Context: an optimization exercise on an open-source flow, tuned for small area. The choices shown serve that exercise and are no tape-out recipe. Function was checked by simulation only, so behaviour that the tests miss may differ from the original. The series may have gaps, and a smaller design here may also do less where the tests do not look. The clock port is modelled as an ideal driver; clocking choices that lean on that would not hold on a real chip.

==> design/flow/run.sh <==
#!/bin/bash
# synth_recipe.tcl (not shown) runs the flow's synth.tcl, then flattens the netlist and writes it again
# the make line also repeats each setting of config.mk as NAME=value (left out here)
make -C /OpenROAD-flow-scripts/flow DESIGN_CONFIG=/design/flow/config.mk WORK_HOME=/design/flow/orfs CLKGATE_MAP_FILE= SYNTH_SCRIPT=/design/flow/synth_recipe.tcl finish
==> design/flow/config.mk <==
export PLATFORM = sky130hd
export DESIGN_NAME = PWU
export DESIGN_NICKNAME = PWU
export VERILOG_FILES = /design/flow/design.v
export SDC_FILE = /design/flow/constraint.sdc
export NUM_CORES = 4
export LEC_CHECK = 0
export CAP_MARGIN = 20
export CORE_MARGIN = 2
export CORE_UTILIZATION = 40
export SLEW_MARGIN = 20
==> design/flow/constraint.sdc <==
create_clock -name core_clock -period 4.0 [get_ports {clk_i}]
set_input_delay 0.8000 -clock core_clock [delete_from_list [all_inputs] [get_ports {clk_i}]]
set_output_delay 0.8000 -clock core_clock [all_outputs]
set_load 0.01 [all_outputs]
==> design/flow/design.v <==
module walker( 
   va_rdy_o, pa_o, pa_vld_o, pa_fault_o, pw_c_va_o, pw_c_vld_o,
   l1_va_o, l1_cancel_o, l1_va_vld_o, ch_va_o, ch_va_vld_o, stall_o,
   clk_i, resetn_i, va_i, va_vld_i, pw_c_pa_i, l1_pa_i, l1_pa_vld_i,
   ch_fault_i, stall_i
   );
   input logic clk_i;   
   input logic resetn_i;
   input logic [31:0] va_i;
   input logic        va_vld_i;
   output logic       va_rdy_o;
   output logic[27:0] pa_o;
   output logic       pa_vld_o;
   output logic       pa_fault_o;
   output logic [31:0] pw_c_va_o;
   output logic        pw_c_vld_o;
   input logic [15:0]  pw_c_pa_i;
   output logic[27:0] l1_va_o;
   output logic       l1_cancel_o;
   output logic       l1_va_vld_o;
   input logic [31:0] l1_pa_i;
   input logic        l1_pa_vld_i;
   output logic[27:0] ch_va_o;
   output logic       ch_va_vld_o;
   input logic        ch_fault_i;
   output logic       stall_o;
   input logic        stall_i;
   logic [31:0] va_reg;
   logic [3:0]  pw00_03_va_vld_reg;
   logic        ld05_va_vld_reg;
   logic        cancel_fault_reg;
   logic [27:0] ld_va_reg;
   logic        va_rdy_reg;
   assign pw_c_va_o = va_reg;
   assign pw_c_vld_o = pw00_03_va_vld_reg[0];
   always_ff@(posedge clk_i)
   begin
      if (!resetn_i)
      begin
	 va_reg <= 32'h0;
	 pw00_03_va_vld_reg <= 4'h0;
	 ld_va_reg <= 28'h0;
      end
      else
      begin
	 if (!stall_o && !stall_i)
	 begin
	    if (va_vld_i && va_rdy_o) 
	    begin
	       va_reg <= va_i;
	    end
	    pw00_03_va_vld_reg[3:0] <= {pw00_03_va_vld_reg[2:0], va_vld_i && va_rdy_o};
	    ld_va_reg <= {pw_c_pa_i, va_reg[11:0]};	    
	 end
      end
   end
   assign va_rdy_o = va_rdy_reg || (pw00_03_va_vld_reg[3] && !stall_o && !stall_i);
   always @(posedge clk_i)
   begin
      if (!resetn_i)		 
	va_rdy_reg <= 1'b1;
      else
	begin	    
	   if (va_vld_i && (va_rdy_reg || va_rdy_o)) 
	     va_rdy_reg <= 1'b0;
	   else if (!va_rdy_reg && va_rdy_o)
	     va_rdy_reg <= 1'b1;
	end
   end
   assign l1_va_o     = ld_va_reg;
   assign l1_va_vld_o = pw00_03_va_vld_reg[2] && !stall_i;
   assign ch_va_o = ld_va_reg;
   assign ch_va_vld_o = pw00_03_va_vld_reg[2] && !stall_i;
   assign l1_cancel_o = ch_fault_i && !cancel_fault_reg && pw00_03_va_vld_reg[3];
   always@(posedge clk_i)
   begin
      if (!resetn_i)
      begin
	 cancel_fault_reg <= 1'b0;	 
	 ld05_va_vld_reg <= 1'b0;
      end
      else
      begin
	 if (!stall_o && !stall_i) 
	 begin	 
	    ld05_va_vld_reg <= pw00_03_va_vld_reg[3];
	 end
	 if (pw00_03_va_vld_reg[3])
	   cancel_fault_reg <= l1_cancel_o;
	 else if (cancel_fault_reg && l1_pa_vld_i && !stall_i)
	   cancel_fault_reg <= 1'b0;
      end
   end
   assign stall_o = !ch_fault_i && !l1_pa_vld_i && pw00_03_va_vld_reg[3]; 
   assign pa_o = {va_reg[31:16],l1_pa_i[11:0]};
   assign pa_vld_o = (l1_pa_vld_i || cancel_fault_reg) && pw00_03_va_vld_reg[3];
   assign pa_fault_o = cancel_fault_reg;
endmodule
module PWU 
( 
   va_rdy_o, pa_o, pa_vld_o, pa_fault_o, pw_c_va_o, pw_c_vld_o,
   l1_va_o, l1_cancel_o, l1_va_vld_o, ch_va_o, ch_va_vld_o,
   clk_i, resetn_i, va_i, va_vld_i, pa_rdy_i, pw_c_pa_i, l1_pa_i,
   l1_pa_vld_i, ch_fault_i
   );
   input logic clk_i;   
   input logic resetn_i;
   input logic [31:0] va_i;
   input logic        va_vld_i;
   output logic       va_rdy_o;
   output logic[27:0] pa_o;
   output logic       pa_vld_o;
   output logic       pa_fault_o;
   input logic        pa_rdy_i;
   output logic [31:0] pw_c_va_o;
   output logic        pw_c_vld_o;
   input logic [15:0]  pw_c_pa_i;
   output logic[27:0] l1_va_o;
   output logic       l1_cancel_o;
   output logic       l1_va_vld_o;
   input logic [31:0] l1_pa_i;
   input logic        l1_pa_vld_i;
   output logic[27:0] ch_va_o;
   output logic       ch_va_vld_o;
   input logic        ch_fault_i;
   logic [1:0]      walk_sel_reg;
   logic [3:0][1:0] walk_sel_pw00_03_reg;
   logic walkers_ready_s;
   logic walkers_stall_s;
   logic [3:0]       va_rdy_s;
   logic [3:0][27:0] pa_s;
   logic [3:0]       pa_vld_s;
   logic [3:0]       pa_fault_s;
   logic [3:0][31:0] pw_c_va_s;
   logic [3:0]       pw_c_vld_s;
   logic [3:0][27:0] l1_va_s;
   logic [3:0]       l1_cancel_s;
   logic [3:0]       l1_va_vld_s;
   logic [3:0][27:0] ch_va_s;
   logic [3:0]       ch_va_vld_s;
   logic [3:0]       stall_s;
   logic [3:0]       va_vld_s;
   always_ff@(posedge clk_i)
   begin
      if (!resetn_i)
      begin
	walk_sel_reg <= 2'h0;
	 for (int i=0; i<4;i++)
	   walk_sel_pw00_03_reg[i] <= 2'h0;
      end
      else
      begin
	 if (walkers_ready_s && va_vld_i && !walkers_stall_s)
	 begin
	    walk_sel_reg <= walk_sel_reg + 1; 
	 end
	 if (!walkers_stall_s)
	 begin
	    walk_sel_pw00_03_reg <= {walk_sel_pw00_03_reg[2:0], walk_sel_reg}; 
	 end
      end      
   end
   assign walkers_ready_s = va_rdy_s != 0;
   assign va_rdy_o = walkers_ready_s;
   always_comb
   begin
      va_vld_s = 4'h1;
      for (int i=0; i<4; i++)
	if (walk_sel_reg == i[1:0])
	begin
	   va_vld_s[i] = 1'b1;
	end
   end
   assign pw_c_vld_o = pw_c_vld_s[walk_sel_pw00_03_reg[0]];
   assign pw_c_va_o  = pw_c_va_s[walk_sel_pw00_03_reg[0]];
   assign l1_va_o     = l1_va_s[walk_sel_pw00_03_reg[2]];
   assign l1_va_vld_o = l1_va_vld_s[walk_sel_pw00_03_reg[2]];
   assign ch_va_o = ch_va_s[walk_sel_pw00_03_reg[2]];
   assign ch_va_vld_o = ch_va_vld_s[walk_sel_pw00_03_reg[2]];
   assign l1_cancel_o = l1_cancel_s[walk_sel_pw00_03_reg[3]];
   assign walkers_stall_s = stall_s != 0 || (pa_vld_o && !pa_rdy_i);
   generate
      for (genvar i=0; i<4; i++)
      begin
	 walker walker_inst( 
			    .va_rdy_o		(va_rdy_s[i]),	  
			    .pa_o		(pa_s[i]),	  
			    .pa_vld_o		(pa_vld_s[i]),	  
			    .pa_fault_o		(pa_fault_s[i]),  
			    .pw_c_va_o		(pw_c_va_s[i]),	  
			    .pw_c_vld_o		(pw_c_vld_s[i]),  
			    .l1_va_o		(l1_va_s[i]),	  
			    .l1_cancel_o	(l1_cancel_s[i]),  
			    .l1_va_vld_o	(l1_va_vld_s[i]),  
			    .ch_va_o		(ch_va_s[i]),	  
			    .ch_va_vld_o	(ch_va_vld_s[i]),  
			    .stall_o		(stall_s[i]),	  
			    .clk_i		(clk_i),
			    .resetn_i		(resetn_i),
			    .va_i		(va_i[31:0]),
			    .va_vld_i		(va_vld_s[i]),	  
			    .pw_c_pa_i		(pw_c_pa_i[15:0]),
			    .l1_pa_i		(l1_pa_i[31:0]),
			    .l1_pa_vld_i	(l1_pa_vld_i),
			    .ch_fault_i		(ch_fault_i),
			    .stall_i		(walkers_stall_s));  
      end
   endgenerate
   always_ff@(posedge clk_i)
   begin
      if (!resetn_i)
      begin
	 pa_o       <= 28'h0;
	 pa_vld_o   <= 1'b0;
	 pa_fault_o <= 1'b0;
      end
      else
      begin
	 if (pa_rdy_i || (!pa_rdy_i && !pa_vld_o))
	 begin
	    pa_o       <= pa_s[walk_sel_pw00_03_reg[3]];
	    pa_vld_o   <= pa_vld_s[walk_sel_pw00_03_reg[3]];
	    pa_fault_o <= pa_fault_s[walk_sel_pw00_03_reg[3]] || l1_pa_i[31:12] != 0; 
	 end
      end
   end
endmodule
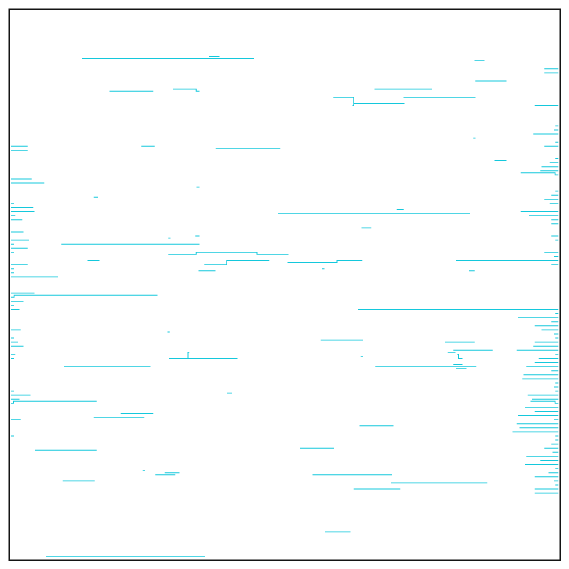
run_1/m3.png
Scale: 3 px per um.
longest straight run: 66.5 um
main direction: horizontal
share of all routed wire: 4.6%

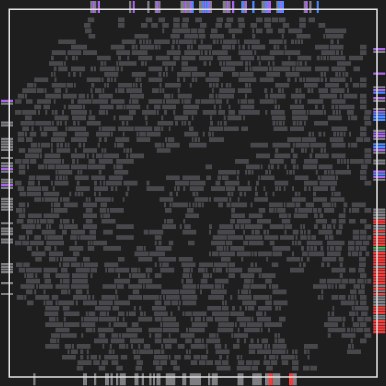
run_1/pinout.png
Scale: 2 px per um. Pins as bars across the die edge, other pins in grey.
| colour | port | pins | direction | edge |
|---|---|---|---|---|
| blue | `pw_c_pa_i` | 16 | input | 9 top, 7 right |
| purple | `l1_va_o` | 28 | output | 15 top, 10 right, 3 left |
| green | `pa_vld_o` | 1 | output | right |
| red | `l1_pa_i` | 32 | input | 28 right, 4 bottom |
all pins by edge: 73 right, 55 bottom, 46 top, 35 left

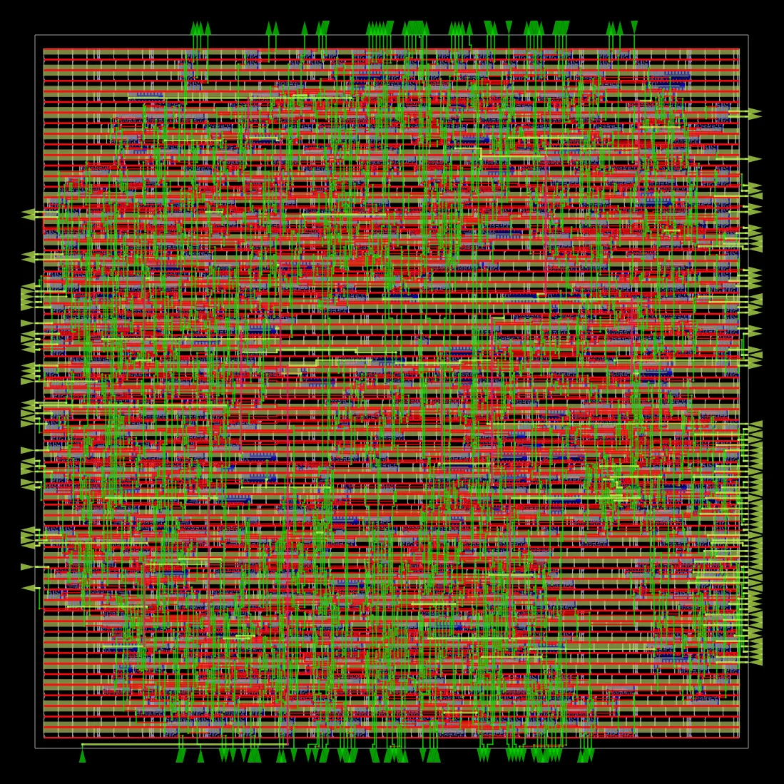
run_1/routed.png
Routed wire per std cell: 16.8 um
WL final: 31500 um
gr usage total: 0.186

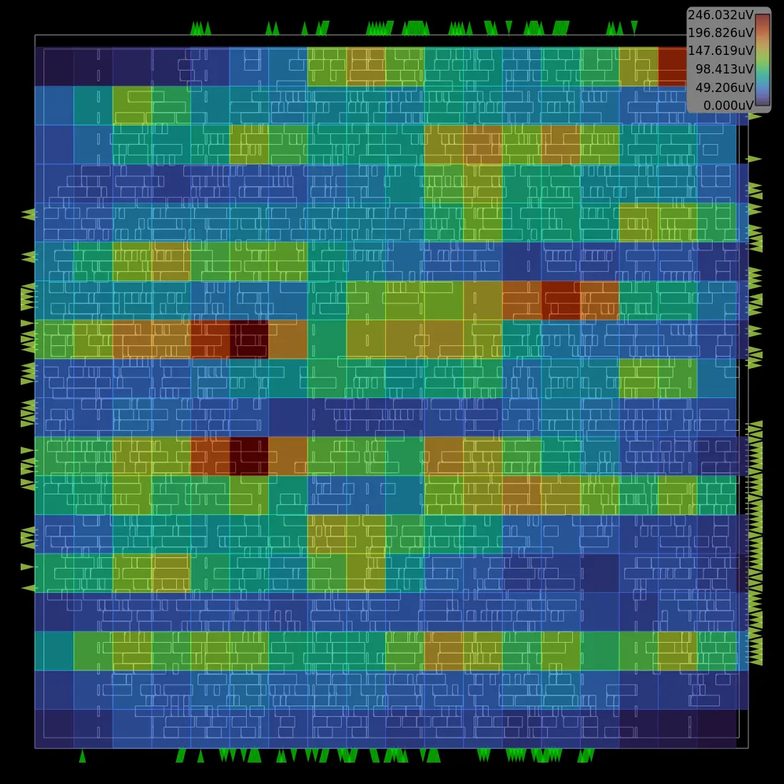
run_1/ir_map.png

## run 1: final cells by class
type,instances,share of cell area
sequential,304,0.377
multi-input combinational,878,0.374
timing repair buffer,230,0.143
clock buffer,55,0.0683
tap,402,0.0311
clock inverter,8,0.00573
inverter,4,0.00108
antenna,1,0.000155
## run 1: critical path, stage by stage
cell,delay (ns)
clkdlybuf4s50_1,0.56
or2_1,0.40
o21a_4,0.23
and2_1,0.15
clkdlybuf4s50_1,0.48
## run 1: cell families after synthesis
group	synth area share
simple gates	0.146
buf+inv	0.0579
mux	0.241
compound gates	0.0781
fa+ha+maj	0.00292
flops	0.474
## run 1: Yosys cell counts
| cell | count |
|---|---|
| o31ai_1 | 1 |
| nor2_1 | 7 |
| o21ai_4 | 1 |
| o311a_1 | 1 |
| inv_1 | 4 |
| a31oi_1 | 4 |
| buf_2 | 30 |
| nor4_4 | 1 |
| nor3_1 | 1 |
| a32oi_1 | 1 |
| nor4_1 | 6 |
| nor2_2 | 1 |
| clkbuf_1 | 53 |
| or2_1 | 1 |
| o221a_2 | 1 |
| and2_1 | 5 |
| ha_1 | 3 |
| and3b_1 | 1 |
| mux2i_1 | 129 |
| buf_4 | 45 |
| nand3b_1 | 2 |
| nor2b_1 | 1 |
| buf_6 | 3 |
| mux4_2 | 80 |
| o21a_1 | 5 |
| nand2_1 | 441 |
| and3_1 | 2 |
| nand2b_1 | 1 |
| dfxtp_1 | 304 |
| a21oi_1 | 169 |
| nor3b_1 | 4 |
| o21ai_0 | 8 |
| nand3_1 | 1 |
| buf_1 | 2 |
## run 1: layout by cell type, fill, tap and decap left out, drive strengths merged
cell / count
nand2: 441
dfxtp: 304
clkdlybuf4s50: 207
a21oi: 169
mux2i: 129
mux4: 80
clkbuf: 55
buf: 23
o21ai: 9
nor2: 8
nor4: 7
and2: 5
clkinv: 5
o21a: 5
a31oi: 4
nor3b: 4
inv: 4
ha: 3
nand3b: 2
and3: 2
bufinv: 2
diode: 1
nand3: 1
nor3: 1
o221a: 1
and3b: 1
a32oi: 1
o311a: 1
or2: 1
nand2b: 1
nor2b: 1
o31ai: 1
clkinvlp: 1
==> summary.txt, run 1 <==
hold path endpoint=walk_sel_pw00_03_reg[5]; Setup WS pre-CTS=0.598 ns; Initial Utilization=0.407; Final Hold Viols=0; global routing usage on met1=0.251; fraction of layout cells with a size suffix above 1=0.117; gr busiest metal=met2; TritonCTS clock tree=yes; die area=33500 um^2; clk root buf=clkbuf_16; Slew Limit Fails=0; Mapped Area=12800 um^2; status=complete, no violations; Fillers=2922; Worst EP required=3.20 ns; Post-route DRC=0; hold depth=2; Reg clk slew, reported paths=0.06 ns; FF-to-FF End=walk_sel_reg[1]; met3 WL=1460 um; worst setup margin=0.575 ns; Buffers on Ports=208; Die W=183 um; flop2flop setup slack=1.67 ns; post-CTS setup buffers=0
run_1/closeup.png
Region (31, 122) to (61, 152) um. Cells in grey, sequential cells in the stronger grey; small squares are vias.
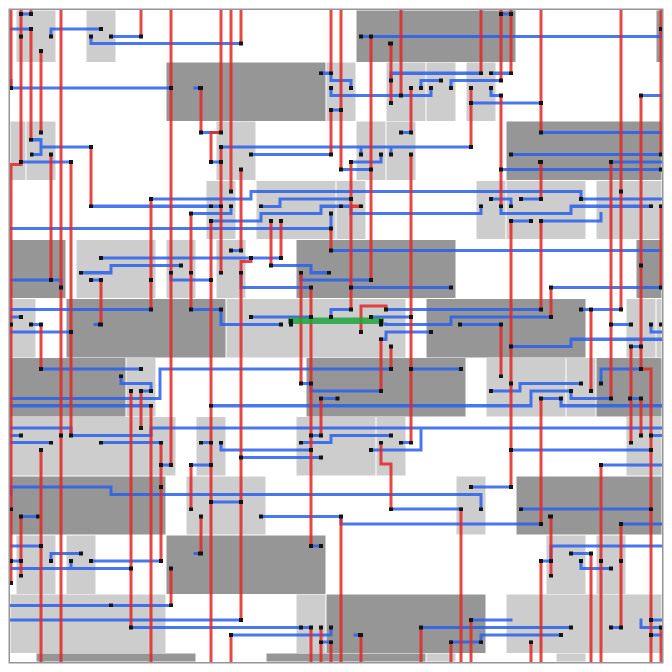

==> run 2: changes to the inputs <==
==> design/flow/design.v (replaced) <==
module walker
  (
   input  logic clk_i,
   input  logic resetn_i,
   input  logic va_vld_i,
   input  logic vld3_i,
   input  logic stall_i,
   input  logic ch_fault_i,
   input  logic l1_pa_vld_i,
   output logic va_rdy_o,
   output logic rdy_reg_o,
   output logic cfr_o
   );
   logic rdy_reg;
   logic cfr;
   assign va_rdy_o  = rdy_reg || (vld3_i && !stall_i);
   assign rdy_reg_o = rdy_reg;
   assign cfr_o     = cfr;
   always_ff @(posedge clk_i)
   begin
      if (!resetn_i)
      begin
         rdy_reg <= 1'b1;
         cfr     <= 1'b0;
      end
      else
      begin
         rdy_reg <= !va_vld_i && va_rdy_o;
         if (vld3_i)
           cfr <= ch_fault_i && !cfr;
         else if (cfr && l1_pa_vld_i && !stall_i)
           cfr <= 1'b0;
      end
   end
endmodule
module PWU
  (
   input  logic        clk_i,
   input  logic        resetn_i,
   input  logic [31:0] va_i,
   input  logic        va_vld_i,
   output logic        va_rdy_o,
   output logic [27:0] pa_o,
   output logic        pa_vld_o,
   output logic        pa_fault_o,
   input  logic        pa_rdy_i,
   output logic [31:0] pw_c_va_o,
   output logic        pw_c_vld_o,
   input  logic [15:0] pw_c_pa_i,
   output logic [27:0] l1_va_o,
   output logic        l1_cancel_o,
   output logic        l1_va_vld_o,
   input  logic [31:0] l1_pa_i,
   input  logic        l1_pa_vld_i,
   output logic [27:0] ch_va_o,
   output logic        ch_va_vld_o,
   input  logic        ch_fault_i
   );
   logic [1:0]      walk_sel_reg;
   logic [3:0][1:0] sel_reg;    
   logic [3:0]      act_reg;    
   logic [1:0]      ph0_reg;    
   logic [31:0]     va0_reg;    
   logic [27:0]     va1_reg;    
   logic [27:0]     va2_reg;    
   logic [15:0]     va3_reg;    
   logic [15:0]     pwc_reg;    
   logic [3:0]      va_vld_s;
   logic [3:0]      vld3_s;
   logic [3:0]      va_rdy_s;
   logic [3:0]      rdy_reg_s;
   logic [3:0]      cfr_s;
   logic            any_vld3_s;
   logic            stall_s;
   logic            cfr3_s;
   assign vld3_s[0] = !rdy_reg_s[0] && ph0_reg == 2'd3;
   for (genvar i = 1; i < 4; i++)
     assign vld3_s[i] = act_reg[3] && sel_reg[3] == i;
   assign any_vld3_s = act_reg[3] || vld3_s[0];
   assign stall_s    = (any_vld3_s && !ch_fault_i && !l1_pa_vld_i) || (pa_vld_o && !pa_rdy_i);
   assign va_rdy_o   = va_rdy_s != 0;
   always_comb
   begin
      va_vld_s = 4'h1;
      va_vld_s[walk_sel_reg] = 1'b1;
   end
   for (genvar i = 0; i < 4; i++)
   begin : g_walker
      walker walker_inst
        (
         .clk_i       (clk_i),
         .resetn_i    (resetn_i),
         .va_vld_i    (va_vld_s[i]),
         .vld3_i      (vld3_s[i]),
         .stall_i     (stall_s),
         .ch_fault_i  (ch_fault_i),
         .l1_pa_vld_i (l1_pa_vld_i),
         .va_rdy_o    (va_rdy_s[i]),
         .rdy_reg_o   (rdy_reg_s[i]),
         .cfr_o       (cfr_s[i])
         );
   end
   assign cfr3_s = cfr_s[sel_reg[3]];
   always_ff @(posedge clk_i)
   begin
      if (!resetn_i)
      begin
         walk_sel_reg <= 2'h0;
         sel_reg      <= '0;
         act_reg      <= 4'h0;
         ph0_reg      <= 2'd3;
      end
      else if (!stall_s)
      begin
         if (va_rdy_o && va_vld_i)
           walk_sel_reg <= walk_sel_reg + 2'd1;
         sel_reg <= {sel_reg[2:0], walk_sel_reg};
         act_reg <= {act_reg[2:0], va_rdy_s[walk_sel_reg]};
         ph0_reg <= ph0_reg + 2'd1;
      end
   end
   always_ff @(posedge clk_i)
   begin
      if (!stall_s)
      begin
         va0_reg <= va_i;
         va1_reg <= {va0_reg[31:16], va0_reg[11:0]};
         va2_reg <= va1_reg;
         va3_reg <= va2_reg[27:12];
         pwc_reg <= pw_c_pa_i;
      end
   end
   assign pw_c_va_o   = va0_reg;
   assign pw_c_vld_o  = act_reg[0];
   assign l1_va_o     = {pwc_reg, va2_reg[11:0]};
   assign ch_va_o     = {pwc_reg, va2_reg[11:0]};
   assign l1_va_vld_o = act_reg[2] && !stall_s;
   assign ch_va_vld_o = act_reg[2] && !stall_s;
   assign l1_cancel_o = ch_fault_i && !cfr3_s && act_reg[3];
   always_ff @(posedge clk_i)
   begin
      if (!resetn_i)
        pa_vld_o <= 1'b0;
      else if (pa_rdy_i || !pa_vld_o)
        pa_vld_o <= (l1_pa_vld_i || cfr3_s) && act_reg[3];
   end
   always_ff @(posedge clk_i)
   begin
      if (pa_rdy_i || !pa_vld_o)
      begin
         pa_o       <= {va3_reg, l1_pa_i[11:0]};
         pa_fault_o <= cfr3_s || l1_pa_i[31:12] != 0;
      end
   end
endmodule
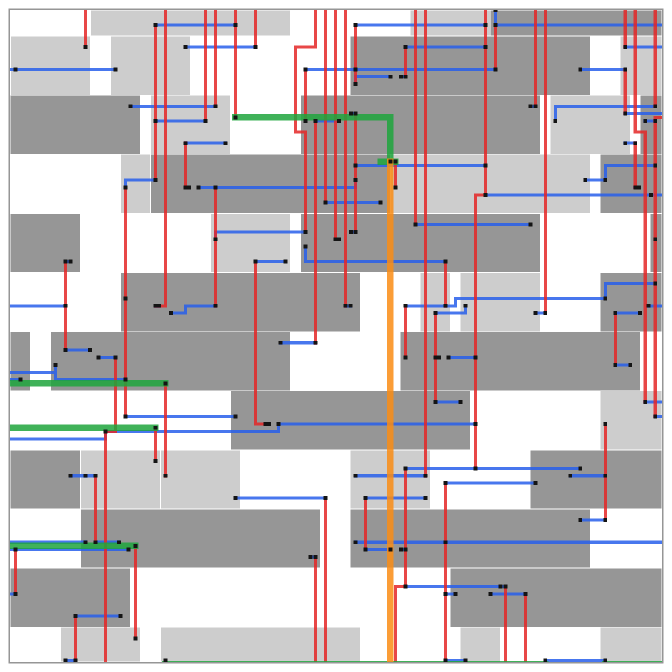
run_2/closeup.png
Region (17, 80) to (47, 110) um. Cells in grey, sequential cells in the stronger grey; small squares are vias.
| colour | layer |
|---|---|
| blue | M1 |
| green | M3 |
| orange | M4 |
| red | M2 |
sequential cells in the window: 14
netlist names of flops here include: `pwc_reg` (4), `va0_reg` (4), `va1_reg` (4)
cells with their middle in the window: 31
most frequent: edfxtp_1 (14), clkdlybuf4s50_1 (12), clkbuf_16 (2)

==> run 2 against run 1 <==
Compared with the run above: sequential share of layout area is 20 points higher; area after synthesis is 53% lower; worst hold slack worse by 0.030 ns; cell count is 62% lower; setup slack worse by 0.18 ns; synthesized cell count is 74% lower; largest cell class unchanged; global-route usage is 4.4 points lower; register-to-register slack better by 0.15 ns; die area is 52% lower; highest routed layer unchanged.
==> summary.txt, run 2 <==
Mapped Area=6000 um^2 (was 12800 um^2); fraction of registers with async set/reset=0 (unchanged); Initial Utilization=0.411 (was 0.407); Worst EP required=3.20 ns (about the same); Post-route DRC=0 (unchanged); most common cell after layout, fill and taps aside=clkdlybuf4s50_1 (was nand2_1); WL final=11200 um (was 31500 um); TritonCTS clock tree=yes (unchanged); gr usage total=0.142 (was 0.186); EDFF count, synth=149 (was 0); Final Non-Filler Cells=717 (was 1882); clk root buf=clkbuf_16 (unchanged); Top FF cell, synth=edfxtp_1 (was dfxtp_1); DR vias/cell=4.67 (was 5.13); Final Hold Viols=0 (unchanged); hold depth=0 (was 2); fraction of layout cells with a size suffix above 1=0.0732 (was 0.117); Routed wire per std cell=15.7 um (was 16.8 um); most common cell in the netlist=edfxtp_1 (was nand2_1); Buffers on Ports=208 (unchanged); ant diodes=0 (was 1); H-tree Lvls=4 (was 2); Commonest cells post-synth=edfxtp_1, buf_4, dfxtp_1 (was nand2_1, dfxtp_1, a21oi_1); Die W=126 um (was 183 um); most frequent cells in the layout=clkdlybuf4s50_1, edfxtp_1, dfxtp_1 (was nand2_1, dfxtp_1, clkdlybuf4s50_1); Reg clk slew, reported paths=0.06 ns (about the same); status=complete, no violations (unchanged); Slew Limit Fails=0 (unchanged)
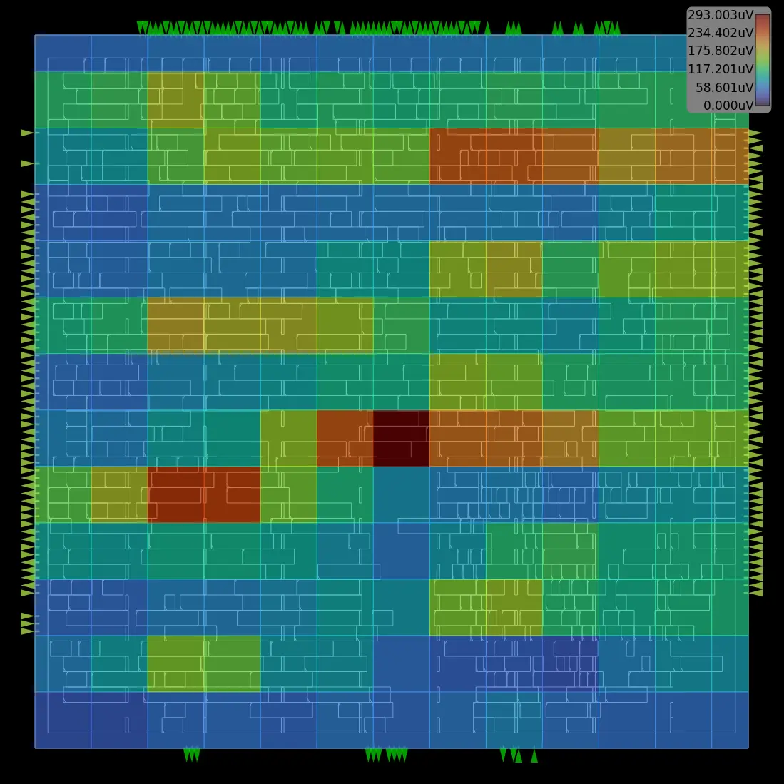
run_2/ir_map.png

-- run 2: layer usage --
metal | share of wire | up-vias | track usage
met5 | 0 | - | 0
met4 | 0.014 | 0 | 0.0640
met3 | 0.10 | 11 | 0.0666
met2 | 0.52 | 146 | 0.241
met1 | 0.36 | 1591 | 0.150
li1 | - | 1601 | -
-- run 2: layout make-up --
type	instances	area (um^2)
Multi-Input combinational cell	108	667
Tap cell	184	230
Inverter	7	26.3
Sequential cell	174	4970
Timing Repair Buffer	212	2120
Clock buffer	20	437
Fill cell	1107	5990
Clock inverter	12	144
-- run 2: per-stage QoR --
stage / setup WS, ns
after global placement: 0.508
final: 0.398
after floorplan: 0.640
after detailed placement: 0.445
after global routing: 0.264
after CTS: 0.424
-- run 2: worst paths after layout --
| kind | start | slack [ns] | endpoint |
|---|---|---|---|
| setup reg to reg | ph0_reg[0] | 1.82 | va2_reg[25] |
| setup / recovery | ch_fault_i | 0.40 | va_rdy_o |
| hold reg to reg | va1_reg[27] | 0.42 | va2_reg[27] |
| hold / removal | va1_reg[27] | 0.42 | va2_reg[27] |
-- run 2: logic make-up (layout without fill, tap and decap cells) --
logic type,Yosys count,after routing,synth area share
AO/OA/AOI/OAI,42,42,0.0402
multiplexers,3,3,0.00709
flip-flops,174,174,0.829
buffers and inverters,56,251,0.0613
AND/OR/NAND/NOR,59,59,0.0542
adder cells (fa/ha/maj),4,4,0.00834
-- run 2: worst max-delay path, cell delays in order --
cell,delay (ns)
clkdlybuf4s50_1,0.51
nor2_2,0.32
o21a_1,0.49
o31ai_1,0.16
clkdlybuf4s50_1,0.50
run_2/m3.png
Scale: 4 px per um.
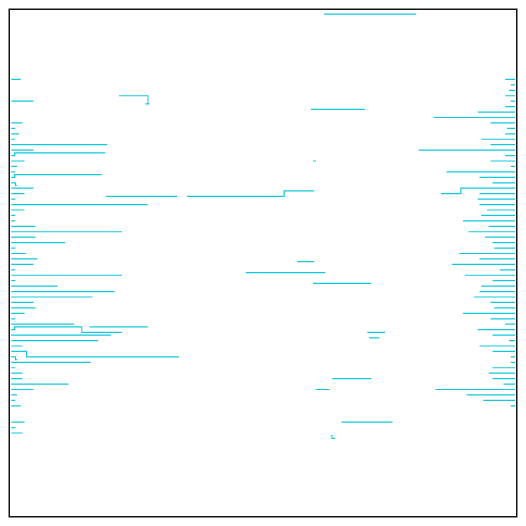

==> run 3: changes to the inputs <==
==> design/flow/flow/run.sh (new file) <==
#!/bin/bash
# Standard ORFS layout (standard.sh, standard synthesis unchanged); the only
# difference is that the port buffers that global placement inserts on every input
# and output port use the smallest buffer cell instead of the tool's default choice.
set -euo pipefail
export BUFFER_PORTS_ARGS="-buffer_cell sky130_fd_sc_hd__buf_1"
bash standard.sh finish > standard_flow.log 2>&1
==> design/flow/standard.sh (new file) <==
#!/bin/bash
# synth_recipe.tcl (not shown) runs the flow's synth.tcl, then flattens the netlist and writes it again
# the make line also repeats each setting of config.mk as NAME=value (left out here)
make -C /OpenROAD-flow-scripts/flow DESIGN_CONFIG=/design/flow/config.mk WORK_HOME=/design/flow/orfs CLKGATE_MAP_FILE= SYNTH_SCRIPT=/design/flow/synth_recipe.tcl "${@:-finish}"
removed: design/flow/run.sh
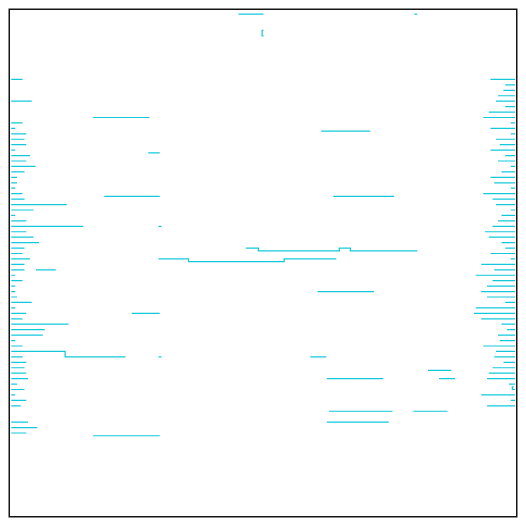
run_3/m3.png
Scale: 4 px per um.
WL final: 10500 um
via count: 3366
met3 usage: 0.0451

==> run 3 against run 2 <==
Compared with the run above: global-route usage decreased by 1.0 points; first-iteration DRC count decreased by 10%; clock skew decreased by 0.0054 ns; die area unchanged; wire length decreased by 7.0%; design area decreased by 15%; synthesized cell count unchanged; register-to-register slack got worse by 0.24 ns; critical path depth increased by 1.
==> summary.txt, run 3 <==
Seq. cell area=4970 um^2 (unchanged); normalized max-slew margin=0.508 (was 0.623); Worst EP required=3.20 ns (about the same); Routed wire per std cell=14.5 um (was 15.7 um); EDFF count, synth=149 (unchanged); H-tree Lvls=4 (unchanged); Final Hold Viols=0 (unchanged); Reg clk slew, reported paths=0.06 ns (about the same); ant diodes=0 (unchanged); fraction of layout cells with a size suffix above 1=0.0784 (was 0.0732); most frequent cells in the layout=buf_1, edfxtp_1, dfxtp_1 (was clkdlybuf4s50_1, edfxtp_1, dfxtp_1); WP data arrival=2.12 ns (was 2.80 ns); crit-path cells=ha_1 > and2b_2 > o21ai_2 > nand3_1 > inv_1 > buf_1 (was clkdlybuf4s50_1 > nor2_2 > o21a_1 > o31ai_1 > clkdlybuf4s50_1); Die W=126 um (unchanged); fraction of registers with async set/reset=0 (unchanged); top cell type's share of synthesized area=0.745 (unchanged); Slew Limit Fails=0 (unchanged); status=complete, no violations (unchanged); Post-Route Skew=0.00415 ns (was 0.00954 ns); Commonest cells post-synth=edfxtp_1, buf_4, dfxtp_1 (unchanged); most common cell in the netlist=edfxtp_1 (unchanged); clk root buf=clkbuf_16 (unchanged); Top FF cell, synth=edfxtp_1 (unchanged); footprint of the multi-input gates=667 um^2 (unchanged); Syn-to-layout area delta=21.9% (was 43.3%); Buffers on Ports=208 (unchanged); die area=16000 um^2 (unchanged); crit-path max cell delay=0.47 ns (was 0.51 ns); gr usage total=0.132 (was 0.142); CP max stage cell=o21ai_2 (was clkdlybuf4s50_1); Mapped Area=6000 um^2 (unchanged); synth warn=2 (unchanged); Fillers=1262 (was 1107); Total Nets Final=613 (was 610); post-synth net total=428 (unchanged); Post-route DRC=0 (unchanged); DR vias/cell=4.68 (was 4.67); post-CTS setup buffers=0 (unchanged); most common cell after layout, fill and taps aside=buf_1 (was clkdlybuf4s50_1); TritonCTS clock tree=yes (unchanged)
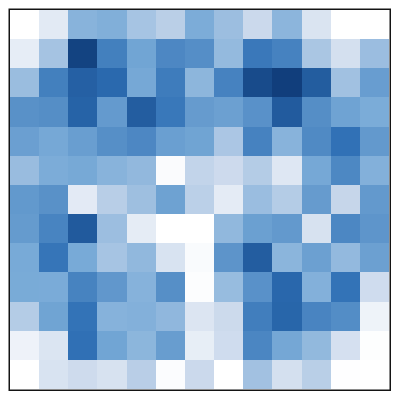
run_3/util_map.png
Scale: 3 px per um. The die is cut into 13 by 13 equal tiles; white is low, dark blue is high, 0 to 100% covered.
mean over tiles: 44%
fullest tile: 94%
tiles over 75% full: 7.7%
Core Util, Final: 0.501
Initial Utilization: 0.411
core box area: 14600 um^2

run 3: metrics by stage:
step / worst slack [ns] / cells / area, um^2
floorplan: 0.640 / 338 / 6010
global placement: 1.23 / 688 / 6770
detailed placement: 1.19 / 688 / 6770
CTS: 1.04 / 720 / 7310
global route: 0.881 / 720 / 7310
finish: 1.08 / 720 / 7310
run 3: cell families (layout without fill, tap and decap cells):
kind of cell,count (synthesis),in the layout,synth area share
adders and majority gates,4,4,0.00834
DFF,174,174,0.829
AOI/OAI and AO/OA,42,42,0.0402
and+or+nand+nor,59,59,0.0542
buffers and inverters,56,254,0.0613
muxes,3,3,0.00709
run 3: worst max-delay path: cells and delay by family, from the launching register on:
kind / cells / cell delay (ns)
flops: 1 / 0.32
fa+ha+maj: 1 / 0.23
simple gates: 2 / 0.41
buf+inv: 2 / 0.26
compound gates: 1 / 0.47
run 3: area by class of cell:
class / instances / area share
sequential: 174 / 0.680
timing repair buffer: 215 / 0.119
multi-input combinational: 108 / 0.0912
clock buffer: 19 / 0.0592
tap: 184 / 0.0315
clock inverter: 13 / 0.0154
inverter: 7 / 0.00359
run 3: worst paths after layout:
kind                     from          end  slack (ns)  depth (start not counted)
setup / recovery   ph0_reg[0]  ch_va_vld_o        1.08                          6
hold / removal    va3_reg[11]     pa_o[23]        0.41                          0
hold reg to reg   va3_reg[11]     pa_o[23]        0.41                          0
setup reg to reg   ph0_reg[0]   va3_reg[5]        1.58                          5
run 3: routing by layer:
| layer | part of all wire | track usage |
|---|---|---|
| met5 | 0 | 0 |
| met3 | 0.075 | 0.0451 |
| met1 | 0.40 | 0.157 |
| met4 | 0.018 | 0.0562 |
| met2 | 0.51 | 0.218 |
run_3/ir_map.png
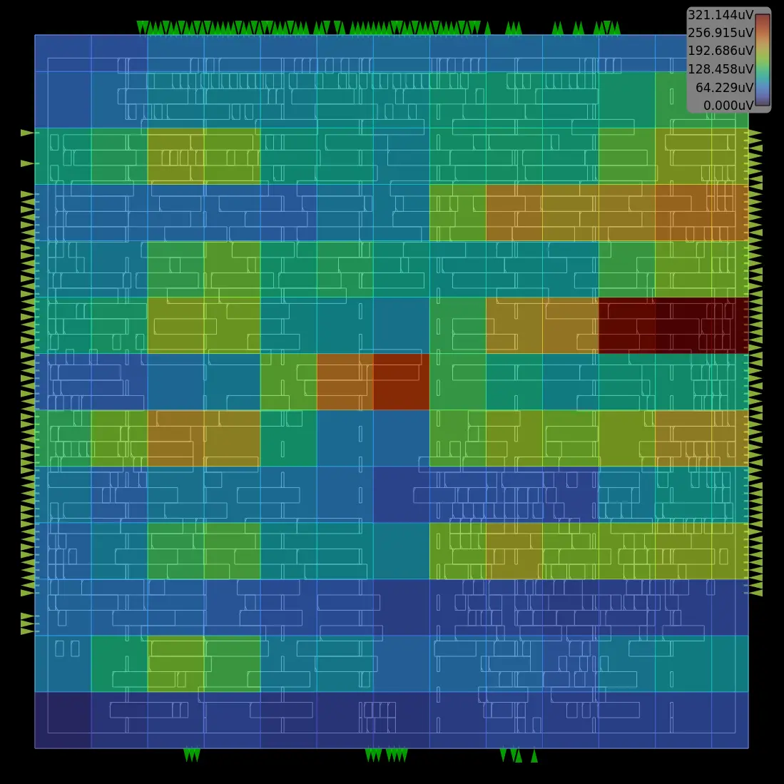

==> run 4: changes to the inputs <==
--- a/design/flow/design.v
+++ b/design/flow/design.v
@@ -57,8 +57,8 @@
    input  logic        ch_fault_i
    );
-   logic [1:0]      walk_sel_reg;
-   logic [3:0][1:0] sel_reg;    
-   logic [3:0]      act_reg;    
-   logic [1:0]      ph0_reg;    
+   logic [1:0]      walk_sel_reg;   
+   logic [3:0][1:0] sel_reg;        
+   logic [3:0]      act_reg;        
+   logic [1:0]      ph0_reg;        
    logic [31:0]     va0_reg;    
    logic [27:0]     va1_reg;    
@@ -66,4 +66,6 @@
    logic [15:0]     va3_reg;    
    logic [15:0]     pwc_reg;    
+   localparam logic [1:0] GRAY0 = 2'b00;
+   localparam logic [1:0] GRAY3 = 2'b10;
    logic [3:0]      va_vld_s;
    logic [3:0]      vld3_s;
@@ -74,15 +76,14 @@
    logic            stall_s;
    logic            cfr3_s;
-   assign vld3_s[0] = !rdy_reg_s[0] && ph0_reg == 2'd3;
+   logic            act0_s;
+   assign vld3_s[0] = !rdy_reg_s[0] && ph0_reg == GRAY3;
    for (genvar i = 1; i < 4; i++)
-     assign vld3_s[i] = act_reg[3] && sel_reg[3] == i;
+     assign vld3_s[i] = act_reg[3] && sel_reg[3] == 2'(i ^ (i >> 1));
    assign any_vld3_s = act_reg[3] || vld3_s[0];
    assign stall_s    = (any_vld3_s && !ch_fault_i && !l1_pa_vld_i) || (pa_vld_o && !pa_rdy_i);
    assign va_rdy_o   = va_rdy_s != 0;
-   always_comb
-   begin
-      va_vld_s = 4'h1;
-      va_vld_s[walk_sel_reg] = 1'b1;
-   end
+   assign va_vld_s[0] = 1'b1;
+   for (genvar i = 1; i < 4; i++)
+     assign va_vld_s[i] = walk_sel_reg == 2'(i ^ (i >> 1));
    for (genvar i = 0; i < 4; i++)
    begin : g_walker
@@ -101,22 +102,36 @@
          );
    end
-   assign cfr3_s = cfr_s[sel_reg[3]];
+   always_comb
+   begin
+      cfr3_s = cfr_s[0];
+      act0_s = va_rdy_s[0];
+      for (int i = 1; i < 4; i++)
+      begin
+         if (sel_reg[3] == 2'(i ^ (i >> 1)))
+           cfr3_s = cfr_s[i];
+         if (walk_sel_reg == 2'(i ^ (i >> 1)))
+           act0_s = va_rdy_s[i];
+      end
+   end
    always_ff @(posedge clk_i)
    begin
       if (!resetn_i)
       begin
-         walk_sel_reg <= 2'h0;
-         sel_reg      <= '0;
+         walk_sel_reg <= GRAY0;
          act_reg      <= 4'h0;
-         ph0_reg      <= 2'd3;
+         ph0_reg      <= GRAY3;
       end
       else if (!stall_s)
       begin
          if (va_rdy_o && va_vld_i)
-           walk_sel_reg <= walk_sel_reg + 2'd1;
-         sel_reg <= {sel_reg[2:0], walk_sel_reg};
-         act_reg <= {act_reg[2:0], va_rdy_s[walk_sel_reg]};
-         ph0_reg <= ph0_reg + 2'd1;
+           walk_sel_reg <= {walk_sel_reg[0], !walk_sel_reg[1]};
+         act_reg <= {act_reg[2:0], act0_s};
+         ph0_reg <= {ph0_reg[0], !ph0_reg[1]};
       end
+   end
+   always_ff @(posedge clk_i)
+   begin
+      if (!stall_s)
+        sel_reg <= {sel_reg[2:0], walk_sel_reg};
    end
    always_ff @(posedge clk_i)
--- a/design/flow/config.mk
+++ b/design/flow/config.mk
@@ -9,3 +9,4 @@
 export CORE_MARGIN = 2
 export CORE_UTILIZATION = 40
+export CTS_BUF_LIST = sky130_fd_sc_hd__clkbuf_4 sky130_fd_sc_hd__clkbuf_8
 export SLEW_MARGIN = 20
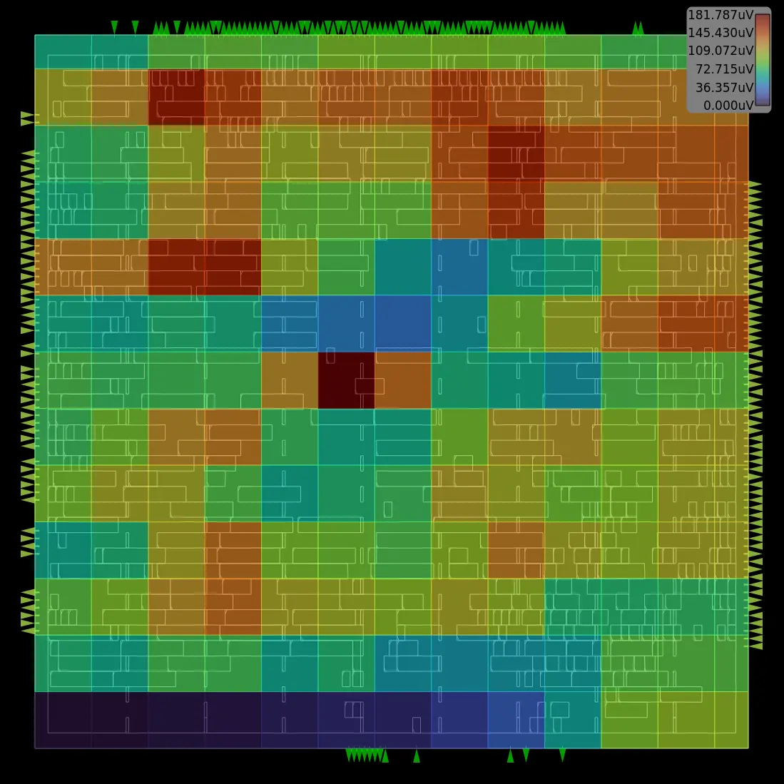
run_4/ir_map.png

==> run 4 against run 3 <==
Compared with the run above: critical path depth is the same; setup slack gained 0.15 ns; flip-flop and latch count is the same; global-route usage shrank 0.69 points; non-clock buffer count shrank 6.
==> summary.txt, run 4 <==
normalized max-slew margin=0.334 (was 0.508); WL final=9970 um (was 10500 um); status=complete, no violations (unchanged); DR vias/cell=4.60 (was 4.68); die area=15900 um^2 (was 16000 um^2); most common cell in the netlist=edfxtp_1 (unchanged); Syn-to-layout area delta=18.2% (was 21.9%); top cell type's share of synthesized area=0.792 (was 0.745); post-CTS setup buffers=0 (unchanged); Post-Route Skew=0.0164 ns (was 0.00415 ns); Post-route DRC=0 (unchanged); post-synth net total=394 (was 428); placed cell area=6650 um^2 (was 6770 um^2); synth warn=2 (unchanged); fraction of registers with async set/reset=0 (unchanged); Worst EP required=3.20 ns (about the same); TritonCTS clock tree=yes (unchanged); core box area=14500 um^2 (was 14600 um^2); Top FF cell, synth=edfxtp_1 (unchanged); Total Nets Final=578 (was 613); Buffers on Ports=208 (unchanged); fraction of layout cells with a size suffix above 1=0.0812 (was 0.0784); EDFF count, synth=157 (was 149); Fillers=1294 (was 1262); most common cell after layout, fill and taps aside=buf_1 (unchanged); WP data arrival=1.97 ns (was 2.12 ns)
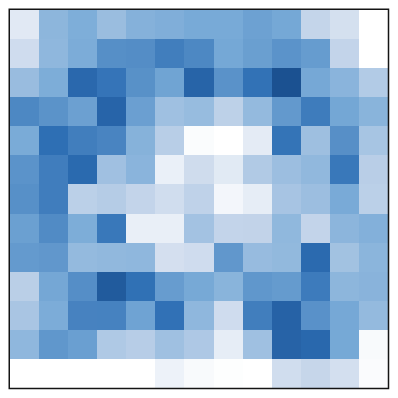
run_4/util_map.png
Scale: 3 px per um. The die is cut into 13 by 13 equal tiles; white is low, dark blue is high, 0 to 100% covered.
Initial Utilization: 0.409
Core Util, Final: 0.484

-- run 4: cell count changes in the layout (fill, tap and decap cells not counted), sizes merged, moves of 6 or more --
cell	delta
o21ai	-8
dfxtp	-8
buf	-6
nand3	-10
a21oi	-7
edfxtp	+8
-- run 4: path summary, 6_finish.rpt --
path	endpoint	slack (ns)	depth (start not counted)
max	ch_va_vld_o	1.23	6
min	sel_reg[7]	0.41	0
max reg2reg	va1_reg[1]	1.74	4
min reg2reg	sel_reg[7]	0.41	0
-- run 4: layout make-up --
cell class | instances | area [um^2] | area share
Clock buffer | 17 | 234 | 0.0333
Clock inverter | 15 | 145 | 0.0206
Inverter | 5 | 18.8 | 0.00267
Multi-Input combinational cell | 85 | 562 | 0.0799
Sequential cell | 174 | 5050 | 0.719
Tap cell | 184 | 230 | 0.0327
Timing Repair Buffer | 209 | 788 | 0.112
-- run 4: routing by layer --
layer | up-vias | GRT usage | wire [um]
li1 | 1507 | - | -
met1 | 1482 | 0.156 | 4020
met2 | 157 | 0.189 | 4920
met3 | 21 | 0.0484 | 816
met4 | 2 | 0.0633 | 209
met5 | - | 0 | 11
-- run 4: critical path, cell delays in order --
cell	delay (ns)
buf_1	0.26
nor2_2	0.14
nor2_1	0.33
o21ai_0	0.19
inv_1	0.10
buf_1	0.15
-- run 4: kinds of logic after synthesis --
family,after synthesis,share of synthesized area
AO/OA/AOI/OAI,29,0.0326
buffers and inverters,49,0.0583
flip-flops,174,0.850
multiplexers,3,0.00715
AND/OR/NAND/NOR,53,0.0524
-- run 4: per-stage QoR --
step	setup slack, ns	hold WS [ns]
after floorplan	0.132	0.400
after global placement	1.28	0.401
after detailed placement	1.24	0.405
after CTS	1.25	0.417
after global routing	1.04	0.426
final	1.23	0.414
==> run 5: changes to the inputs <==
--- a/design/flow/config.mk
+++ b/design/flow/config.mk
@@ -9,4 +9,4 @@
 export CORE_MARGIN = 2
 export CORE_UTILIZATION = 40
-export CTS_BUF_LIST = sky130_fd_sc_hd__clkbuf_4 sky130_fd_sc_hd__clkbuf_8
+export CTS_BUF_LIST = sky130_fd_sc_hd__clkbuf_8
 export SLEW_MARGIN = 20
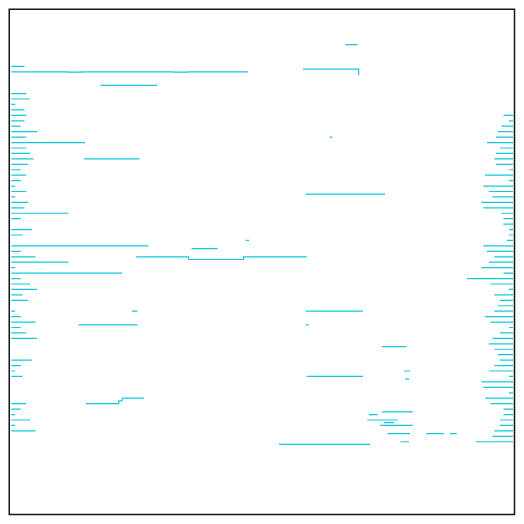
run_5/m3.png
Scale: 4 px per um.
WL final: 9970 um
met3 usage: 0.0484
via count: 3169

==> run 5 against run 4 <==
Compared with the run above: setup slack stayed put; non-clock buffer count stayed put; still clean on timing, DRC and antenna; register-to-register slack hardly changed; flip-flop and latch count stayed put; die area stayed put; wire length stayed put; global-route usage stayed put; cell count stayed put; core utilization stayed put; clock skew stayed put.
==> summary.txt, run 5 <==
status=complete, no violations (unchanged); Syn-to-layout area delta=18.2% (unchanged); gr busiest metal=met2 (unchanged); Mapped Area=5950 um^2 (unchanged); post-synth net total=394 (unchanged); H-tree Lvls=4 (unchanged); fraction of registers with async set/reset=0 (unchanged); grt met2 use=0.189 (unchanged); most common cell after layout, fill and taps aside=buf_1 (unchanged); Final Hold Viols=0 (unchanged); Routed wire per std cell=14.5 um (unchanged); most frequent cells in the layout=buf_1, edfxtp_1, dfxtp_1, clkbuf_8, nand2_1 (unchanged); Reg clk slew, reported paths=0.08 ns (about the same); TritonCTS clock tree=yes (unchanged); top cell type's share of synthesized area=0.792 (unchanged); Final Non-Filler Cells=689 (unchanged); core box area=14500 um^2 (unchanged); clk root buf=clkbuf_8 (unchanged); Post-route DRC=0 (unchanged); ant diodes=0 (unchanged); Die W=126 um (unchanged); WP data arrival=1.97 ns (about the same)
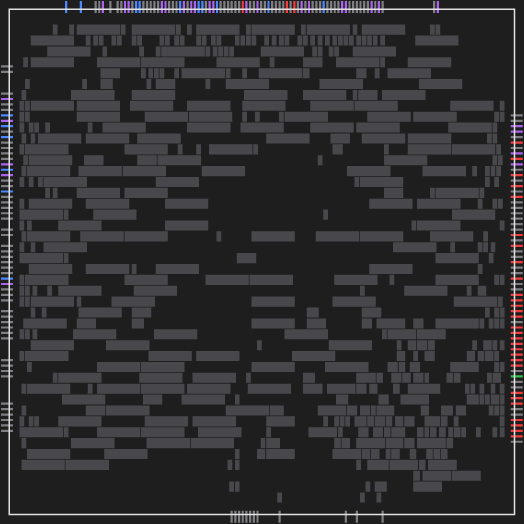
run_5/pinout.png
Scale: 4 px per um. Pins as bars across the die edge, other pins in grey.
| colour | port | pins | direction | edge |
|---|---|---|---|---|
| green | `pa_vld_o` | 1 | output | right |
| purple | `l1_va_o` | 28 | output | 19 top, 5 left, 4 right |
| blue | `pw_c_pa_i` | 16 | input | 10 top, 6 left |
| red | `l1_pa_i` | 32 | input | 29 right, 3 top |

[run 5: cell counts after synthesis]
Identical to the previous run, type by type.
[run 5: worst max-delay path, stage by stage]
cell     delay (ns)
buf_1          0.26
nor2_2         0.14
nor2_1         0.33
o21ai_0        0.19
inv_1          0.10
buf_1          0.15
[run 5: path summary, 6_finish.rpt]
path,startpoint,endpoint,cells after the start
worst max-delay path,ch_fault_i,ch_va_vld_o,6
worst min-delay path,sel_reg[5],sel_reg[7],0
worst max register to register,pa_vld_o,va1_reg[1],4
worst min register to register,sel_reg[5],sel_reg[7],0
[run 5: kinds of logic (layout without fill, tap and decap cells)]
family                 after synthesis  after routing  synth area share
AO/OA/AOI/OAI                       29             29            0.0326
multiplexers                         3              3           0.00715
flip-flops                         174            174             0.850
AND/OR/NAND/NOR                     53             53            0.0524
buffers and inverters               49            246            0.0583
[run 5: area by class of cell]
cell class                      instances  area [um^2]
Timing Repair Buffer                  209          788
Inverter                                5         18.8
Clock buffer                           17          234
Multi-Input combinational cell         85          562
Fill cell                            1294         7500
Clock inverter                         15          145
Tap cell                              184          230
Sequential cell                       174         5050
[run 5: routing by layer]
layer	vias up	routed length, um
li1	1507	-
met1	1482	4020
met2	157	4920
met3	21	816
met4	2	209
met5	-	11
[run 5: metrics by stage]
| step | utilization | worst slack (ns) | cell area (um^2) | hold slack, ns |
|---|---|---|---|---|
| 6_report | 0.484 | 1.23 | 7030 | 0.414 |
| 5_1_grt | 0.484 | 1.04 | 7030 | 0.426 |
| 4_1_cts | 0.484 | 1.25 | 7030 | 0.417 |
| 3_5_place_dp | 0.458 | 1.24 | 6650 | 0.405 |
| 3_3_place_gp | 0.458 | 1.28 | 6650 | 0.401 |
| 2_1_floorplan | - | 0.132 | 5950 | 0.400 |
run_5/closeup.png
Region (16, 79) to (46, 109) um. Cells in grey, sequential cells in the stronger grey; small squares are vias.
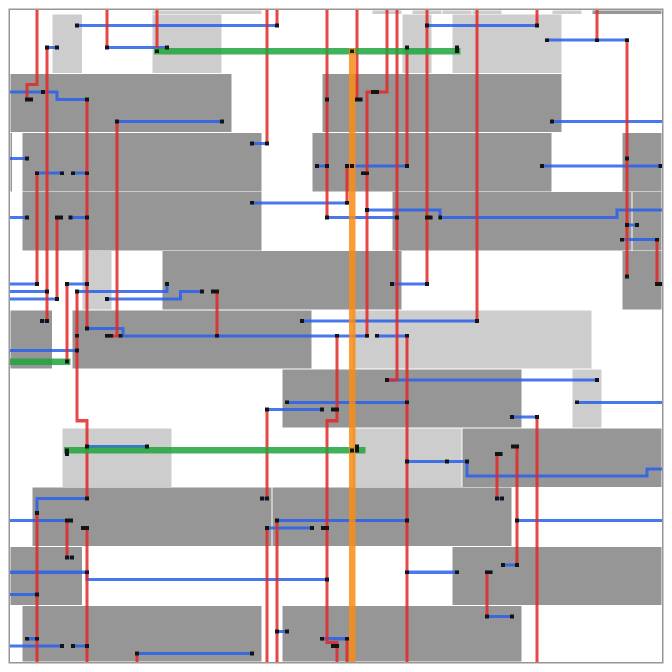

==> run 6: changes to the inputs <==
==> design/flow/flow/run.sh (replaced) <==
#!/bin/bash
# Standard ORFS layout (standard.sh, standard synthesis unchanged), with the
# port buffers on the smallest buffer cell and the clock tree built from small buffers.
set -euo pipefail
export BUFFER_PORTS_ARGS="-buffer_cell sky130_fd_sc_hd__buf_1"
export CTS_ARGS="-sink_clustering_enable -repair_clock_nets -buf_list sky130_fd_sc_hd__clkbuf_8 -dont_use_dummy_load"
bash standard.sh finish > standard_flow.log 2>&1
--- a/design/flow/config.mk
+++ b/design/flow/config.mk
@@ -9,4 +9,3 @@
 export CORE_MARGIN = 2
 export CORE_UTILIZATION = 40
-export CTS_BUF_LIST = sky130_fd_sc_hd__clkbuf_8
 export SLEW_MARGIN = 20
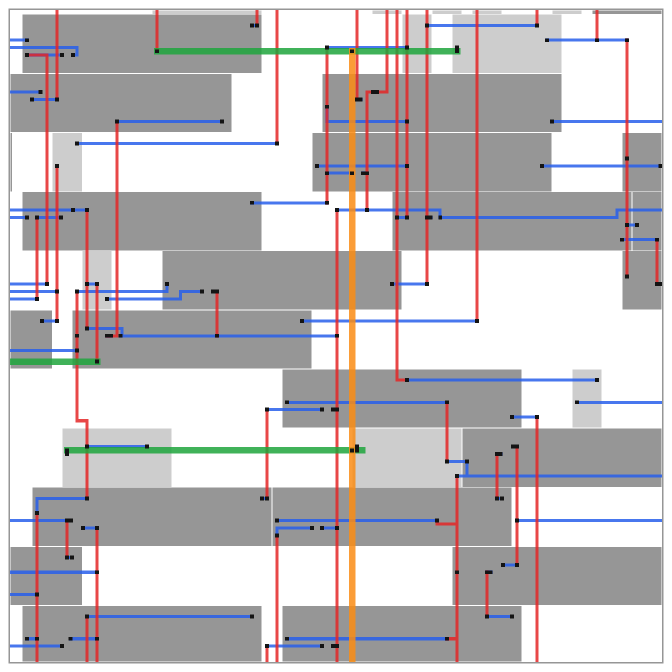
run_6/closeup.png
Region (16, 79) to (46, 109) um. Cells in grey, sequential cells in the stronger grey; small squares are vias.
| colour | layer |
|---|---|
| green | M3 |
| red | M2 |
| blue | M1 |
| orange | M4 |
netlist names of flops here include: `va1_reg` (6), `va0_reg` (3), `pa_o` (2)
most frequent: edfxtp_1 (15), buf_1 (4), clkbuf_8 (3)
sequential cells in the window: 15
cells with their middle in the window: 22

==> run 6 against run 5 <==
Compared with the run above: highest routed layer unchanged; setup slack improved by 0.0067 ns; non-clock buffer count unchanged; still clean; clock skew up 0.0032 ns; flip-flop and latch count unchanged; wire length fell by 0.37%.
==> summary.txt, run 6 <==
top cell family by delay on the critical path=buffers and inverters (unchanged); Post-Route Skew=0.0196 ns (was 0.0164 ns); Total Nets Final=578 (unchanged); footprint of the multi-input gates=562 um^2 (unchanged); Slew Limit Fails=0 (unchanged); Fillers=1304 (was 1294); most frequent cells in the layout=buf_1, edfxtp_1, dfxtp_1, clkbuf_8, nand2_1 (unchanged); TritonCTS clock tree=yes (unchanged); Mapped Area=5950 um^2 (unchanged); Initial Utilization=0.409 (unchanged); Worst EP required=3.20 ns (about the same); status=complete, no violations (unchanged); normalized max-slew margin=0.311 (was 0.334); Final Hold Viols=0 (unchanged); die area=15900 um^2 (unchanged); DR vias/cell=4.66 (was 4.60); cell mode on critical path=buf_1 (unchanged); Clock Latency Late Sink=0.43 ns (was 0.45 ns); WL final=9940 um (was 9970 um); Final Cell Area=6890 um^2 (was 7030 um^2); buffers and inverters on the worst path=3 (unchanged); Die W=126 um (unchanged); Buffers on Ports=208 (unchanged); crit-path cells=buf_1 > nor2_2 > nor2_1 > o21ai_0 > inv_1 > buf_1 (unchanged); most common cell after layout, fill and taps aside=buf_1 (unchanged); most common cell in the netlist=edfxtp_1 (unchanged); core box area=14500 um^2 (unchanged); flop2flop setup slack=1.72 ns (was 1.74 ns); hold depth=0 (unchanged); via count=3139 (was 3169); fraction of registers with async set/reset=0 (unchanged); placed cell area=6650 um^2 (unchanged); synth warn=2 (unchanged); clk root buf=clkbuf_8 (unchanged); Reg clk slew, reported paths=0.06 ns (was 0.08 ns); gr usage total=0.124 (was 0.125); CP max stage cell=nor2_1 (unchanged); RR Startpoint=pa_vld_o (unchanged); FF-to-FF End=va3_reg[6] (was va1_reg[1]); hold path endpoint=sel_reg[7] (unchanged); Seq. cell area=5050 um^2 (unchanged); top cell type's share of synthesized area=0.792 (unchanged); Routed wire per std cell=14.7 um (was 14.5 um); Commonest cells post-synth=edfxtp_1, buf_4, dfxtp_1 (unchanged); Core Util, Final=0.474 (was 0.484); Post-route DRC=0 (unchanged); fraction of layout cells with a size suffix above 1=0.0612 (was 0.0812); Top FF cell, synth=edfxtp_1 (unchanged); Syn-to-layout area delta=15.8% (was 18.2%); post-CTS setup buffers=0 (unchanged); Hold Startpoint=sel_reg[5] (unchanged); WP data arrival=1.96 ns (was 1.97 ns); reg2reg path depth=4 (unchanged); crit-path max cell delay=0.32 ns (was 0.33 ns); EDFF count, synth=157 (unchanged); worst setup margin=1.24 ns (was 1.23 ns)
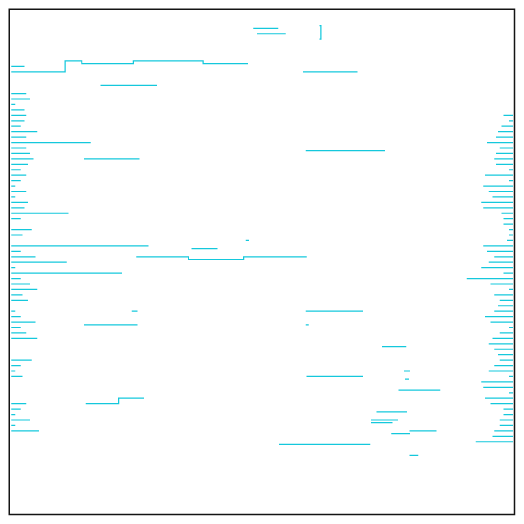
run_6/m3.png
Scale: 4 px per um.
share of all routed wire: 8.4%
wire length on this layer: 836 um

## run 6: cell counts after synthesis
Identical to the previous run, type by type.
## run 6: worst reg2reg max path: cells and delay by family, from the launching register on
family                 cells  cell delay [ns]
buffers and inverters      1             0.12
DFF                        1             0.33
AOI/OAI and AO/OA          1             0.19
and+or+nand+nor            2             0.92
## run 6: area by class of cell
type	count	area share
flip-flops and latches	174	0.734
repair buffers	209	0.114
multi-input cells	85	0.0816
clock buffers	17	0.0340
well taps	184	0.0334
inverters	5	0.00272
## run 6: worst max path at each step
stage | from | to | slack, ns | cells past startpoint
global route | pa_rdy_i | l1_va_vld_o | 1.04 | 6
floorplan | pa_rdy_i | pwc_reg[0] | 0.13 | 5
CTS | ch_fault_i | ch_va_vld_o | 1.25 | 6
detailed placement | pa_rdy_i | va0_reg[14] | 1.24 | 5
finish | ch_fault_i | ch_va_vld_o | 1.24 | 6
global placement | pa_rdy_i | l1_va_vld_o | 1.28 | 6
## run 6: logic make-up (layout without fill, tap and decap cells)
family,after synthesis,count (layout),share of synthesized area
simple gates,53,53,0.0524
flops,174,174,0.850
buf+inv,49,231,0.0583
mux,3,3,0.00715
compound gates,29,29,0.0326
## run 6: stage by stage
step / hold slack, ns / std cells
finish: 0.411 / 674
CTS: 0.411 / 674
global placement: 0.401 / 657
detailed placement: 0.405 / 657
floorplan: 0.400 / 308
global route: 0.419 / 674
## run 6: metal layers
metal / track usage / vias to the layer above / routed length (um)
met5: 0 / - / 11
met2: 0.189 / 159 / 4900
li1: - / 1489 / -
met3: 0.0484 / 18 / 835
met1: 0.154 / 1471 / 4000
met4: 0.0633 / 2 / 190
run_6/ir_map.png
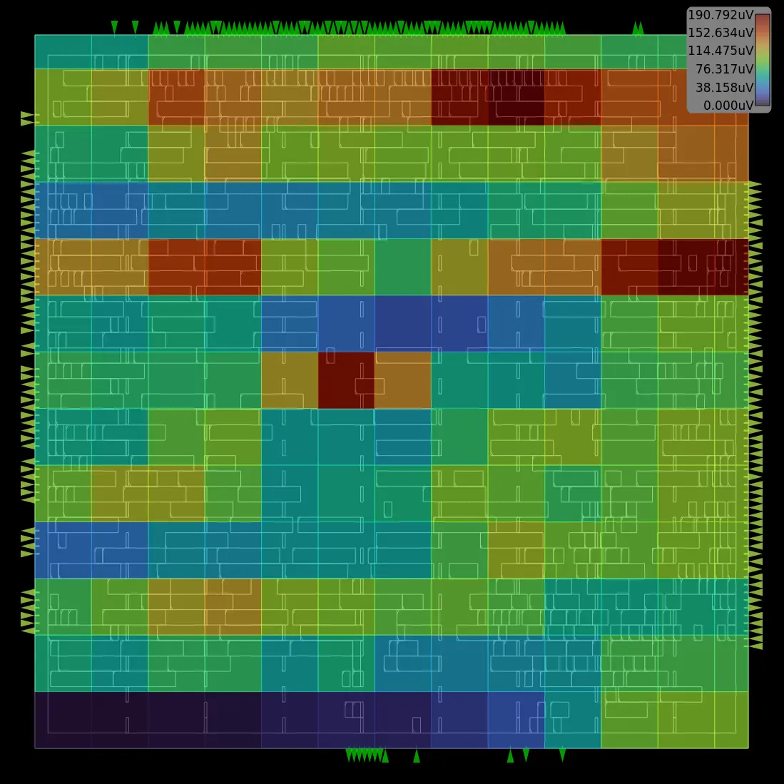

==> run 7: changes to the inputs <==
==> design/flow/flow/run.sh (replaced) <==
#!/bin/bash
# Standard ORFS layout (standard.sh, standard synthesis unchanged), except:
# - the port buffers that global placement puts on every input and output use the
#   smallest buffer cell;
# - the clock tree is built from clkbuf_4 cells under a clkbuf_8 root, without dummy
#   loads, and leaf buffers that drive many flip-flops are then upsized to clkbuf_8.
set -euo pipefail
export BUFFER_PORTS_ARGS="-buffer_cell sky130_fd_sc_hd__buf_1"
export CTS_ARGS="-sink_clustering_enable -repair_clock_nets -root_buf sky130_fd_sc_hd__clkbuf_8 -buf_list sky130_fd_sc_hd__clkbuf_4 -dont_use_dummy_load"
export POST_CTS_TCL="$PWD/flow/post_cts.tcl"
bash standard.sh finish > standard_flow.log 2>&1
==> design/flow/flow/post_cts.tcl (new file) <==
set block [ord::get_db_block]
set changed 0
foreach inst [$block getInsts] {
  if {[[$inst getMaster] getName] ne "sky130_fd_sc_hd__clkbuf_4"} { continue }
  set net [[$inst findITerm X] getNet]
  if {$net eq "NULL"} { continue }
  set n [expr {[llength [$net getITerms]] - 1}]
  if {$n >= 13} {
    replace_cell [$inst getName] sky130_fd_sc_hd__clkbuf_8
    incr changed
  }
}
puts "post_cts: upsized $changed clock buffers"
if {$changed > 0} {
  detailed_placement
  check_placement -verbose
}
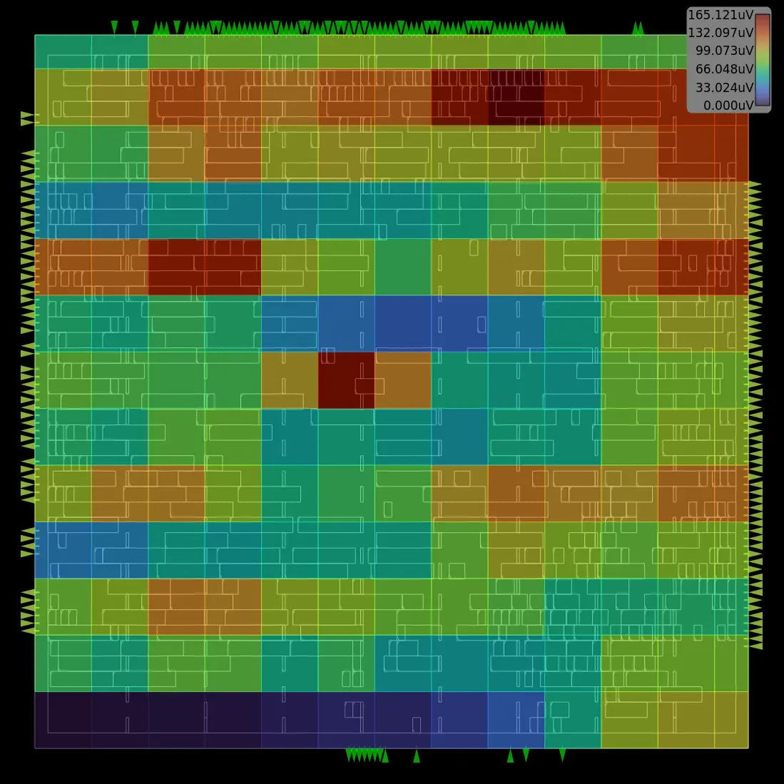
run_7/ir_map.png

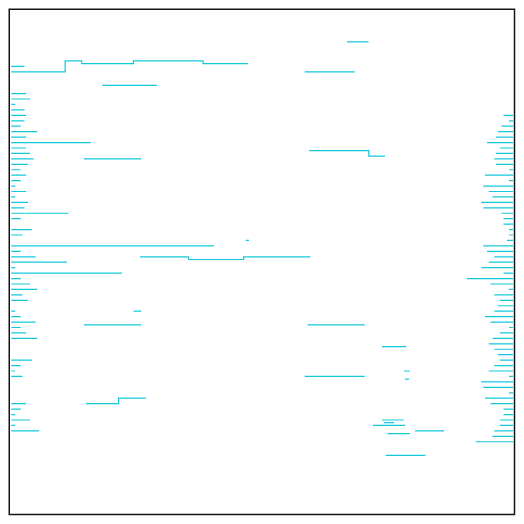
run_7/m3.png
Scale: 4 px per um.
main direction: horizontal
longest straight run: 50.4 um
share of all routed wire: 8.2%

==> run 7 against run 6 <==
Compared with the run above: global-route usage about the same; clock skew increased by 0.019 ns; fmax increased by 0.37%; core utilization decreased by 0.46 points; cell count increased by 0.15%; die area unchanged; worst hold slack got worse by 0.014 ns.
==> summary.txt, run 7 <==
status=complete, no violations (unchanged); top cell type's share of synthesized area=0.792 (unchanged); Post-route DRC=0 (unchanged); Post-Route Skew=0.0391 ns (was 0.0196 ns); Syn-to-layout area delta=14.7% (was 15.8%); synth warn=2 (unchanged); core box area=14500 um^2 (unchanged); fraction of layout cells with a size suffix above 1=0.0612 (unchanged); buffers and inverters on the worst path=3 (unchanged); Adder-Cell Fraction of Synth Area=0 (unchanged); cell mode on critical path=buf_1 (unchanged); via count=3132 (was 3139); Initial Utilization=0.409 (unchanged); crit-path cells=buf_1 > nor2_2 > nor2_1 > o21ai_0 > inv_1 > buf_1 (unchanged); die area=15900 um^2 (unchanged); Slew Limit Fails=0 (unchanged); placed cell area=6650 um^2 (unchanged); Final Hold Viols=0 (unchanged); EDFF count, synth=157 (unchanged); most common cell in the netlist=edfxtp_1 (unchanged); xor/xnor share of the synthesized area=0 (unchanged); Worst EP required=3.20 ns (about the same); TritonCTS clock tree=yes (unchanged); top cell family by delay on the critical path=buffers and inverters (unchanged); post-synth net total=394 (unchanged); crit-path max cell delay=0.32 ns (about the same); Total Nets Final=578 (unchanged); Buffers on Ports=208 (unchanged); CP max stage cell=nor2_1 (unchanged); Die W=126 um (unchanged); dominant combinational cell family by area after synthesis=buffers and inverters (unchanged); DR vias/cell=4.64 (was 4.66); area fraction in compound gates after synthesis=0.0326 (unchanged); Top FF cell, synth=edfxtp_1 (unchanged)
==> run 7: cell counts after synthesis <==
Identical to the previous run, type by type.
==> run 7: stage by stage <==
stage               setup WS [ns]  cells  hold slack (ns)   util
finish                       1.25    675            0.397  0.469
global route                 1.03    674            0.402  0.469
detailed placement           1.24    657            0.405  0.458
global placement             1.28    657            0.401  0.458
floorplan                   0.132    308            0.400      -
==> run 7: final timing paths <==
kind | cells past startpoint | startpoint | to | slack [ns]
setup / recovery | 6 | ch_fault_i | ch_va_vld_o | 1.25
hold / removal | 0 | va1_reg[24] | va2_reg[24] | 0.40
setup reg to reg | 4 | pa_vld_o | va2_reg[4] | 1.68
hold reg to reg | 0 | va1_reg[24] | va2_reg[24] | 0.40
==> run 7: logic make-up after synthesis <==
group	Yosys count
DFF	174
and+or+nand+nor	53
buffers and inverters	49
AOI/OAI and AO/OA	29
muxes	3
==> run 7: worst reg2reg max path: stages (launching register included) <==
cell and delay [ns]:
dfxtp_1 0.34, nor2b_2 0.41, inv_1 0.12, o21ai_2 0.19, nand2_8 0.51
==> run 7: final cells by class <==
class	count	area, um^2	area share
tap	184	230	0.0337
sequential	174	5050	0.741
multi-input combinational	85	562	0.0824
clock buffer	17	165	0.0242
antenna	1	2.50	0.000367
inverter	5	18.8	0.00275
timing repair buffer	209	788	0.116
==> run 7: metal layers <==
layer | share of wire | global-route usage | wire, um
met1 | 0.40 | 0.153 | 3980
met2 | 0.50 | 0.190 | 4930
met3 | 0.081 | 0.0484 | 809
met4 | 0.021 | 0.0653 | 210
met5 | 0 | 0 | 0
run_7/util_map.png
Scale: 3 px per um. The die is cut into 13 by 13 equal tiles; white is low, dark blue is high, 0 to 100% covered.
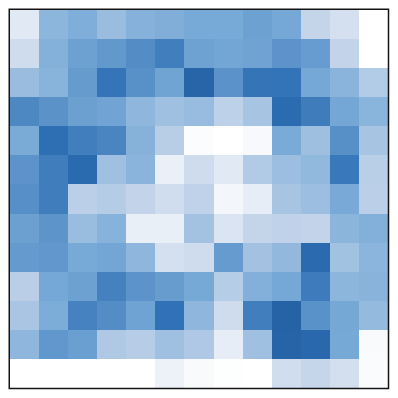

==> run 8: changes to the inputs <==
--- a/design/flow/design.v
+++ b/design/flow/design.v
@@ -58,5 +58,6 @@
    );
    logic [1:0]      walk_sel_reg;   
-   logic [3:0][1:0] sel_reg;        
+   logic [3:0]      inc_reg;        
+   logic [1:0]      sel3_reg;       
    logic [3:0]      act_reg;        
    logic [1:0]      ph0_reg;        
@@ -79,5 +80,5 @@
    assign vld3_s[0] = !rdy_reg_s[0] && ph0_reg == GRAY3;
    for (genvar i = 1; i < 4; i++)
-     assign vld3_s[i] = act_reg[3] && sel_reg[3] == 2'(i ^ (i >> 1));
+     assign vld3_s[i] = act_reg[3] && sel3_reg == 2'(i ^ (i >> 1));
    assign any_vld3_s = act_reg[3] || vld3_s[0];
    assign stall_s    = (any_vld3_s && !ch_fault_i && !l1_pa_vld_i) || (pa_vld_o && !pa_rdy_i);
@@ -105,11 +106,11 @@
    begin
       cfr3_s = cfr_s[0];
-      act0_s = va_rdy_s[0];
+      act0_s = rdy_reg_s[0] || vld3_s[0];
       for (int i = 1; i < 4; i++)
       begin
-         if (sel_reg[3] == 2'(i ^ (i >> 1)))
+         if (sel3_reg == 2'(i ^ (i >> 1)))
            cfr3_s = cfr_s[i];
          if (walk_sel_reg == 2'(i ^ (i >> 1)))
-           act0_s = va_rdy_s[i];
+           act0_s = rdy_reg_s[i] || vld3_s[i];
       end
    end
@@ -119,4 +120,6 @@
       begin
          walk_sel_reg <= GRAY0;
+         sel3_reg     <= GRAY0;
+         inc_reg      <= 4'h0;
          act_reg      <= 4'h0;
          ph0_reg      <= GRAY3;
@@ -127,11 +130,9 @@
            walk_sel_reg <= {walk_sel_reg[0], !walk_sel_reg[1]};
          act_reg <= {act_reg[2:0], act0_s};
+         inc_reg <= {inc_reg[2:0], va_rdy_o && va_vld_i};
+         if (inc_reg[3])
+           sel3_reg <= {sel3_reg[0], !sel3_reg[1]};
          ph0_reg <= {ph0_reg[0], !ph0_reg[1]};
       end
-   end
-   always_ff @(posedge clk_i)
-   begin
-      if (!stall_s)
-        sel_reg <= {sel_reg[2:0], walk_sel_reg};
    end
    always_ff @(posedge clk_i)
--- a/design/flow/flow/run.sh
+++ b/design/flow/flow/run.sh
@@ -8,4 +8,5 @@
 export BUFFER_PORTS_ARGS="-buffer_cell sky130_fd_sc_hd__buf_1"
 export CTS_ARGS="-sink_clustering_enable -repair_clock_nets -root_buf sky130_fd_sc_hd__clkbuf_8 -buf_list sky130_fd_sc_hd__clkbuf_4 -dont_use_dummy_load"
+export PRE_CTS_TCL="$PWD/flow/pre_cts.tcl"
 export POST_CTS_TCL="$PWD/flow/post_cts.tcl"
 bash standard.sh finish > standard_flow.log 2>&1
--- a/design/flow/flow/post_cts.tcl
+++ b/design/flow/flow/post_cts.tcl
@@ -1,2 +1,3 @@
+set_max_fanout 1000 [current_design]
 set block [ord::get_db_block]
 set changed 0
@@ -6,5 +7,5 @@
   if {$net eq "NULL"} { continue }
   set n [expr {[llength [$net getITerms]] - 1}]
-  if {$n >= 13} {
+  if {$n >= 12} {
     replace_cell [$inst getName] sky130_fd_sc_hd__clkbuf_8
     incr changed
==> design/flow/flow/pre_cts.tcl (new file) <==
set_max_fanout 10 [current_design]
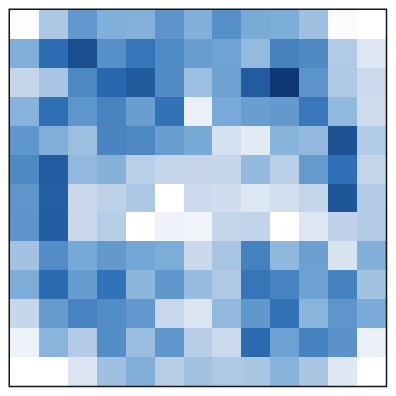
run_8/util_map.png
Scale: 3 px per um. The die is cut into 13 by 13 equal tiles; white is low, dark blue is high, 0 to 100% covered.
core box area: 14400 um^2
Initial Utilization: 0.408
Core Util, Final: 0.496

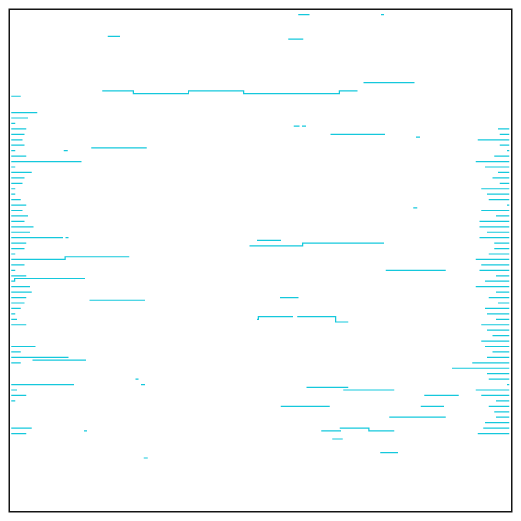
run_8/m3.png
Scale: 4 px per um.
nets with wire on the layer: 128
wire length on this layer: 839 um
met3 usage: 0.0591
via count: 3353

==> run 8 against run 7 <==
Compared with the run above: still clean; core utilization rose by 2.7 points; register-to-register slack barely moved; global-route usage rose by 0.56 points; critical endpoint unchanged.
==> summary.txt, run 8 <==
Top FF cell, synth=edfxtp_1 (unchanged); DR vias/cell=4.66 (was 4.64); fraction of registers with async set/reset=0 (unchanged); highest metal used=met4 (unchanged); Syn-to-layout area delta=21.6% (was 14.7%); Total Nets Final=623 (was 578); wl on met1=4150 um (was 3980 um); fmax=340 MHz (was 364 MHz); footprint of the multi-input gates=593 um^2 (was 562 um^2); crit-path max cell delay=0.57 ns (was 0.32 ns); Worst Setup End Kind=primary output (unchanged); post-synth net total=410 (was 394); most common cell in the netlist=edfxtp_1 (unchanged); Buffers on Ports=208 (unchanged); Final Cell Area=7150 um^2 (was 6820 um^2); crit-path cells=buf_1 > nor2_1 > nor2_1 > o21ai_0 > inv_1 > buf_1 (was buf_1 > nor2_2 > nor2_1 > o21ai_0 > inv_1 > buf_1); Fillers=1295 (was 1313); top cell family by delay on the critical path=simple AND/OR/NAND/NOR gates (was buffers and inverters); buffers and inverters on the worst path=3 (unchanged); Final Hold Viols=0 (unchanged); met3 WL=838 um (was 809 um); placed cell area=6580 um^2 (was 6650 um^2); die area=15700 um^2 (was 15900 um^2); Post-Route Skew=0.0161 ns (was 0.0391 ns); Worst Setup SP=ch_fault_i (unchanged); Seq. cell area=4930 um^2 (was 5050 um^2); Setup WS pre-CTS=1.08 ns (was 1.24 ns); most common cell after layout, fill and taps aside=buf_1 (unchanged); DR WL met2=4840 um (was 4930 um); Clock Latency Late Sink=0.50 ns (was 0.44 ns); top cell type's share of synthesized area=0.761 (was 0.792); WP data arrival=2.14 ns (was 1.95 ns); Post-route DRC=0 (unchanged); worst setup margin=1.06 ns (was 1.25 ns); Worst EP required=3.20 ns (about the same); Slew Limit Fails=0 (unchanged); Die W=125 um (was 126 um); most frequent cells in the layout=buf_1, edfxtp_1, clkbuf_8 (was buf_1, edfxtp_1, dfxtp_1); RR Startpoint=ph0_reg[1] (was pa_vld_o); fraction of layout cells with a size suffix above 1=0.105 (was 0.0612); WL final=10100 um (was 9930 um); Mapped Area=5880 um^2 (was 5950 um^2); Hold Startpoint=va3_reg[2] (was va1_reg[24]); status=complete, no violations (unchanged); final hold slack=0.409 ns (was 0.397 ns); Routed wire per std cell=14.1 um (was 14.7 um); synth warn=2 (unchanged); max reg flops=32 (unchanged); gr usage total=0.130 (was 0.124); ant diodes=0 (was 1); Commonest cells post-synth=edfxtp_1, buf_4, dfxtp_1 (unchanged); CP max stage cell=nor2_1 (unchanged); Reg clk slew, reported paths=0.04 ns (was 0.11 ns)
-- run 8: layout make-up --
cell class,instances,share of cell area
Clock buffer,49,0.0803
Timing Repair Buffer,211,0.112
Tap cell,184,0.0322
Multi-Input combinational cell,98,0.0829
Inverter,5,0.00262
Sequential cell,172,0.690
-- run 8: worst reg2reg max path, delay by kind of cell (launching register included) --
| family | cells | cell delay [ns] |
|---|---|---|
| simple gates | 3 | 1.27 |
| flops | 1 | 0.37 |
-- run 8: per-layer routing --
metal | track usage | vias up
li1 | - | 1595
met1 | 0.152 | 1566
met2 | 0.191 | 169
met3 | 0.0591 | 23
met4 | 0.0902 | 0
met5 | 0 | -
-- run 8: logic make-up (layout without fill, tap and decap cells) --
kind of cell	Yosys count	after routing	share of synthesized area
AO/OA/AOI/OAI	35	35	0.0347
buffers and inverters	54	265	0.0630
flip-flops	172	172	0.839
multiplexers	5	5	0.0106
AND/OR/NAND/NOR	58	58	0.0528
-- run 8: worst paths after layout --
kind | slack (ns) | endpoint | cells after the start
worst min-delay path | 0.41 | pa_o[14] | 0
worst min register to register | 0.41 | pa_o[14] | 0
worst max register to register | 1.69 | va2_reg[1] | 3
worst max-delay path | 1.06 | ch_va_vld_o | 6
-- run 8: per-stage QoR --
step,util,instances
6_report,0.496,719
5_1_grt,0.496,719
3_5_place_dp,0.456,670
3_3_place_gp,0.456,670
2_1_floorplan,-,324
run_8/closeup.png
Region (16, 79) to (46, 109) um. Cells in grey, sequential cells in the stronger grey; small squares are vias.
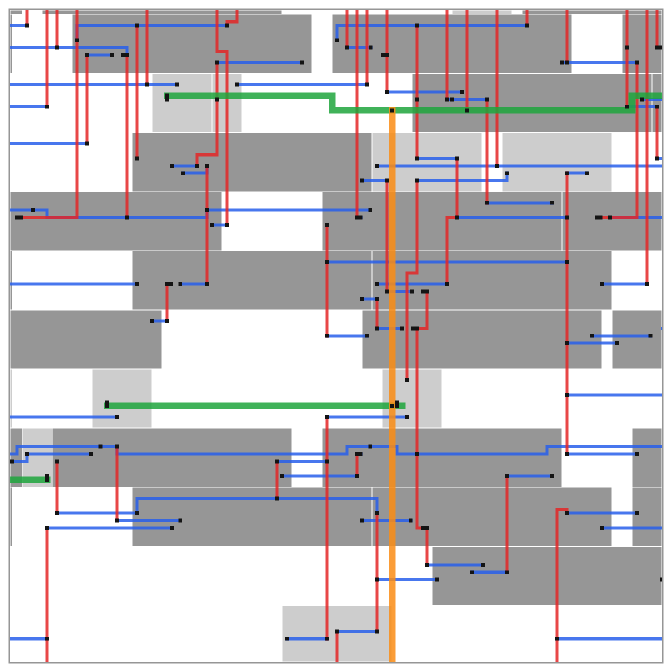

==> run 9: changes to the inputs <==
--- a/design/flow/flow/run.sh
+++ b/design/flow/flow/run.sh
@@ -8,5 +8,4 @@
 export BUFFER_PORTS_ARGS="-buffer_cell sky130_fd_sc_hd__buf_1"
 export CTS_ARGS="-sink_clustering_enable -repair_clock_nets -root_buf sky130_fd_sc_hd__clkbuf_8 -buf_list sky130_fd_sc_hd__clkbuf_4 -dont_use_dummy_load"
-export PRE_CTS_TCL="$PWD/flow/pre_cts.tcl"
 export POST_CTS_TCL="$PWD/flow/post_cts.tcl"
 bash standard.sh finish > standard_flow.log 2>&1
--- a/design/flow/flow/post_cts.tcl
+++ b/design/flow/flow/post_cts.tcl
@@ -1,3 +1,2 @@
-set_max_fanout 1000 [current_design]
 set block [ord::get_db_block]
 set changed 0
removed: design/flow/flow/pre_cts.tcl
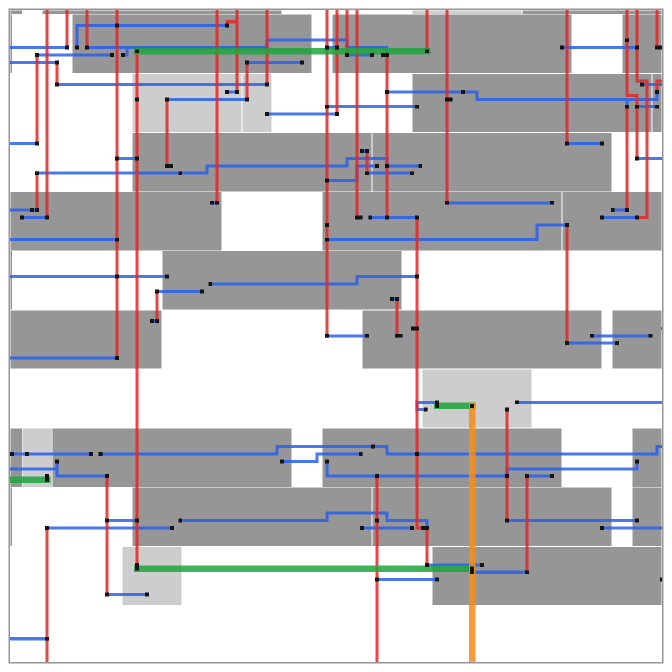
run_9/closeup.png
Region (16, 79) to (46, 109) um. Cells in grey, sequential cells in the stronger grey; small squares are vias.

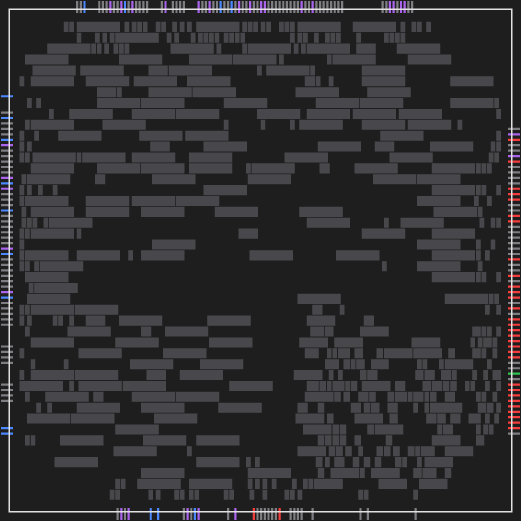
run_9/pinout.png
Scale: 4 px per um. Pins as bars across the die edge, other pins in grey.
| colour | port | pins | direction | edge |
|---|---|---|---|---|
| red | `l1_pa_i` | 32 | input | 30 right, 2 bottom |
| purple | `l1_va_o` | 28 | output | 16 top, 5 bottom, 5 left, 2 right |
| blue | `pw_c_pa_i` | 16 | input | 9 left, 4 top, 3 bottom |
| green | `pa_vld_o` | 1 | output | right |
all pins by edge: 72 top, 57 right, 51 left, 29 bottom
Die W: 125 um
Die H: 125 um
Buffers on Ports: 208

==> run 9 against run 8 <==
Compared with the run above: count of clock-buffer cells in the layout shrank 32; still clean; core utilization shrank 2.7 points; largest cell class unchanged; non-clock buffer count is the same; via count shrank 5.4%; highest routed layer unchanged; worst hold slack lost 0.017 ns; global-route usage shrank 0.74 points; synthesized cell count is the same; critical path depth is the same; critical path type unchanged; flip-flop and latch count is the same.
==> summary.txt, run 9 <==
status=complete, no violations (unchanged); Commonest cells post-synth=edfxtp_1, buf_4, dfxtp_1 (unchanged); Adder-Cell Fraction of Synth Area=0 (unchanged); Final Non-Filler Cells=687 (was 719); core box area=14400 um^2 (unchanged); Final Hold Viols=0 (unchanged); fraction of registers with async set/reset=0 (unchanged); Slew Limit Fails=0 (unchanged); DR vias/cell=4.62 (was 4.66); fraction of layout cells with a size suffix above 1=0.0477 (was 0.105); fmax=340 MHz (about the same); Reg clk slew, reported paths=0.11 ns (was 0.04 ns); Antenna Violating Nets Remaining=0 (unchanged); most common cell in the netlist=edfxtp_1 (unchanged); Worst Setup End Kind=primary output (unchanged); via count=3173 (was 3353); Post-route DRC=0 (unchanged); normalized max-slew margin=0.369 (was 0.371); xor/xnor share of the synthesized area=0 (unchanged); Post-Route Skew=0.0328 ns (was 0.0161 ns); Mapped Area=5880 um^2 (unchanged); footprint of the multi-input gates=593 um^2 (unchanged); post-synthesis mux area share=0.0106 (unchanged); Clock Latency Late Sink=0.44 ns (was 0.50 ns); Worst EP required=3.20 ns (about the same); simple-gate share of the synthesized area=0.0528 (unchanged); Top FF cell, synth=edfxtp_1 (unchanged); Final Cell Area=6760 um^2 (was 7150 um^2); Total Nets Final=591 (was 623); most common cell after layout, fill and taps aside=buf_1 (unchanged); top cell family by delay on the critical path=simple AND/OR/NAND/NOR gates (unchanged); post-synth net total=410 (unchanged); dominant combinational cell family by area after synthesis=buffers and inverters (unchanged); buffers and inverters on the worst path=3 (unchanged); Syn-to-layout area delta=14.9% (was 21.6%); placed cell area=6580 um^2 (unchanged); Routed wire per std cell=13.9 um (was 14.1 um); top cell type's share of synthesized area=0.761 (unchanged); CP max stage cell=nor2_1 (unchanged); Fillers=1315 (was 1295); WL final=9580 um (was 10100 um); WP data arrival=2.14 ns (about the same); crit-path max cell delay=0.57 ns (about the same); Post-Place Cells=670 (unchanged); TritonCTS clock tree=yes (unchanged); area fraction in compound gates after synthesis=0.0347 (unchanged); ant diodes=0 (unchanged); die area=15700 um^2 (unchanged)
==> run 9: cell types whose count changed in the layout (fill, tap and decap cells not counted), sizes merged <==
| cell | delta |
|---|---|
| clkbuf | -32 |
==> run 9: stage by stage <==
stage	util	hold WS, ns	setup slack [ns]
2_1_floorplan	-	0.400	0.187
3_3_place_gp	0.456	0.401	1.15
3_5_place_dp	0.456	0.405	1.08
5_1_grt	0.469	0.397	0.919
6_report	0.469	0.392	1.06
==> run 9: metal layers <==
layer,vias to the layer above,share of wire,GRT usage
met5,-,0,0
met4,0,0.024,0.0706
met3,16,0.080,0.0445
met2,154,0.48,0.188
met1,1473,0.42,0.149
li1,1530,-,-
==> run 9: path summary, 6_finish.rpt <==
| check | startpoint | to | slack (ns) | cells after the start |
|---|---|---|---|---|
| setup / recovery | ch_fault_i | ch_va_vld_o | 1.06 | 6 |
| hold / removal | va1_reg[2] | va2_reg[2] | 0.39 | 0 |
| setup reg to reg | ph0_reg[1] | va3_reg[2] | 1.68 | 3 |
| hold reg to reg | va1_reg[2] | va2_reg[2] | 0.39 | 0 |
==> run 9: area by class of cell <==
class / count / area share
clock buffer: 17 / 0.0263
multi-input combinational: 98 / 0.0878
tap: 184 / 0.0341
inverter: 5 / 0.00278
sequential: 172 / 0.730
timing repair buffer: 211 / 0.119
==> run 9: cell families after synthesis <==
family | after synthesis
flops | 172
compound gates | 35
simple gates | 58
buf+inv | 54
mux | 5
==> run 9: worst reg2reg max path: stages (launching register included) <==
cell and delay [ns]:
dfxtp_1 0.38, nor3b_2 0.31, or3_1 0.44, nand2_8 0.52
run_9/routed.png
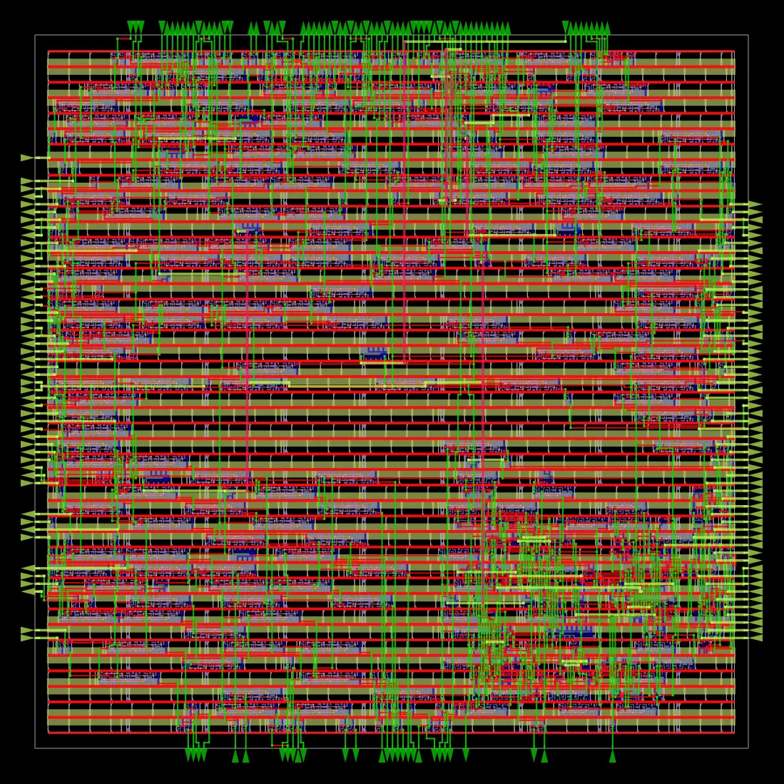

==> run 10: changes to the inputs <==
--- a/design/flow/config.mk
+++ b/design/flow/config.mk
@@ -6,6 +6,6 @@
 export NUM_CORES = 4
 export LEC_CHECK = 0
-export CAP_MARGIN = 20
+export CAP_MARGIN = 0
 export CORE_MARGIN = 2
-export CORE_UTILIZATION = 40
-export SLEW_MARGIN = 20
+export CORE_UTILIZATION = 70
+export SLEW_MARGIN = 0
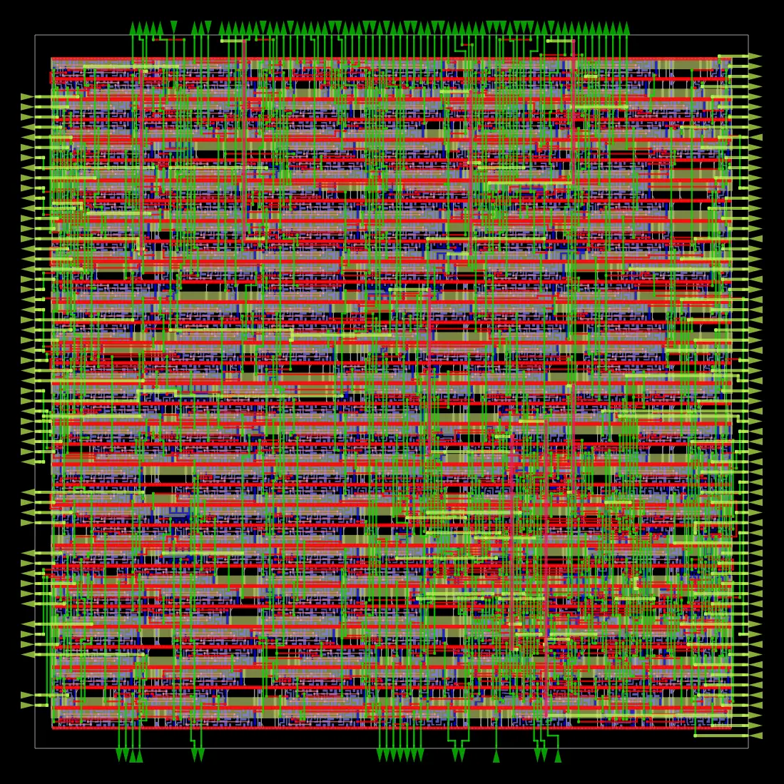
run_10/routed.png
wl on met1: 3500 um
DR WL met2: 5860 um

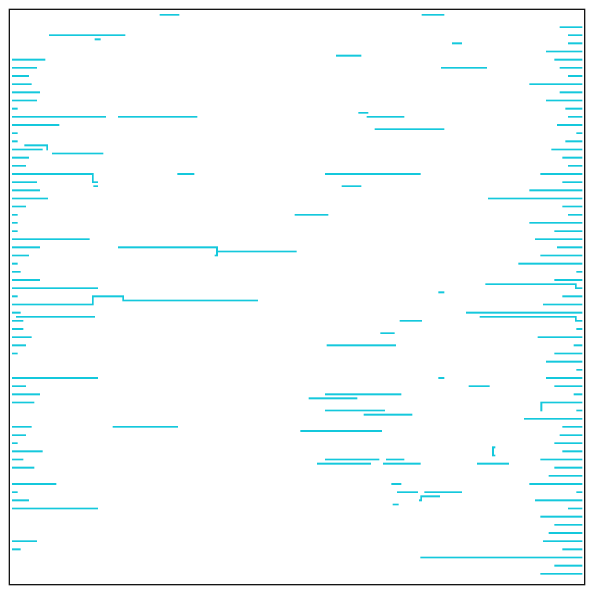
run_10/m3.png
Scale: 6 px per um.
longest straight run: 26.7 um
wire length on this layer: 903 um
share of all routed wire: 8.6%
main direction: horizontal
nets with wire on the layer: 149

==> run 10 against run 9 <==
Compared with the run above: still clean; first-iteration DRC count increased by 5.0%; flip-flop and latch count unchanged; wire length up 9.1%; non-clock buffer count increased by 4; critical endpoint unchanged.
==> summary.txt, run 10 <==
crit-path cells=buf_1 > nor2_1 > nor2_1 > o21ai_0 > inv_1 > buf_1 (unchanged); DR vias/cell=5.41 (was 4.62); Die W=95.7 um (was 125 um); Buffers on Ports=208 (unchanged); Reg clk slew, reported paths=0.09 ns (was 0.11 ns); Initial Utilization=0.719 (was 0.408); Slew Limit Fails=0 (unchanged); Die H=95.7 um (was 125 um); most common cell after layout, fill and taps aside=buf_1 (unchanged); top cell type's share of synthesized area=0.761 (unchanged); Worst EP required=3.20 ns (about the same); fraction of layout cells with a size suffix above 1=0.0552 (was 0.0477); Mapped Area=5880 um^2 (unchanged); EDFF count, synth=149 (unchanged); normalized max-slew margin=0.542 (was 0.369); fmax=339 MHz (was 340 MHz); fraction of registers with async set/reset=0 (unchanged); ant diodes=0 (unchanged); CP max stage cell=nor2_1 (unchanged); die area=9150 um^2 (was 15700 um^2); status=complete, no violations (unchanged); Final Hold Viols=0 (unchanged); Routed wire per std cell=17.1 um (was 13.9 um); top cell family by delay on the critical path=simple AND/OR/NAND/NOR gates (unchanged); gr usage total=0.227 (was 0.122); core box area=8180 um^2 (was 14400 um^2); Syn-to-layout area delta=13.7% (was 14.9%); Clock Latency Late Sink=0.42 ns (was 0.44 ns); Total Nets Final=595 (was 591); max reg flops=32 (unchanged)
## run 10: cell count changes in the layout (fill, tap and decap cells not counted)
cell,previous run,this run
nand2_4,0,1
clkbuf_4,9,10
clkbuf_8,8,7
buf_4,3,6
buf_12,0,1
nand2_8,1,0
## run 10: layout make-up
| cell class | instances | area [um^2] | share of cell area |
|---|---|---|---|
| Timing Repair Buffer | 215 | 846 | 0.126 |
| Inverter | 5 | 18.8 | 0.00281 |
| Sequential cell | 172 | 4930 | 0.738 |
| Clock buffer | 17 | 171 | 0.0256 |
| Multi-Input combinational cell | 98 | 584 | 0.0874 |
| Tap cell | 105 | 131 | 0.0196 |
## run 10: cell families (layout without fill, tap and decap cells)
family                 Yosys count  in the layout  share of synthesized area
AO/OA/AOI/OAI                   35             35                     0.0347
buffers and inverters           54            237                     0.0630
multiplexers                     5              5                     0.0106
flip-flops                     172            172                      0.839
AND/OR/NAND/NOR                 58             58                     0.0528
## run 10: path summary, 6_finish.rpt
path / startpoint / endpoint / slack (ns) / cells after the start
worst max-delay path: ch_fault_i / ch_va_vld_o / 1.05 / 6
worst min-delay path: va3_reg[11] / pa_o[23] / 0.40 / 0
worst max register to register: pa_vld_o / va1_reg[13] / 1.63 / 4
worst min register to register: va3_reg[11] / pa_o[23] / 0.40 / 0
## run 10: through the flow
stage                     instances  hold slack, ns  worst slack (ns)   util  area, um^2
after floorplan                 324           0.400             0.187      -        5880
after global placement          595           0.400              1.15  0.797        6520
after detailed placement        595           0.405              1.08  0.797        6520
after global routing            612           0.408             0.825  0.818        6690
final                           612           0.397              1.05  0.818        6690
## run 10: metal layers
metal  routed length, um  GRT usage
met1                3500      0.239
met2                5860      0.416
met3                 903     0.0719
met4                 195     0.0940
met5                   0          0
run_10/ir_map.png
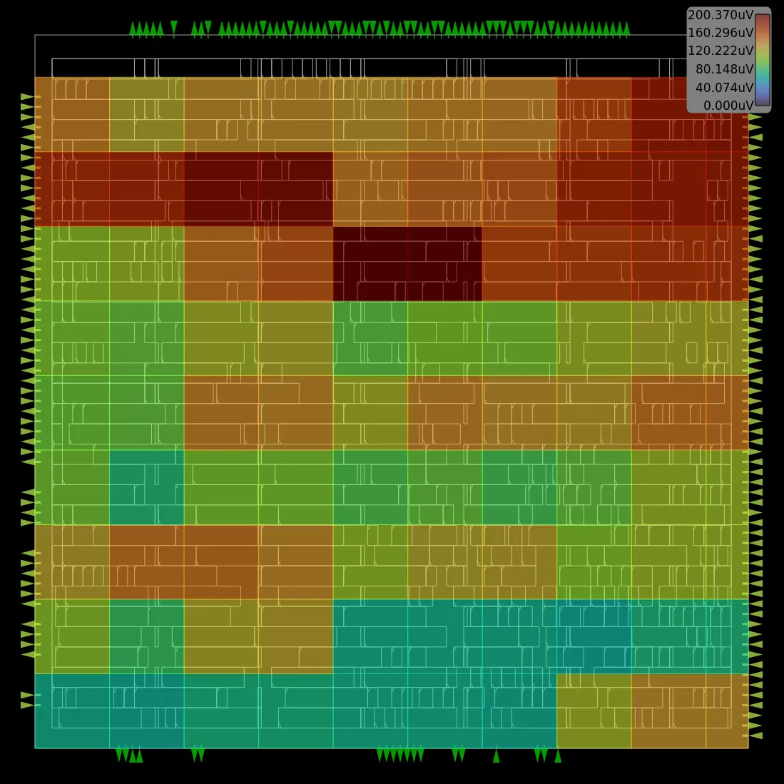

==> run 11: changes to the inputs <==
--- a/design/flow/flow/run.sh
+++ b/design/flow/flow/run.sh
@@ -7,5 +7,5 @@
 set -euo pipefail
 export BUFFER_PORTS_ARGS="-buffer_cell sky130_fd_sc_hd__buf_1"
-export CTS_ARGS="-sink_clustering_enable -repair_clock_nets -root_buf sky130_fd_sc_hd__clkbuf_8 -buf_list sky130_fd_sc_hd__clkbuf_4 -dont_use_dummy_load"
+export CTS_ARGS="-sink_clustering_enable -repair_clock_nets -root_buf sky130_fd_sc_hd__clkbuf_8 -buf_list sky130_fd_sc_hd__clkbuf_4 -dont_use_dummy_load -sink_clustering_size 10 -sink_clustering_max_diameter 60 -sink_clustering_levels 1 -balance_levels"
 export POST_CTS_TCL="$PWD/flow/post_cts.tcl"
 bash standard.sh finish > standard_flow.log 2>&1
--- a/design/flow/config.mk
+++ b/design/flow/config.mk
@@ -6,6 +6,6 @@
 export NUM_CORES = 4
 export LEC_CHECK = 0
-export CAP_MARGIN = 0
+export CAP_MARGIN = 20
 export CORE_MARGIN = 2
-export CORE_UTILIZATION = 70
-export SLEW_MARGIN = 0
+export CORE_UTILIZATION = 40
+export SLEW_MARGIN = 20
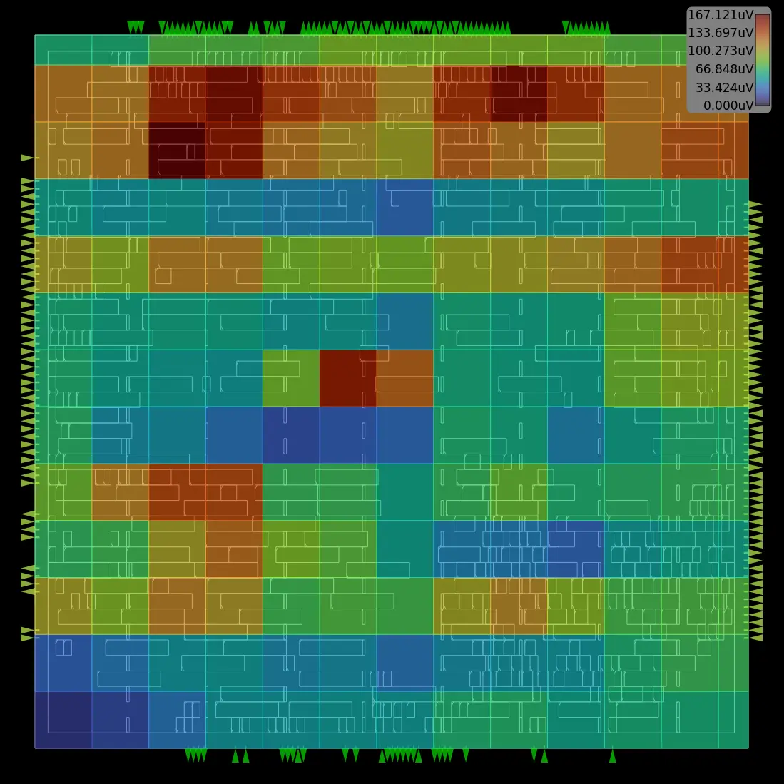
run_11/ir_map.png

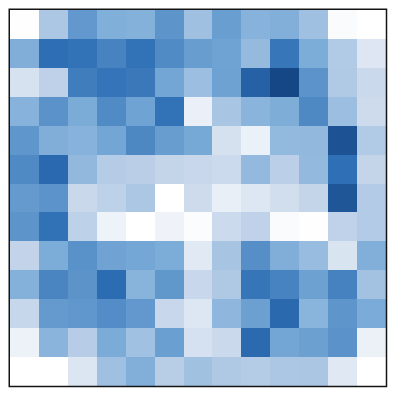
run_11/util_map.png
Scale: 3 px per um. The die is cut into 13 by 13 equal tiles; white is low, dark blue is high, 0 to 100% covered.
Core Util, Final: 0.469

==> run 11 against run 10 <==
Compared with the run above: critical path depth unchanged; critical path type unchanged; first-iteration DRC count decreased by 4.8%; setup slack improved by 0.010 ns; still clean on timing, DRC and antenna; largest cell class unchanged; via count decreased by 4.2%.
==> summary.txt, run 11 <==
status=complete, no violations (unchanged); Routed wire per std cell=13.9 um (was 17.1 um); WL final=9580 um (was 10500 um); fraction of registers with async set/reset=0 (unchanged); post-synth net total=410 (unchanged); top cell type's share of synthesized area=0.761 (unchanged); Total Nets Final=591 (was 595); EDFF count, synth=149 (unchanged); Post-route DRC=0 (unchanged); most common cell after layout, fill and taps aside=buf_1 (unchanged); fraction of layout cells with a size suffix above 1=0.0477 (was 0.0552); Worst Setup End Kind=primary output (unchanged); Adder-Cell Fraction of Synth Area=0 (unchanged); Die W=125 um (was 95.7 um); Initial Utilization=0.408 (was 0.719); normalized max-slew margin=0.369 (was 0.542); ant diodes=0 (unchanged); die area=15700 um^2 (was 9150 um^2); Top FF cell, synth=edfxtp_1 (unchanged); synth warn=2 (unchanged); most common cell in the netlist=edfxtp_1 (unchanged); Clock Latency Late Sink=0.44 ns (was 0.42 ns); WP data arrival=2.14 ns (was 2.15 ns); Buffers on Ports=208 (unchanged); Mapped Area=5880 um^2 (unchanged); area fraction in compound gates after synthesis=0.0347 (unchanged); DR vias/cell=4.62 (was 5.41); Antenna Violating Nets Remaining=0 (unchanged); Slew Limit Fails=0 (unchanged); dominant combinational cell family by area after synthesis=buffers and inverters (unchanged); Final Hold Viols=0 (unchanged); max reg flops=32 (unchanged); Reg clk slew, reported paths=0.11 ns (was 0.09 ns)
## run 11: cell counts after synthesis
Identical to the previous run, type by type.
## run 11: final cells by class
type / instances / area, um^2 / share of cell area
inverters: 5 / 18.8 / 0.00278
well taps: 184 / 230 / 0.0341
multi-input cells: 98 / 593 / 0.0878
clock buffers: 17 / 178 / 0.0263
flip-flops and latches: 172 / 4930 / 0.730
repair buffers: 211 / 803 / 0.119
## run 11: worst paths after layout
kind              start  depth (start not counted)          end
max          ch_fault_i                          6  ch_va_vld_o
min          va1_reg[2]                          0   va2_reg[2]
max reg2reg  ph0_reg[1]                          3   va3_reg[2]
min reg2reg  va1_reg[2]                          0   va2_reg[2]
## run 11: per-layer routing
metal | track usage | up-vias | share of wire
met5 | 0 | - | 0
met4 | 0.0706 | 0 | 0.024
met3 | 0.0445 | 16 | 0.080
met2 | 0.188 | 154 | 0.48
met1 | 0.149 | 1473 | 0.42
li1 | - | 1530 | -
## run 11: kinds of logic (layout without fill, tap and decap cells)
group | count (synthesis) | count (layout)
and+or+nand+nor | 58 | 58
DFF | 172 | 172
AOI/OAI and AO/OA | 35 | 35
buffers and inverters | 54 | 233
muxes | 5 | 5
## run 11: worst max-delay path, stage by stage
cell     delay, ns
buf_1         0.21
nor2_1        0.08
nor2_1        0.57
o21ai_0       0.22
inv_1         0.11
buf_1         0.15
## run 11: metrics by stage
| stage | setup WS (ns) | cells | cell area [um^2] | hold slack (ns) | util |
|---|---|---|---|---|---|
| after detailed placement | 1.08 | 670 | 6580 | 0.405 | 0.456 |
| final | 1.06 | 687 | 6760 | 0.392 | 0.469 |
| after floorplan | 0.187 | 324 | 5880 | 0.400 | - |
| after global placement | 1.15 | 670 | 6580 | 0.401 | 0.456 |
| after global routing | 0.919 | 687 | 6760 | 0.397 | 0.469 |
run_11/m3.png
Scale: 4 px per um.
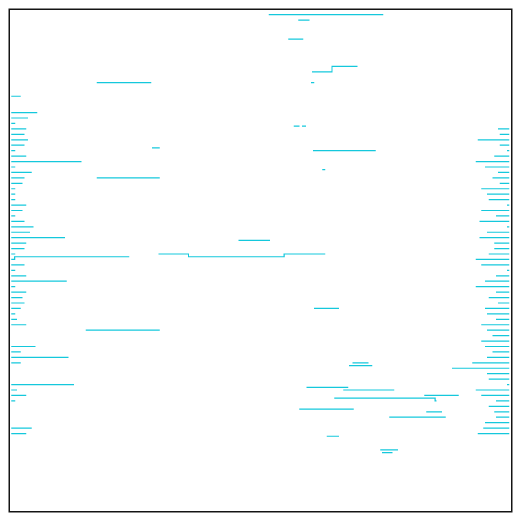

==> run 12: changes to the inputs <==
--- a/design/flow/flow/run.sh
+++ b/design/flow/flow/run.sh
@@ -7,5 +7,5 @@
 set -euo pipefail
 export BUFFER_PORTS_ARGS="-buffer_cell sky130_fd_sc_hd__buf_1"
-export CTS_ARGS="-sink_clustering_enable -repair_clock_nets -root_buf sky130_fd_sc_hd__clkbuf_8 -buf_list sky130_fd_sc_hd__clkbuf_4 -dont_use_dummy_load -sink_clustering_size 10 -sink_clustering_max_diameter 60 -sink_clustering_levels 1 -balance_levels"
+export CTS_ARGS="-sink_clustering_enable -repair_clock_nets -root_buf sky130_fd_sc_hd__clkbuf_16 -buf_list sky130_fd_sc_hd__clkbuf_4 -dont_use_dummy_load"
 export POST_CTS_TCL="$PWD/flow/post_cts.tcl"
 bash standard.sh finish > standard_flow.log 2>&1
--- a/design/flow/flow/post_cts.tcl
+++ b/design/flow/flow/post_cts.tcl
@@ -6,5 +6,5 @@
   if {$net eq "NULL"} { continue }
   set n [expr {[llength [$net getITerms]] - 1}]
-  if {$n >= 12} {
+  if {$n >= 14} {
     replace_cell [$inst getName] sky130_fd_sc_hd__clkbuf_8
     incr changed
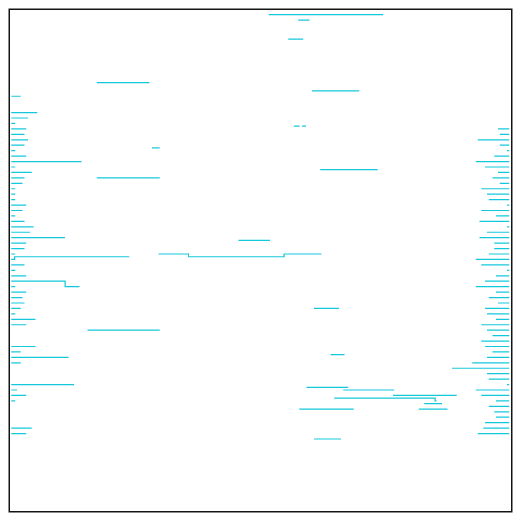
run_12/m3.png
Scale: 4 px per um.
met3 usage: 0.0445
WL final: 9570 um
via count: 3151

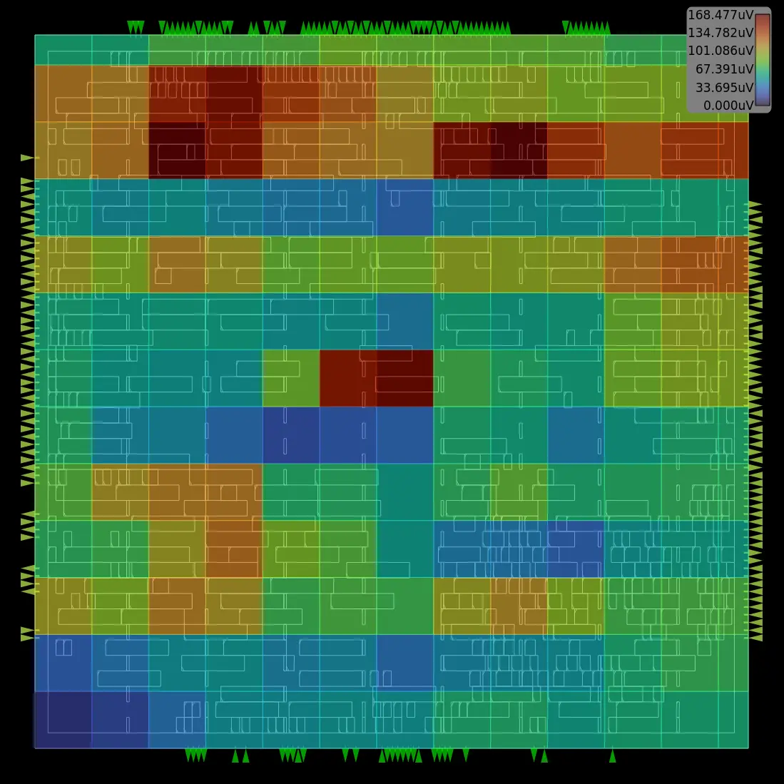
run_12/ir_map.png

==> run 12 against run 11 <==
Compared with the run above: still clean; setup slack gained 0.0079 ns; worst hold slack better by 0.0026 ns; fmax is 0.27% higher; first-iteration DRC count shrank 14%; synthesized cell count stayed put; core utilization is 0.095 points lower; flip-flop and latch count unchanged; wire length down 0.15%; critical path depth is the same; critical endpoint unchanged; largest cell class unchanged.
==> summary.txt, run 12 <==
Final Cell Area=6740 um^2 (was 6760 um^2); Final Hold Viols=0 (unchanged); WP data arrival=2.13 ns (was 2.14 ns); synth warn=2 (unchanged); Slew Limit Fails=0 (unchanged); Routed wire per std cell=13.9 um (about the same); top cell type's share of synthesized area=0.761 (unchanged); Antenna Violating Nets Remaining=0 (unchanged); Initial Utilization=0.408 (unchanged); fmax=341 MHz (was 340 MHz); Worst EP required=3.20 ns (about the same); normalized max-slew margin=0.371 (was 0.369); Final Non-Filler Cells=687 (unchanged); fraction of layout cells with a size suffix above 1=0.0477 (unchanged); Mapped Area=5880 um^2 (unchanged); Syn-to-layout area delta=14.7% (was 14.9%); post-synth net total=410 (unchanged); max reg flops=32 (unchanged); Worst Setup End Kind=primary output (unchanged); status=complete, no violations (unchanged); EDFF count, synth=149 (unchanged); Die H=125 um (unchanged); Die W=125 um (unchanged); Clock Latency Late Sink=0.37 ns (was 0.44 ns); Total Nets Final=591 (unchanged); fraction of registers with async set/reset=0 (unchanged); DR vias/cell=4.59 (was 4.62); die area=15700 um^2 (unchanged); Post-Place Cells=670 (unchanged); ant diodes=0 (unchanged); Top FF cell, synth=edfxtp_1 (unchanged)
-- run 12: cell type report --
type | count | area [um^2]
fill | 1313 | 7680
sequential | 172 | 4930
timing repair buffer | 211 | 803
multi-input combinational | 98 | 593
tap | 184 | 230
clock buffer | 17 | 164
inverter | 5 | 18.8
-- run 12: stage by stage --
step / util / worst slack, ns
3_5_place_dp: 0.456 / 1.08
6_report: 0.468 / 1.07
2_1_floorplan: - / 0.187
3_3_place_gp: 0.456 / 1.15
5_1_grt: 0.468 / 0.919
-- run 12: cells by family (layout without fill, tap and decap cells) --
family,count (synthesis),count (layout),share of synthesized area
buffers and inverters,54,233,0.0630
DFF,172,172,0.839
muxes,5,5,0.0106
and+or+nand+nor,58,58,0.0528
AOI/OAI and AO/OA,35,35,0.0347
-- run 12: routing by layer --
| layer | global-route usage | up-vias | share of wire |
|---|---|---|---|
| met5 | 0 | - | 0 |
| met4 | 0.0686 | 0 | 0.024 |
| met3 | 0.0445 | 15 | 0.080 |
| met2 | 0.189 | 148 | 0.48 |
| met1 | 0.149 | 1458 | 0.42 |
| li1 | - | 1530 | - |
-- run 12: critical path, cell delays in order --
cell	delay [ns]
buf_1	0.21
nor2_1	0.08
nor2_1	0.56
o21ai_0	0.22
inv_1	0.11
buf_1	0.15
-- run 12: worst paths after layout --
| check | to | cells after the start | startpoint | slack [ns] |
|---|---|---|---|---|
| worst max-delay path | ch_va_vld_o | 6 | ch_fault_i | 1.07 |
| worst min register to register | va2_reg[2] | 0 | va1_reg[2] | 0.39 |
| worst min-delay path | va2_reg[2] | 0 | va1_reg[2] | 0.39 |
| worst max register to register | va3_reg[10] | 3 | ph0_reg[1] | 1.68 |
run_12/routed.png
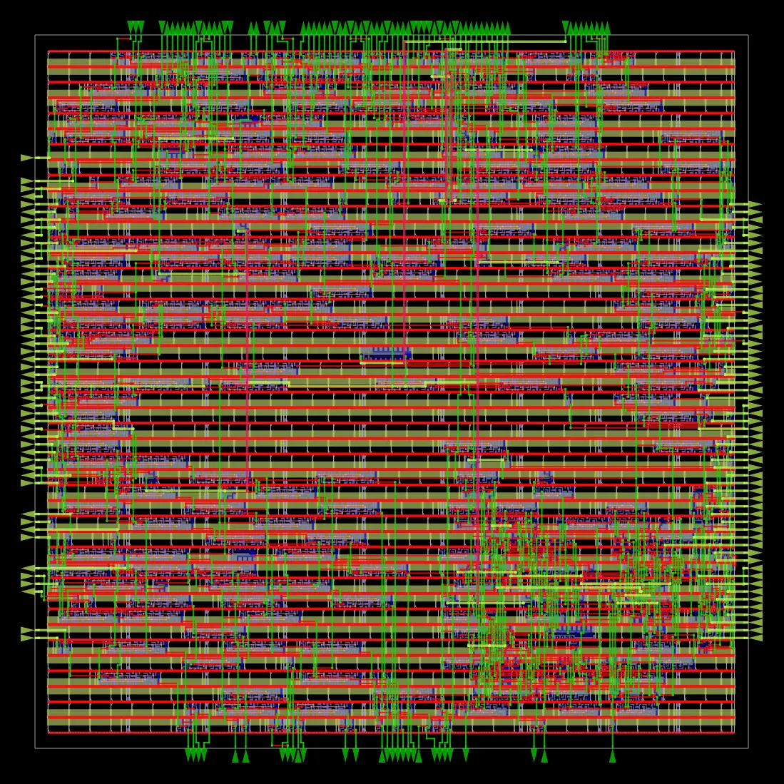

==> run 13: changes to the inputs <==
--- a/design/flow/flow/run.sh
+++ b/design/flow/flow/run.sh
@@ -3,5 +3,5 @@
 # - the port buffers that global placement puts on every input and output use the
 #   smallest buffer cell;
-# - the clock tree is built from clkbuf_4 cells under a clkbuf_8 root, without dummy
+# - the clock tree is built from clkbuf_4 cells under a clkbuf_16 root, without dummy
 #   loads, and leaf buffers that drive many flip-flops are then upsized to clkbuf_8.
 set -euo pipefail
--- a/design/flow/flow/post_cts.tcl
+++ b/design/flow/flow/post_cts.tcl
@@ -6,5 +6,5 @@
   if {$net eq "NULL"} { continue }
   set n [expr {[llength [$net getITerms]] - 1}]
-  if {$n >= 14} {
+  if {$n >= 13} {
     replace_cell [$inst getName] sky130_fd_sc_hd__clkbuf_8
     incr changed
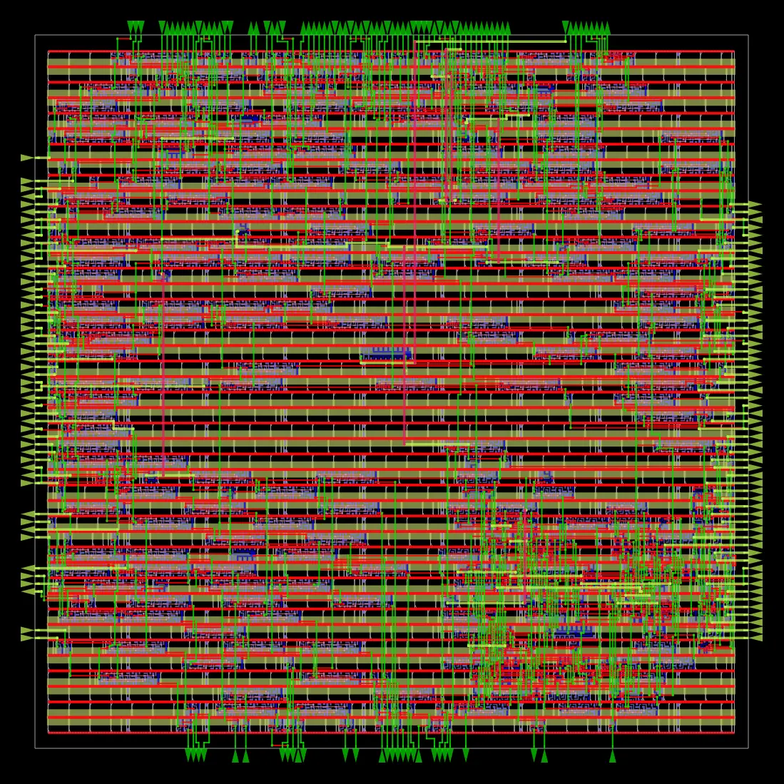
run_13/routed.png
highest metal used: met4
gr usage total: 0.122

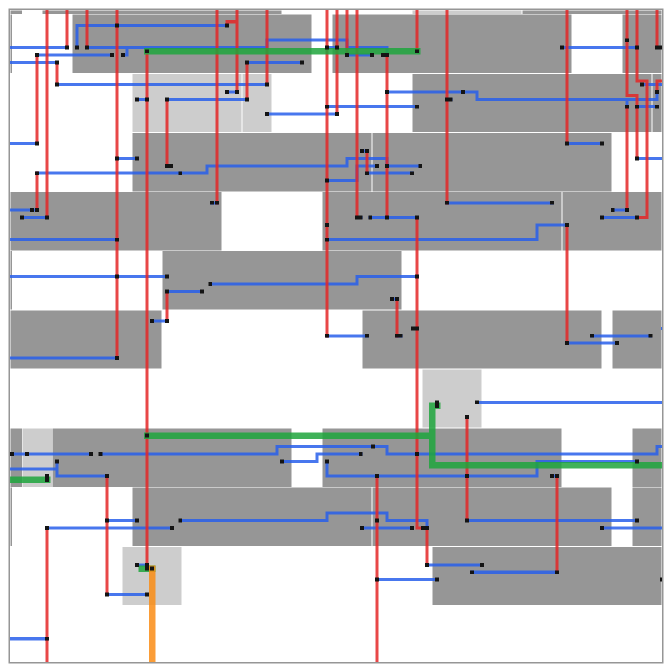
run_13/closeup.png
Region (16, 79) to (46, 109) um. Cells in grey, sequential cells in the stronger grey; small squares are vias.
| colour | layer |
|---|---|
| blue | M1 |
| green | M3 |
| orange | M4 |
| red | M2 |
most frequent: edfxtp_1 (15), clkbuf_4 (2), buf_1 (2)
cells with their middle in the window: 20
netlist names of flops here include: `va1_reg` (5), `va2_reg` (4), `va0_reg` (3)
sequential cells in the window: 15

==> run 13 against run 12 <==
Compared with the run above: still clean; area after synthesis unchanged; register-to-register slack about the same; global-route usage increased by 0.065 points; wire length increased by 0.14%; design area about the same; largest cell class unchanged; highest routed layer unchanged.
==> summary.txt, run 13 <==
Fillers=1314 (was 1313); core box area=14400 um^2 (unchanged); most common cell after layout, fill and taps aside=buf_1 (unchanged); max reg flops=32 (unchanged); Worst Setup SP=ch_fault_i (unchanged); Mapped Area=5880 um^2 (unchanged); Top FF cell, synth=edfxtp_1 (unchanged); Worst EP required=3.20 ns (about the same); normalized max-slew margin=0.371 (about the same); ant diodes=0 (unchanged); via count=3165 (was 3151); reg2reg path depth=3 (unchanged); FF-to-FF End=va2_reg[6] (was va3_reg[10]); die area=15700 um^2 (unchanged); fmax=341 MHz (about the same); top cell type's share of synthesized area=0.761 (unchanged); Syn-to-layout area delta=14.8% (was 14.7%); WL final=9580 um (was 9570 um); Slew Limit Fails=0 (unchanged); Post-route DRC=0 (unchanged); Clock Latency Late Sink=0.37 ns (about the same); most frequent cells in the layout=buf_1, edfxtp_1, dfxtp_1 (unchanged); Die W=125 um (unchanged); Post-Place Cells=670 (unchanged); DR vias/cell=4.61 (was 4.59); Worst Setup End Kind=primary output (unchanged); Initial Utilization=0.408 (unchanged); Post-Route Skew=0.0318 ns (was 0.0298 ns); CP max stage cell=nor2_1 (unchanged); TritonCTS clock tree=yes (unchanged); status=complete, no violations (unchanged); synth warn=2 (unchanged); Critical Path Sink=ch_va_vld_o (unchanged)
[run 13: cell counts after synthesis]
Identical to the previous run, type by type.
[run 13: worst min-delay path by stage]
stage,start,cells after the start,to
2_1_floorplan,va3_reg[0],0,pa_o[12]
6_report,va1_reg[2],0,va2_reg[2]
3_3_place_gp,va1_reg[2],0,va2_reg[2]
3_5_place_dp,va3_reg[13],0,pa_o[25]
5_1_grt,va1_reg[2],0,va2_reg[2]
[run 13: kinds of logic (layout without fill, tap and decap cells)]
family,Yosys count,in the layout,share of synthesized area
multiplexers,5,5,0.0106
flip-flops,172,172,0.839
buffers and inverters,54,233,0.0630
AO/OA/AOI/OAI,35,35,0.0347
AND/OR/NAND/NOR,58,58,0.0528
[run 13: stage by stage]
stage | cell area (um^2) | util | hold WS [ns] | worst slack, ns
final | 6750 | 0.468 | 0.393 | 1.07
after global routing | 6750 | 0.468 | 0.398 | 0.919
after global placement | 6580 | 0.456 | 0.401 | 1.15
after floorplan | 5880 | - | 0.400 | 0.187
after detailed placement | 6580 | 0.456 | 0.405 | 1.08
[run 13: critical path: cells and delay by family]
kind / cells / cell delay [ns]
simple gates: 2 / 0.64
buf+inv: 3 / 0.47
compound gates: 1 / 0.22
[run 13: final cells by class]
type,count,area share
clock buffers,17,0.0252
well taps,184,0.0341
multi-input cells,98,0.0879
repair buffers,211,0.119
inverters,5,0.00278
flip-flops and latches,172,0.731
[run 13: routing by layer]
layer  up-vias  track usage  routed length [um]
met2       152        0.188                4580
met5         -            0                   0
met1      1467        0.149                4020
met4         0       0.0706                 216
met3        15       0.0458                 767
li1       1531            -                   -

re-timing with driven ports:
How much do the figures lean on ideal ports? The routed layouts below were timed once more, with nothing changed but the port constraints.
Step 1 (the two cells are an assumption about what drives the block):
set clk [get_ports {clk_i}]
set_driving_cell -lib_cell sky130_fd_sc_hd__clkbuf_16 $clk
set_driving_cell -lib_cell sky130_fd_sc_hd__buf_2 [delete_from_list [all_inputs] $clk]
Step 2, shift: input delay + t, output delay - t, t = (earliest + latest rising clock arrival at the registers) / 2. This alone moves slack from input paths to output paths.
Three values: ideal ports, drivers, drivers and shift; two values: the first two.
run	t, ns	setup WS [ns]	worst hold slack (ns)	clock arrival spread, ns	worst slew at a driven data input, ns
run 1	0.546	0.575 / 0.542 / 0.542	0.445 / 0.445 / 0.445	0.011 / 0.011	0.10
run 2	0.450	0.398 / 0.375 / 0.375	0.416 / 0.416 / 0.416	0.011 / 0.010	0.05
run 3	0.450	1.085 / 1.046 / 1.162	0.414 / 0.414 / 0.414	0.007 / 0.006	0.05
run 4	0.475	1.234 / 1.208 / 1.208	0.414 / 0.414 / 0.414	0.017 / 0.016	0.06
run 5	0.475	1.234 / 1.208 / 1.208	0.414 / 0.414 / 0.414	0.017 / 0.016	0.06
run 6	0.461	1.241 / 1.214 / 1.176	0.411 / 0.411 / 0.411	0.029 / 0.029	0.06
run 7	0.452	1.251 / 1.225 / 1.162	0.397 / 0.397 / 0.397	0.040 / 0.041	0.06
run 8	0.528	1.058 / 1.031 / 1.031	0.409 / 0.409 / 0.409	0.017 / 0.018	0.04
run 9	0.450	1.060 / 1.033 / 1.033	0.392 / 0.392 / 0.392	0.040 / 0.039	0.04
run 10	0.423	1.049 / 1.024 / 1.024	0.397 / 0.397 / 0.397	0.040 / 0.040	0.05
run 11	0.450	1.060 / 1.033 / 1.033	0.392 / 0.392 / 0.392	0.040 / 0.039	0.04
run 12	0.391	1.067 / 1.041 / 1.041	0.394 / 0.394 / 0.394	0.035 / 0.034	0.04
run 13	0.394	1.068 / 1.041 / 1.041	0.393 / 0.393 / 0.393	0.036 / 0.035	0.04
After both steps every run listed still meets setup and hold. For run 7, which loses most, drivers alone change the setup slack by -0.026 ns; drivers and shift together by -0.089 ns.
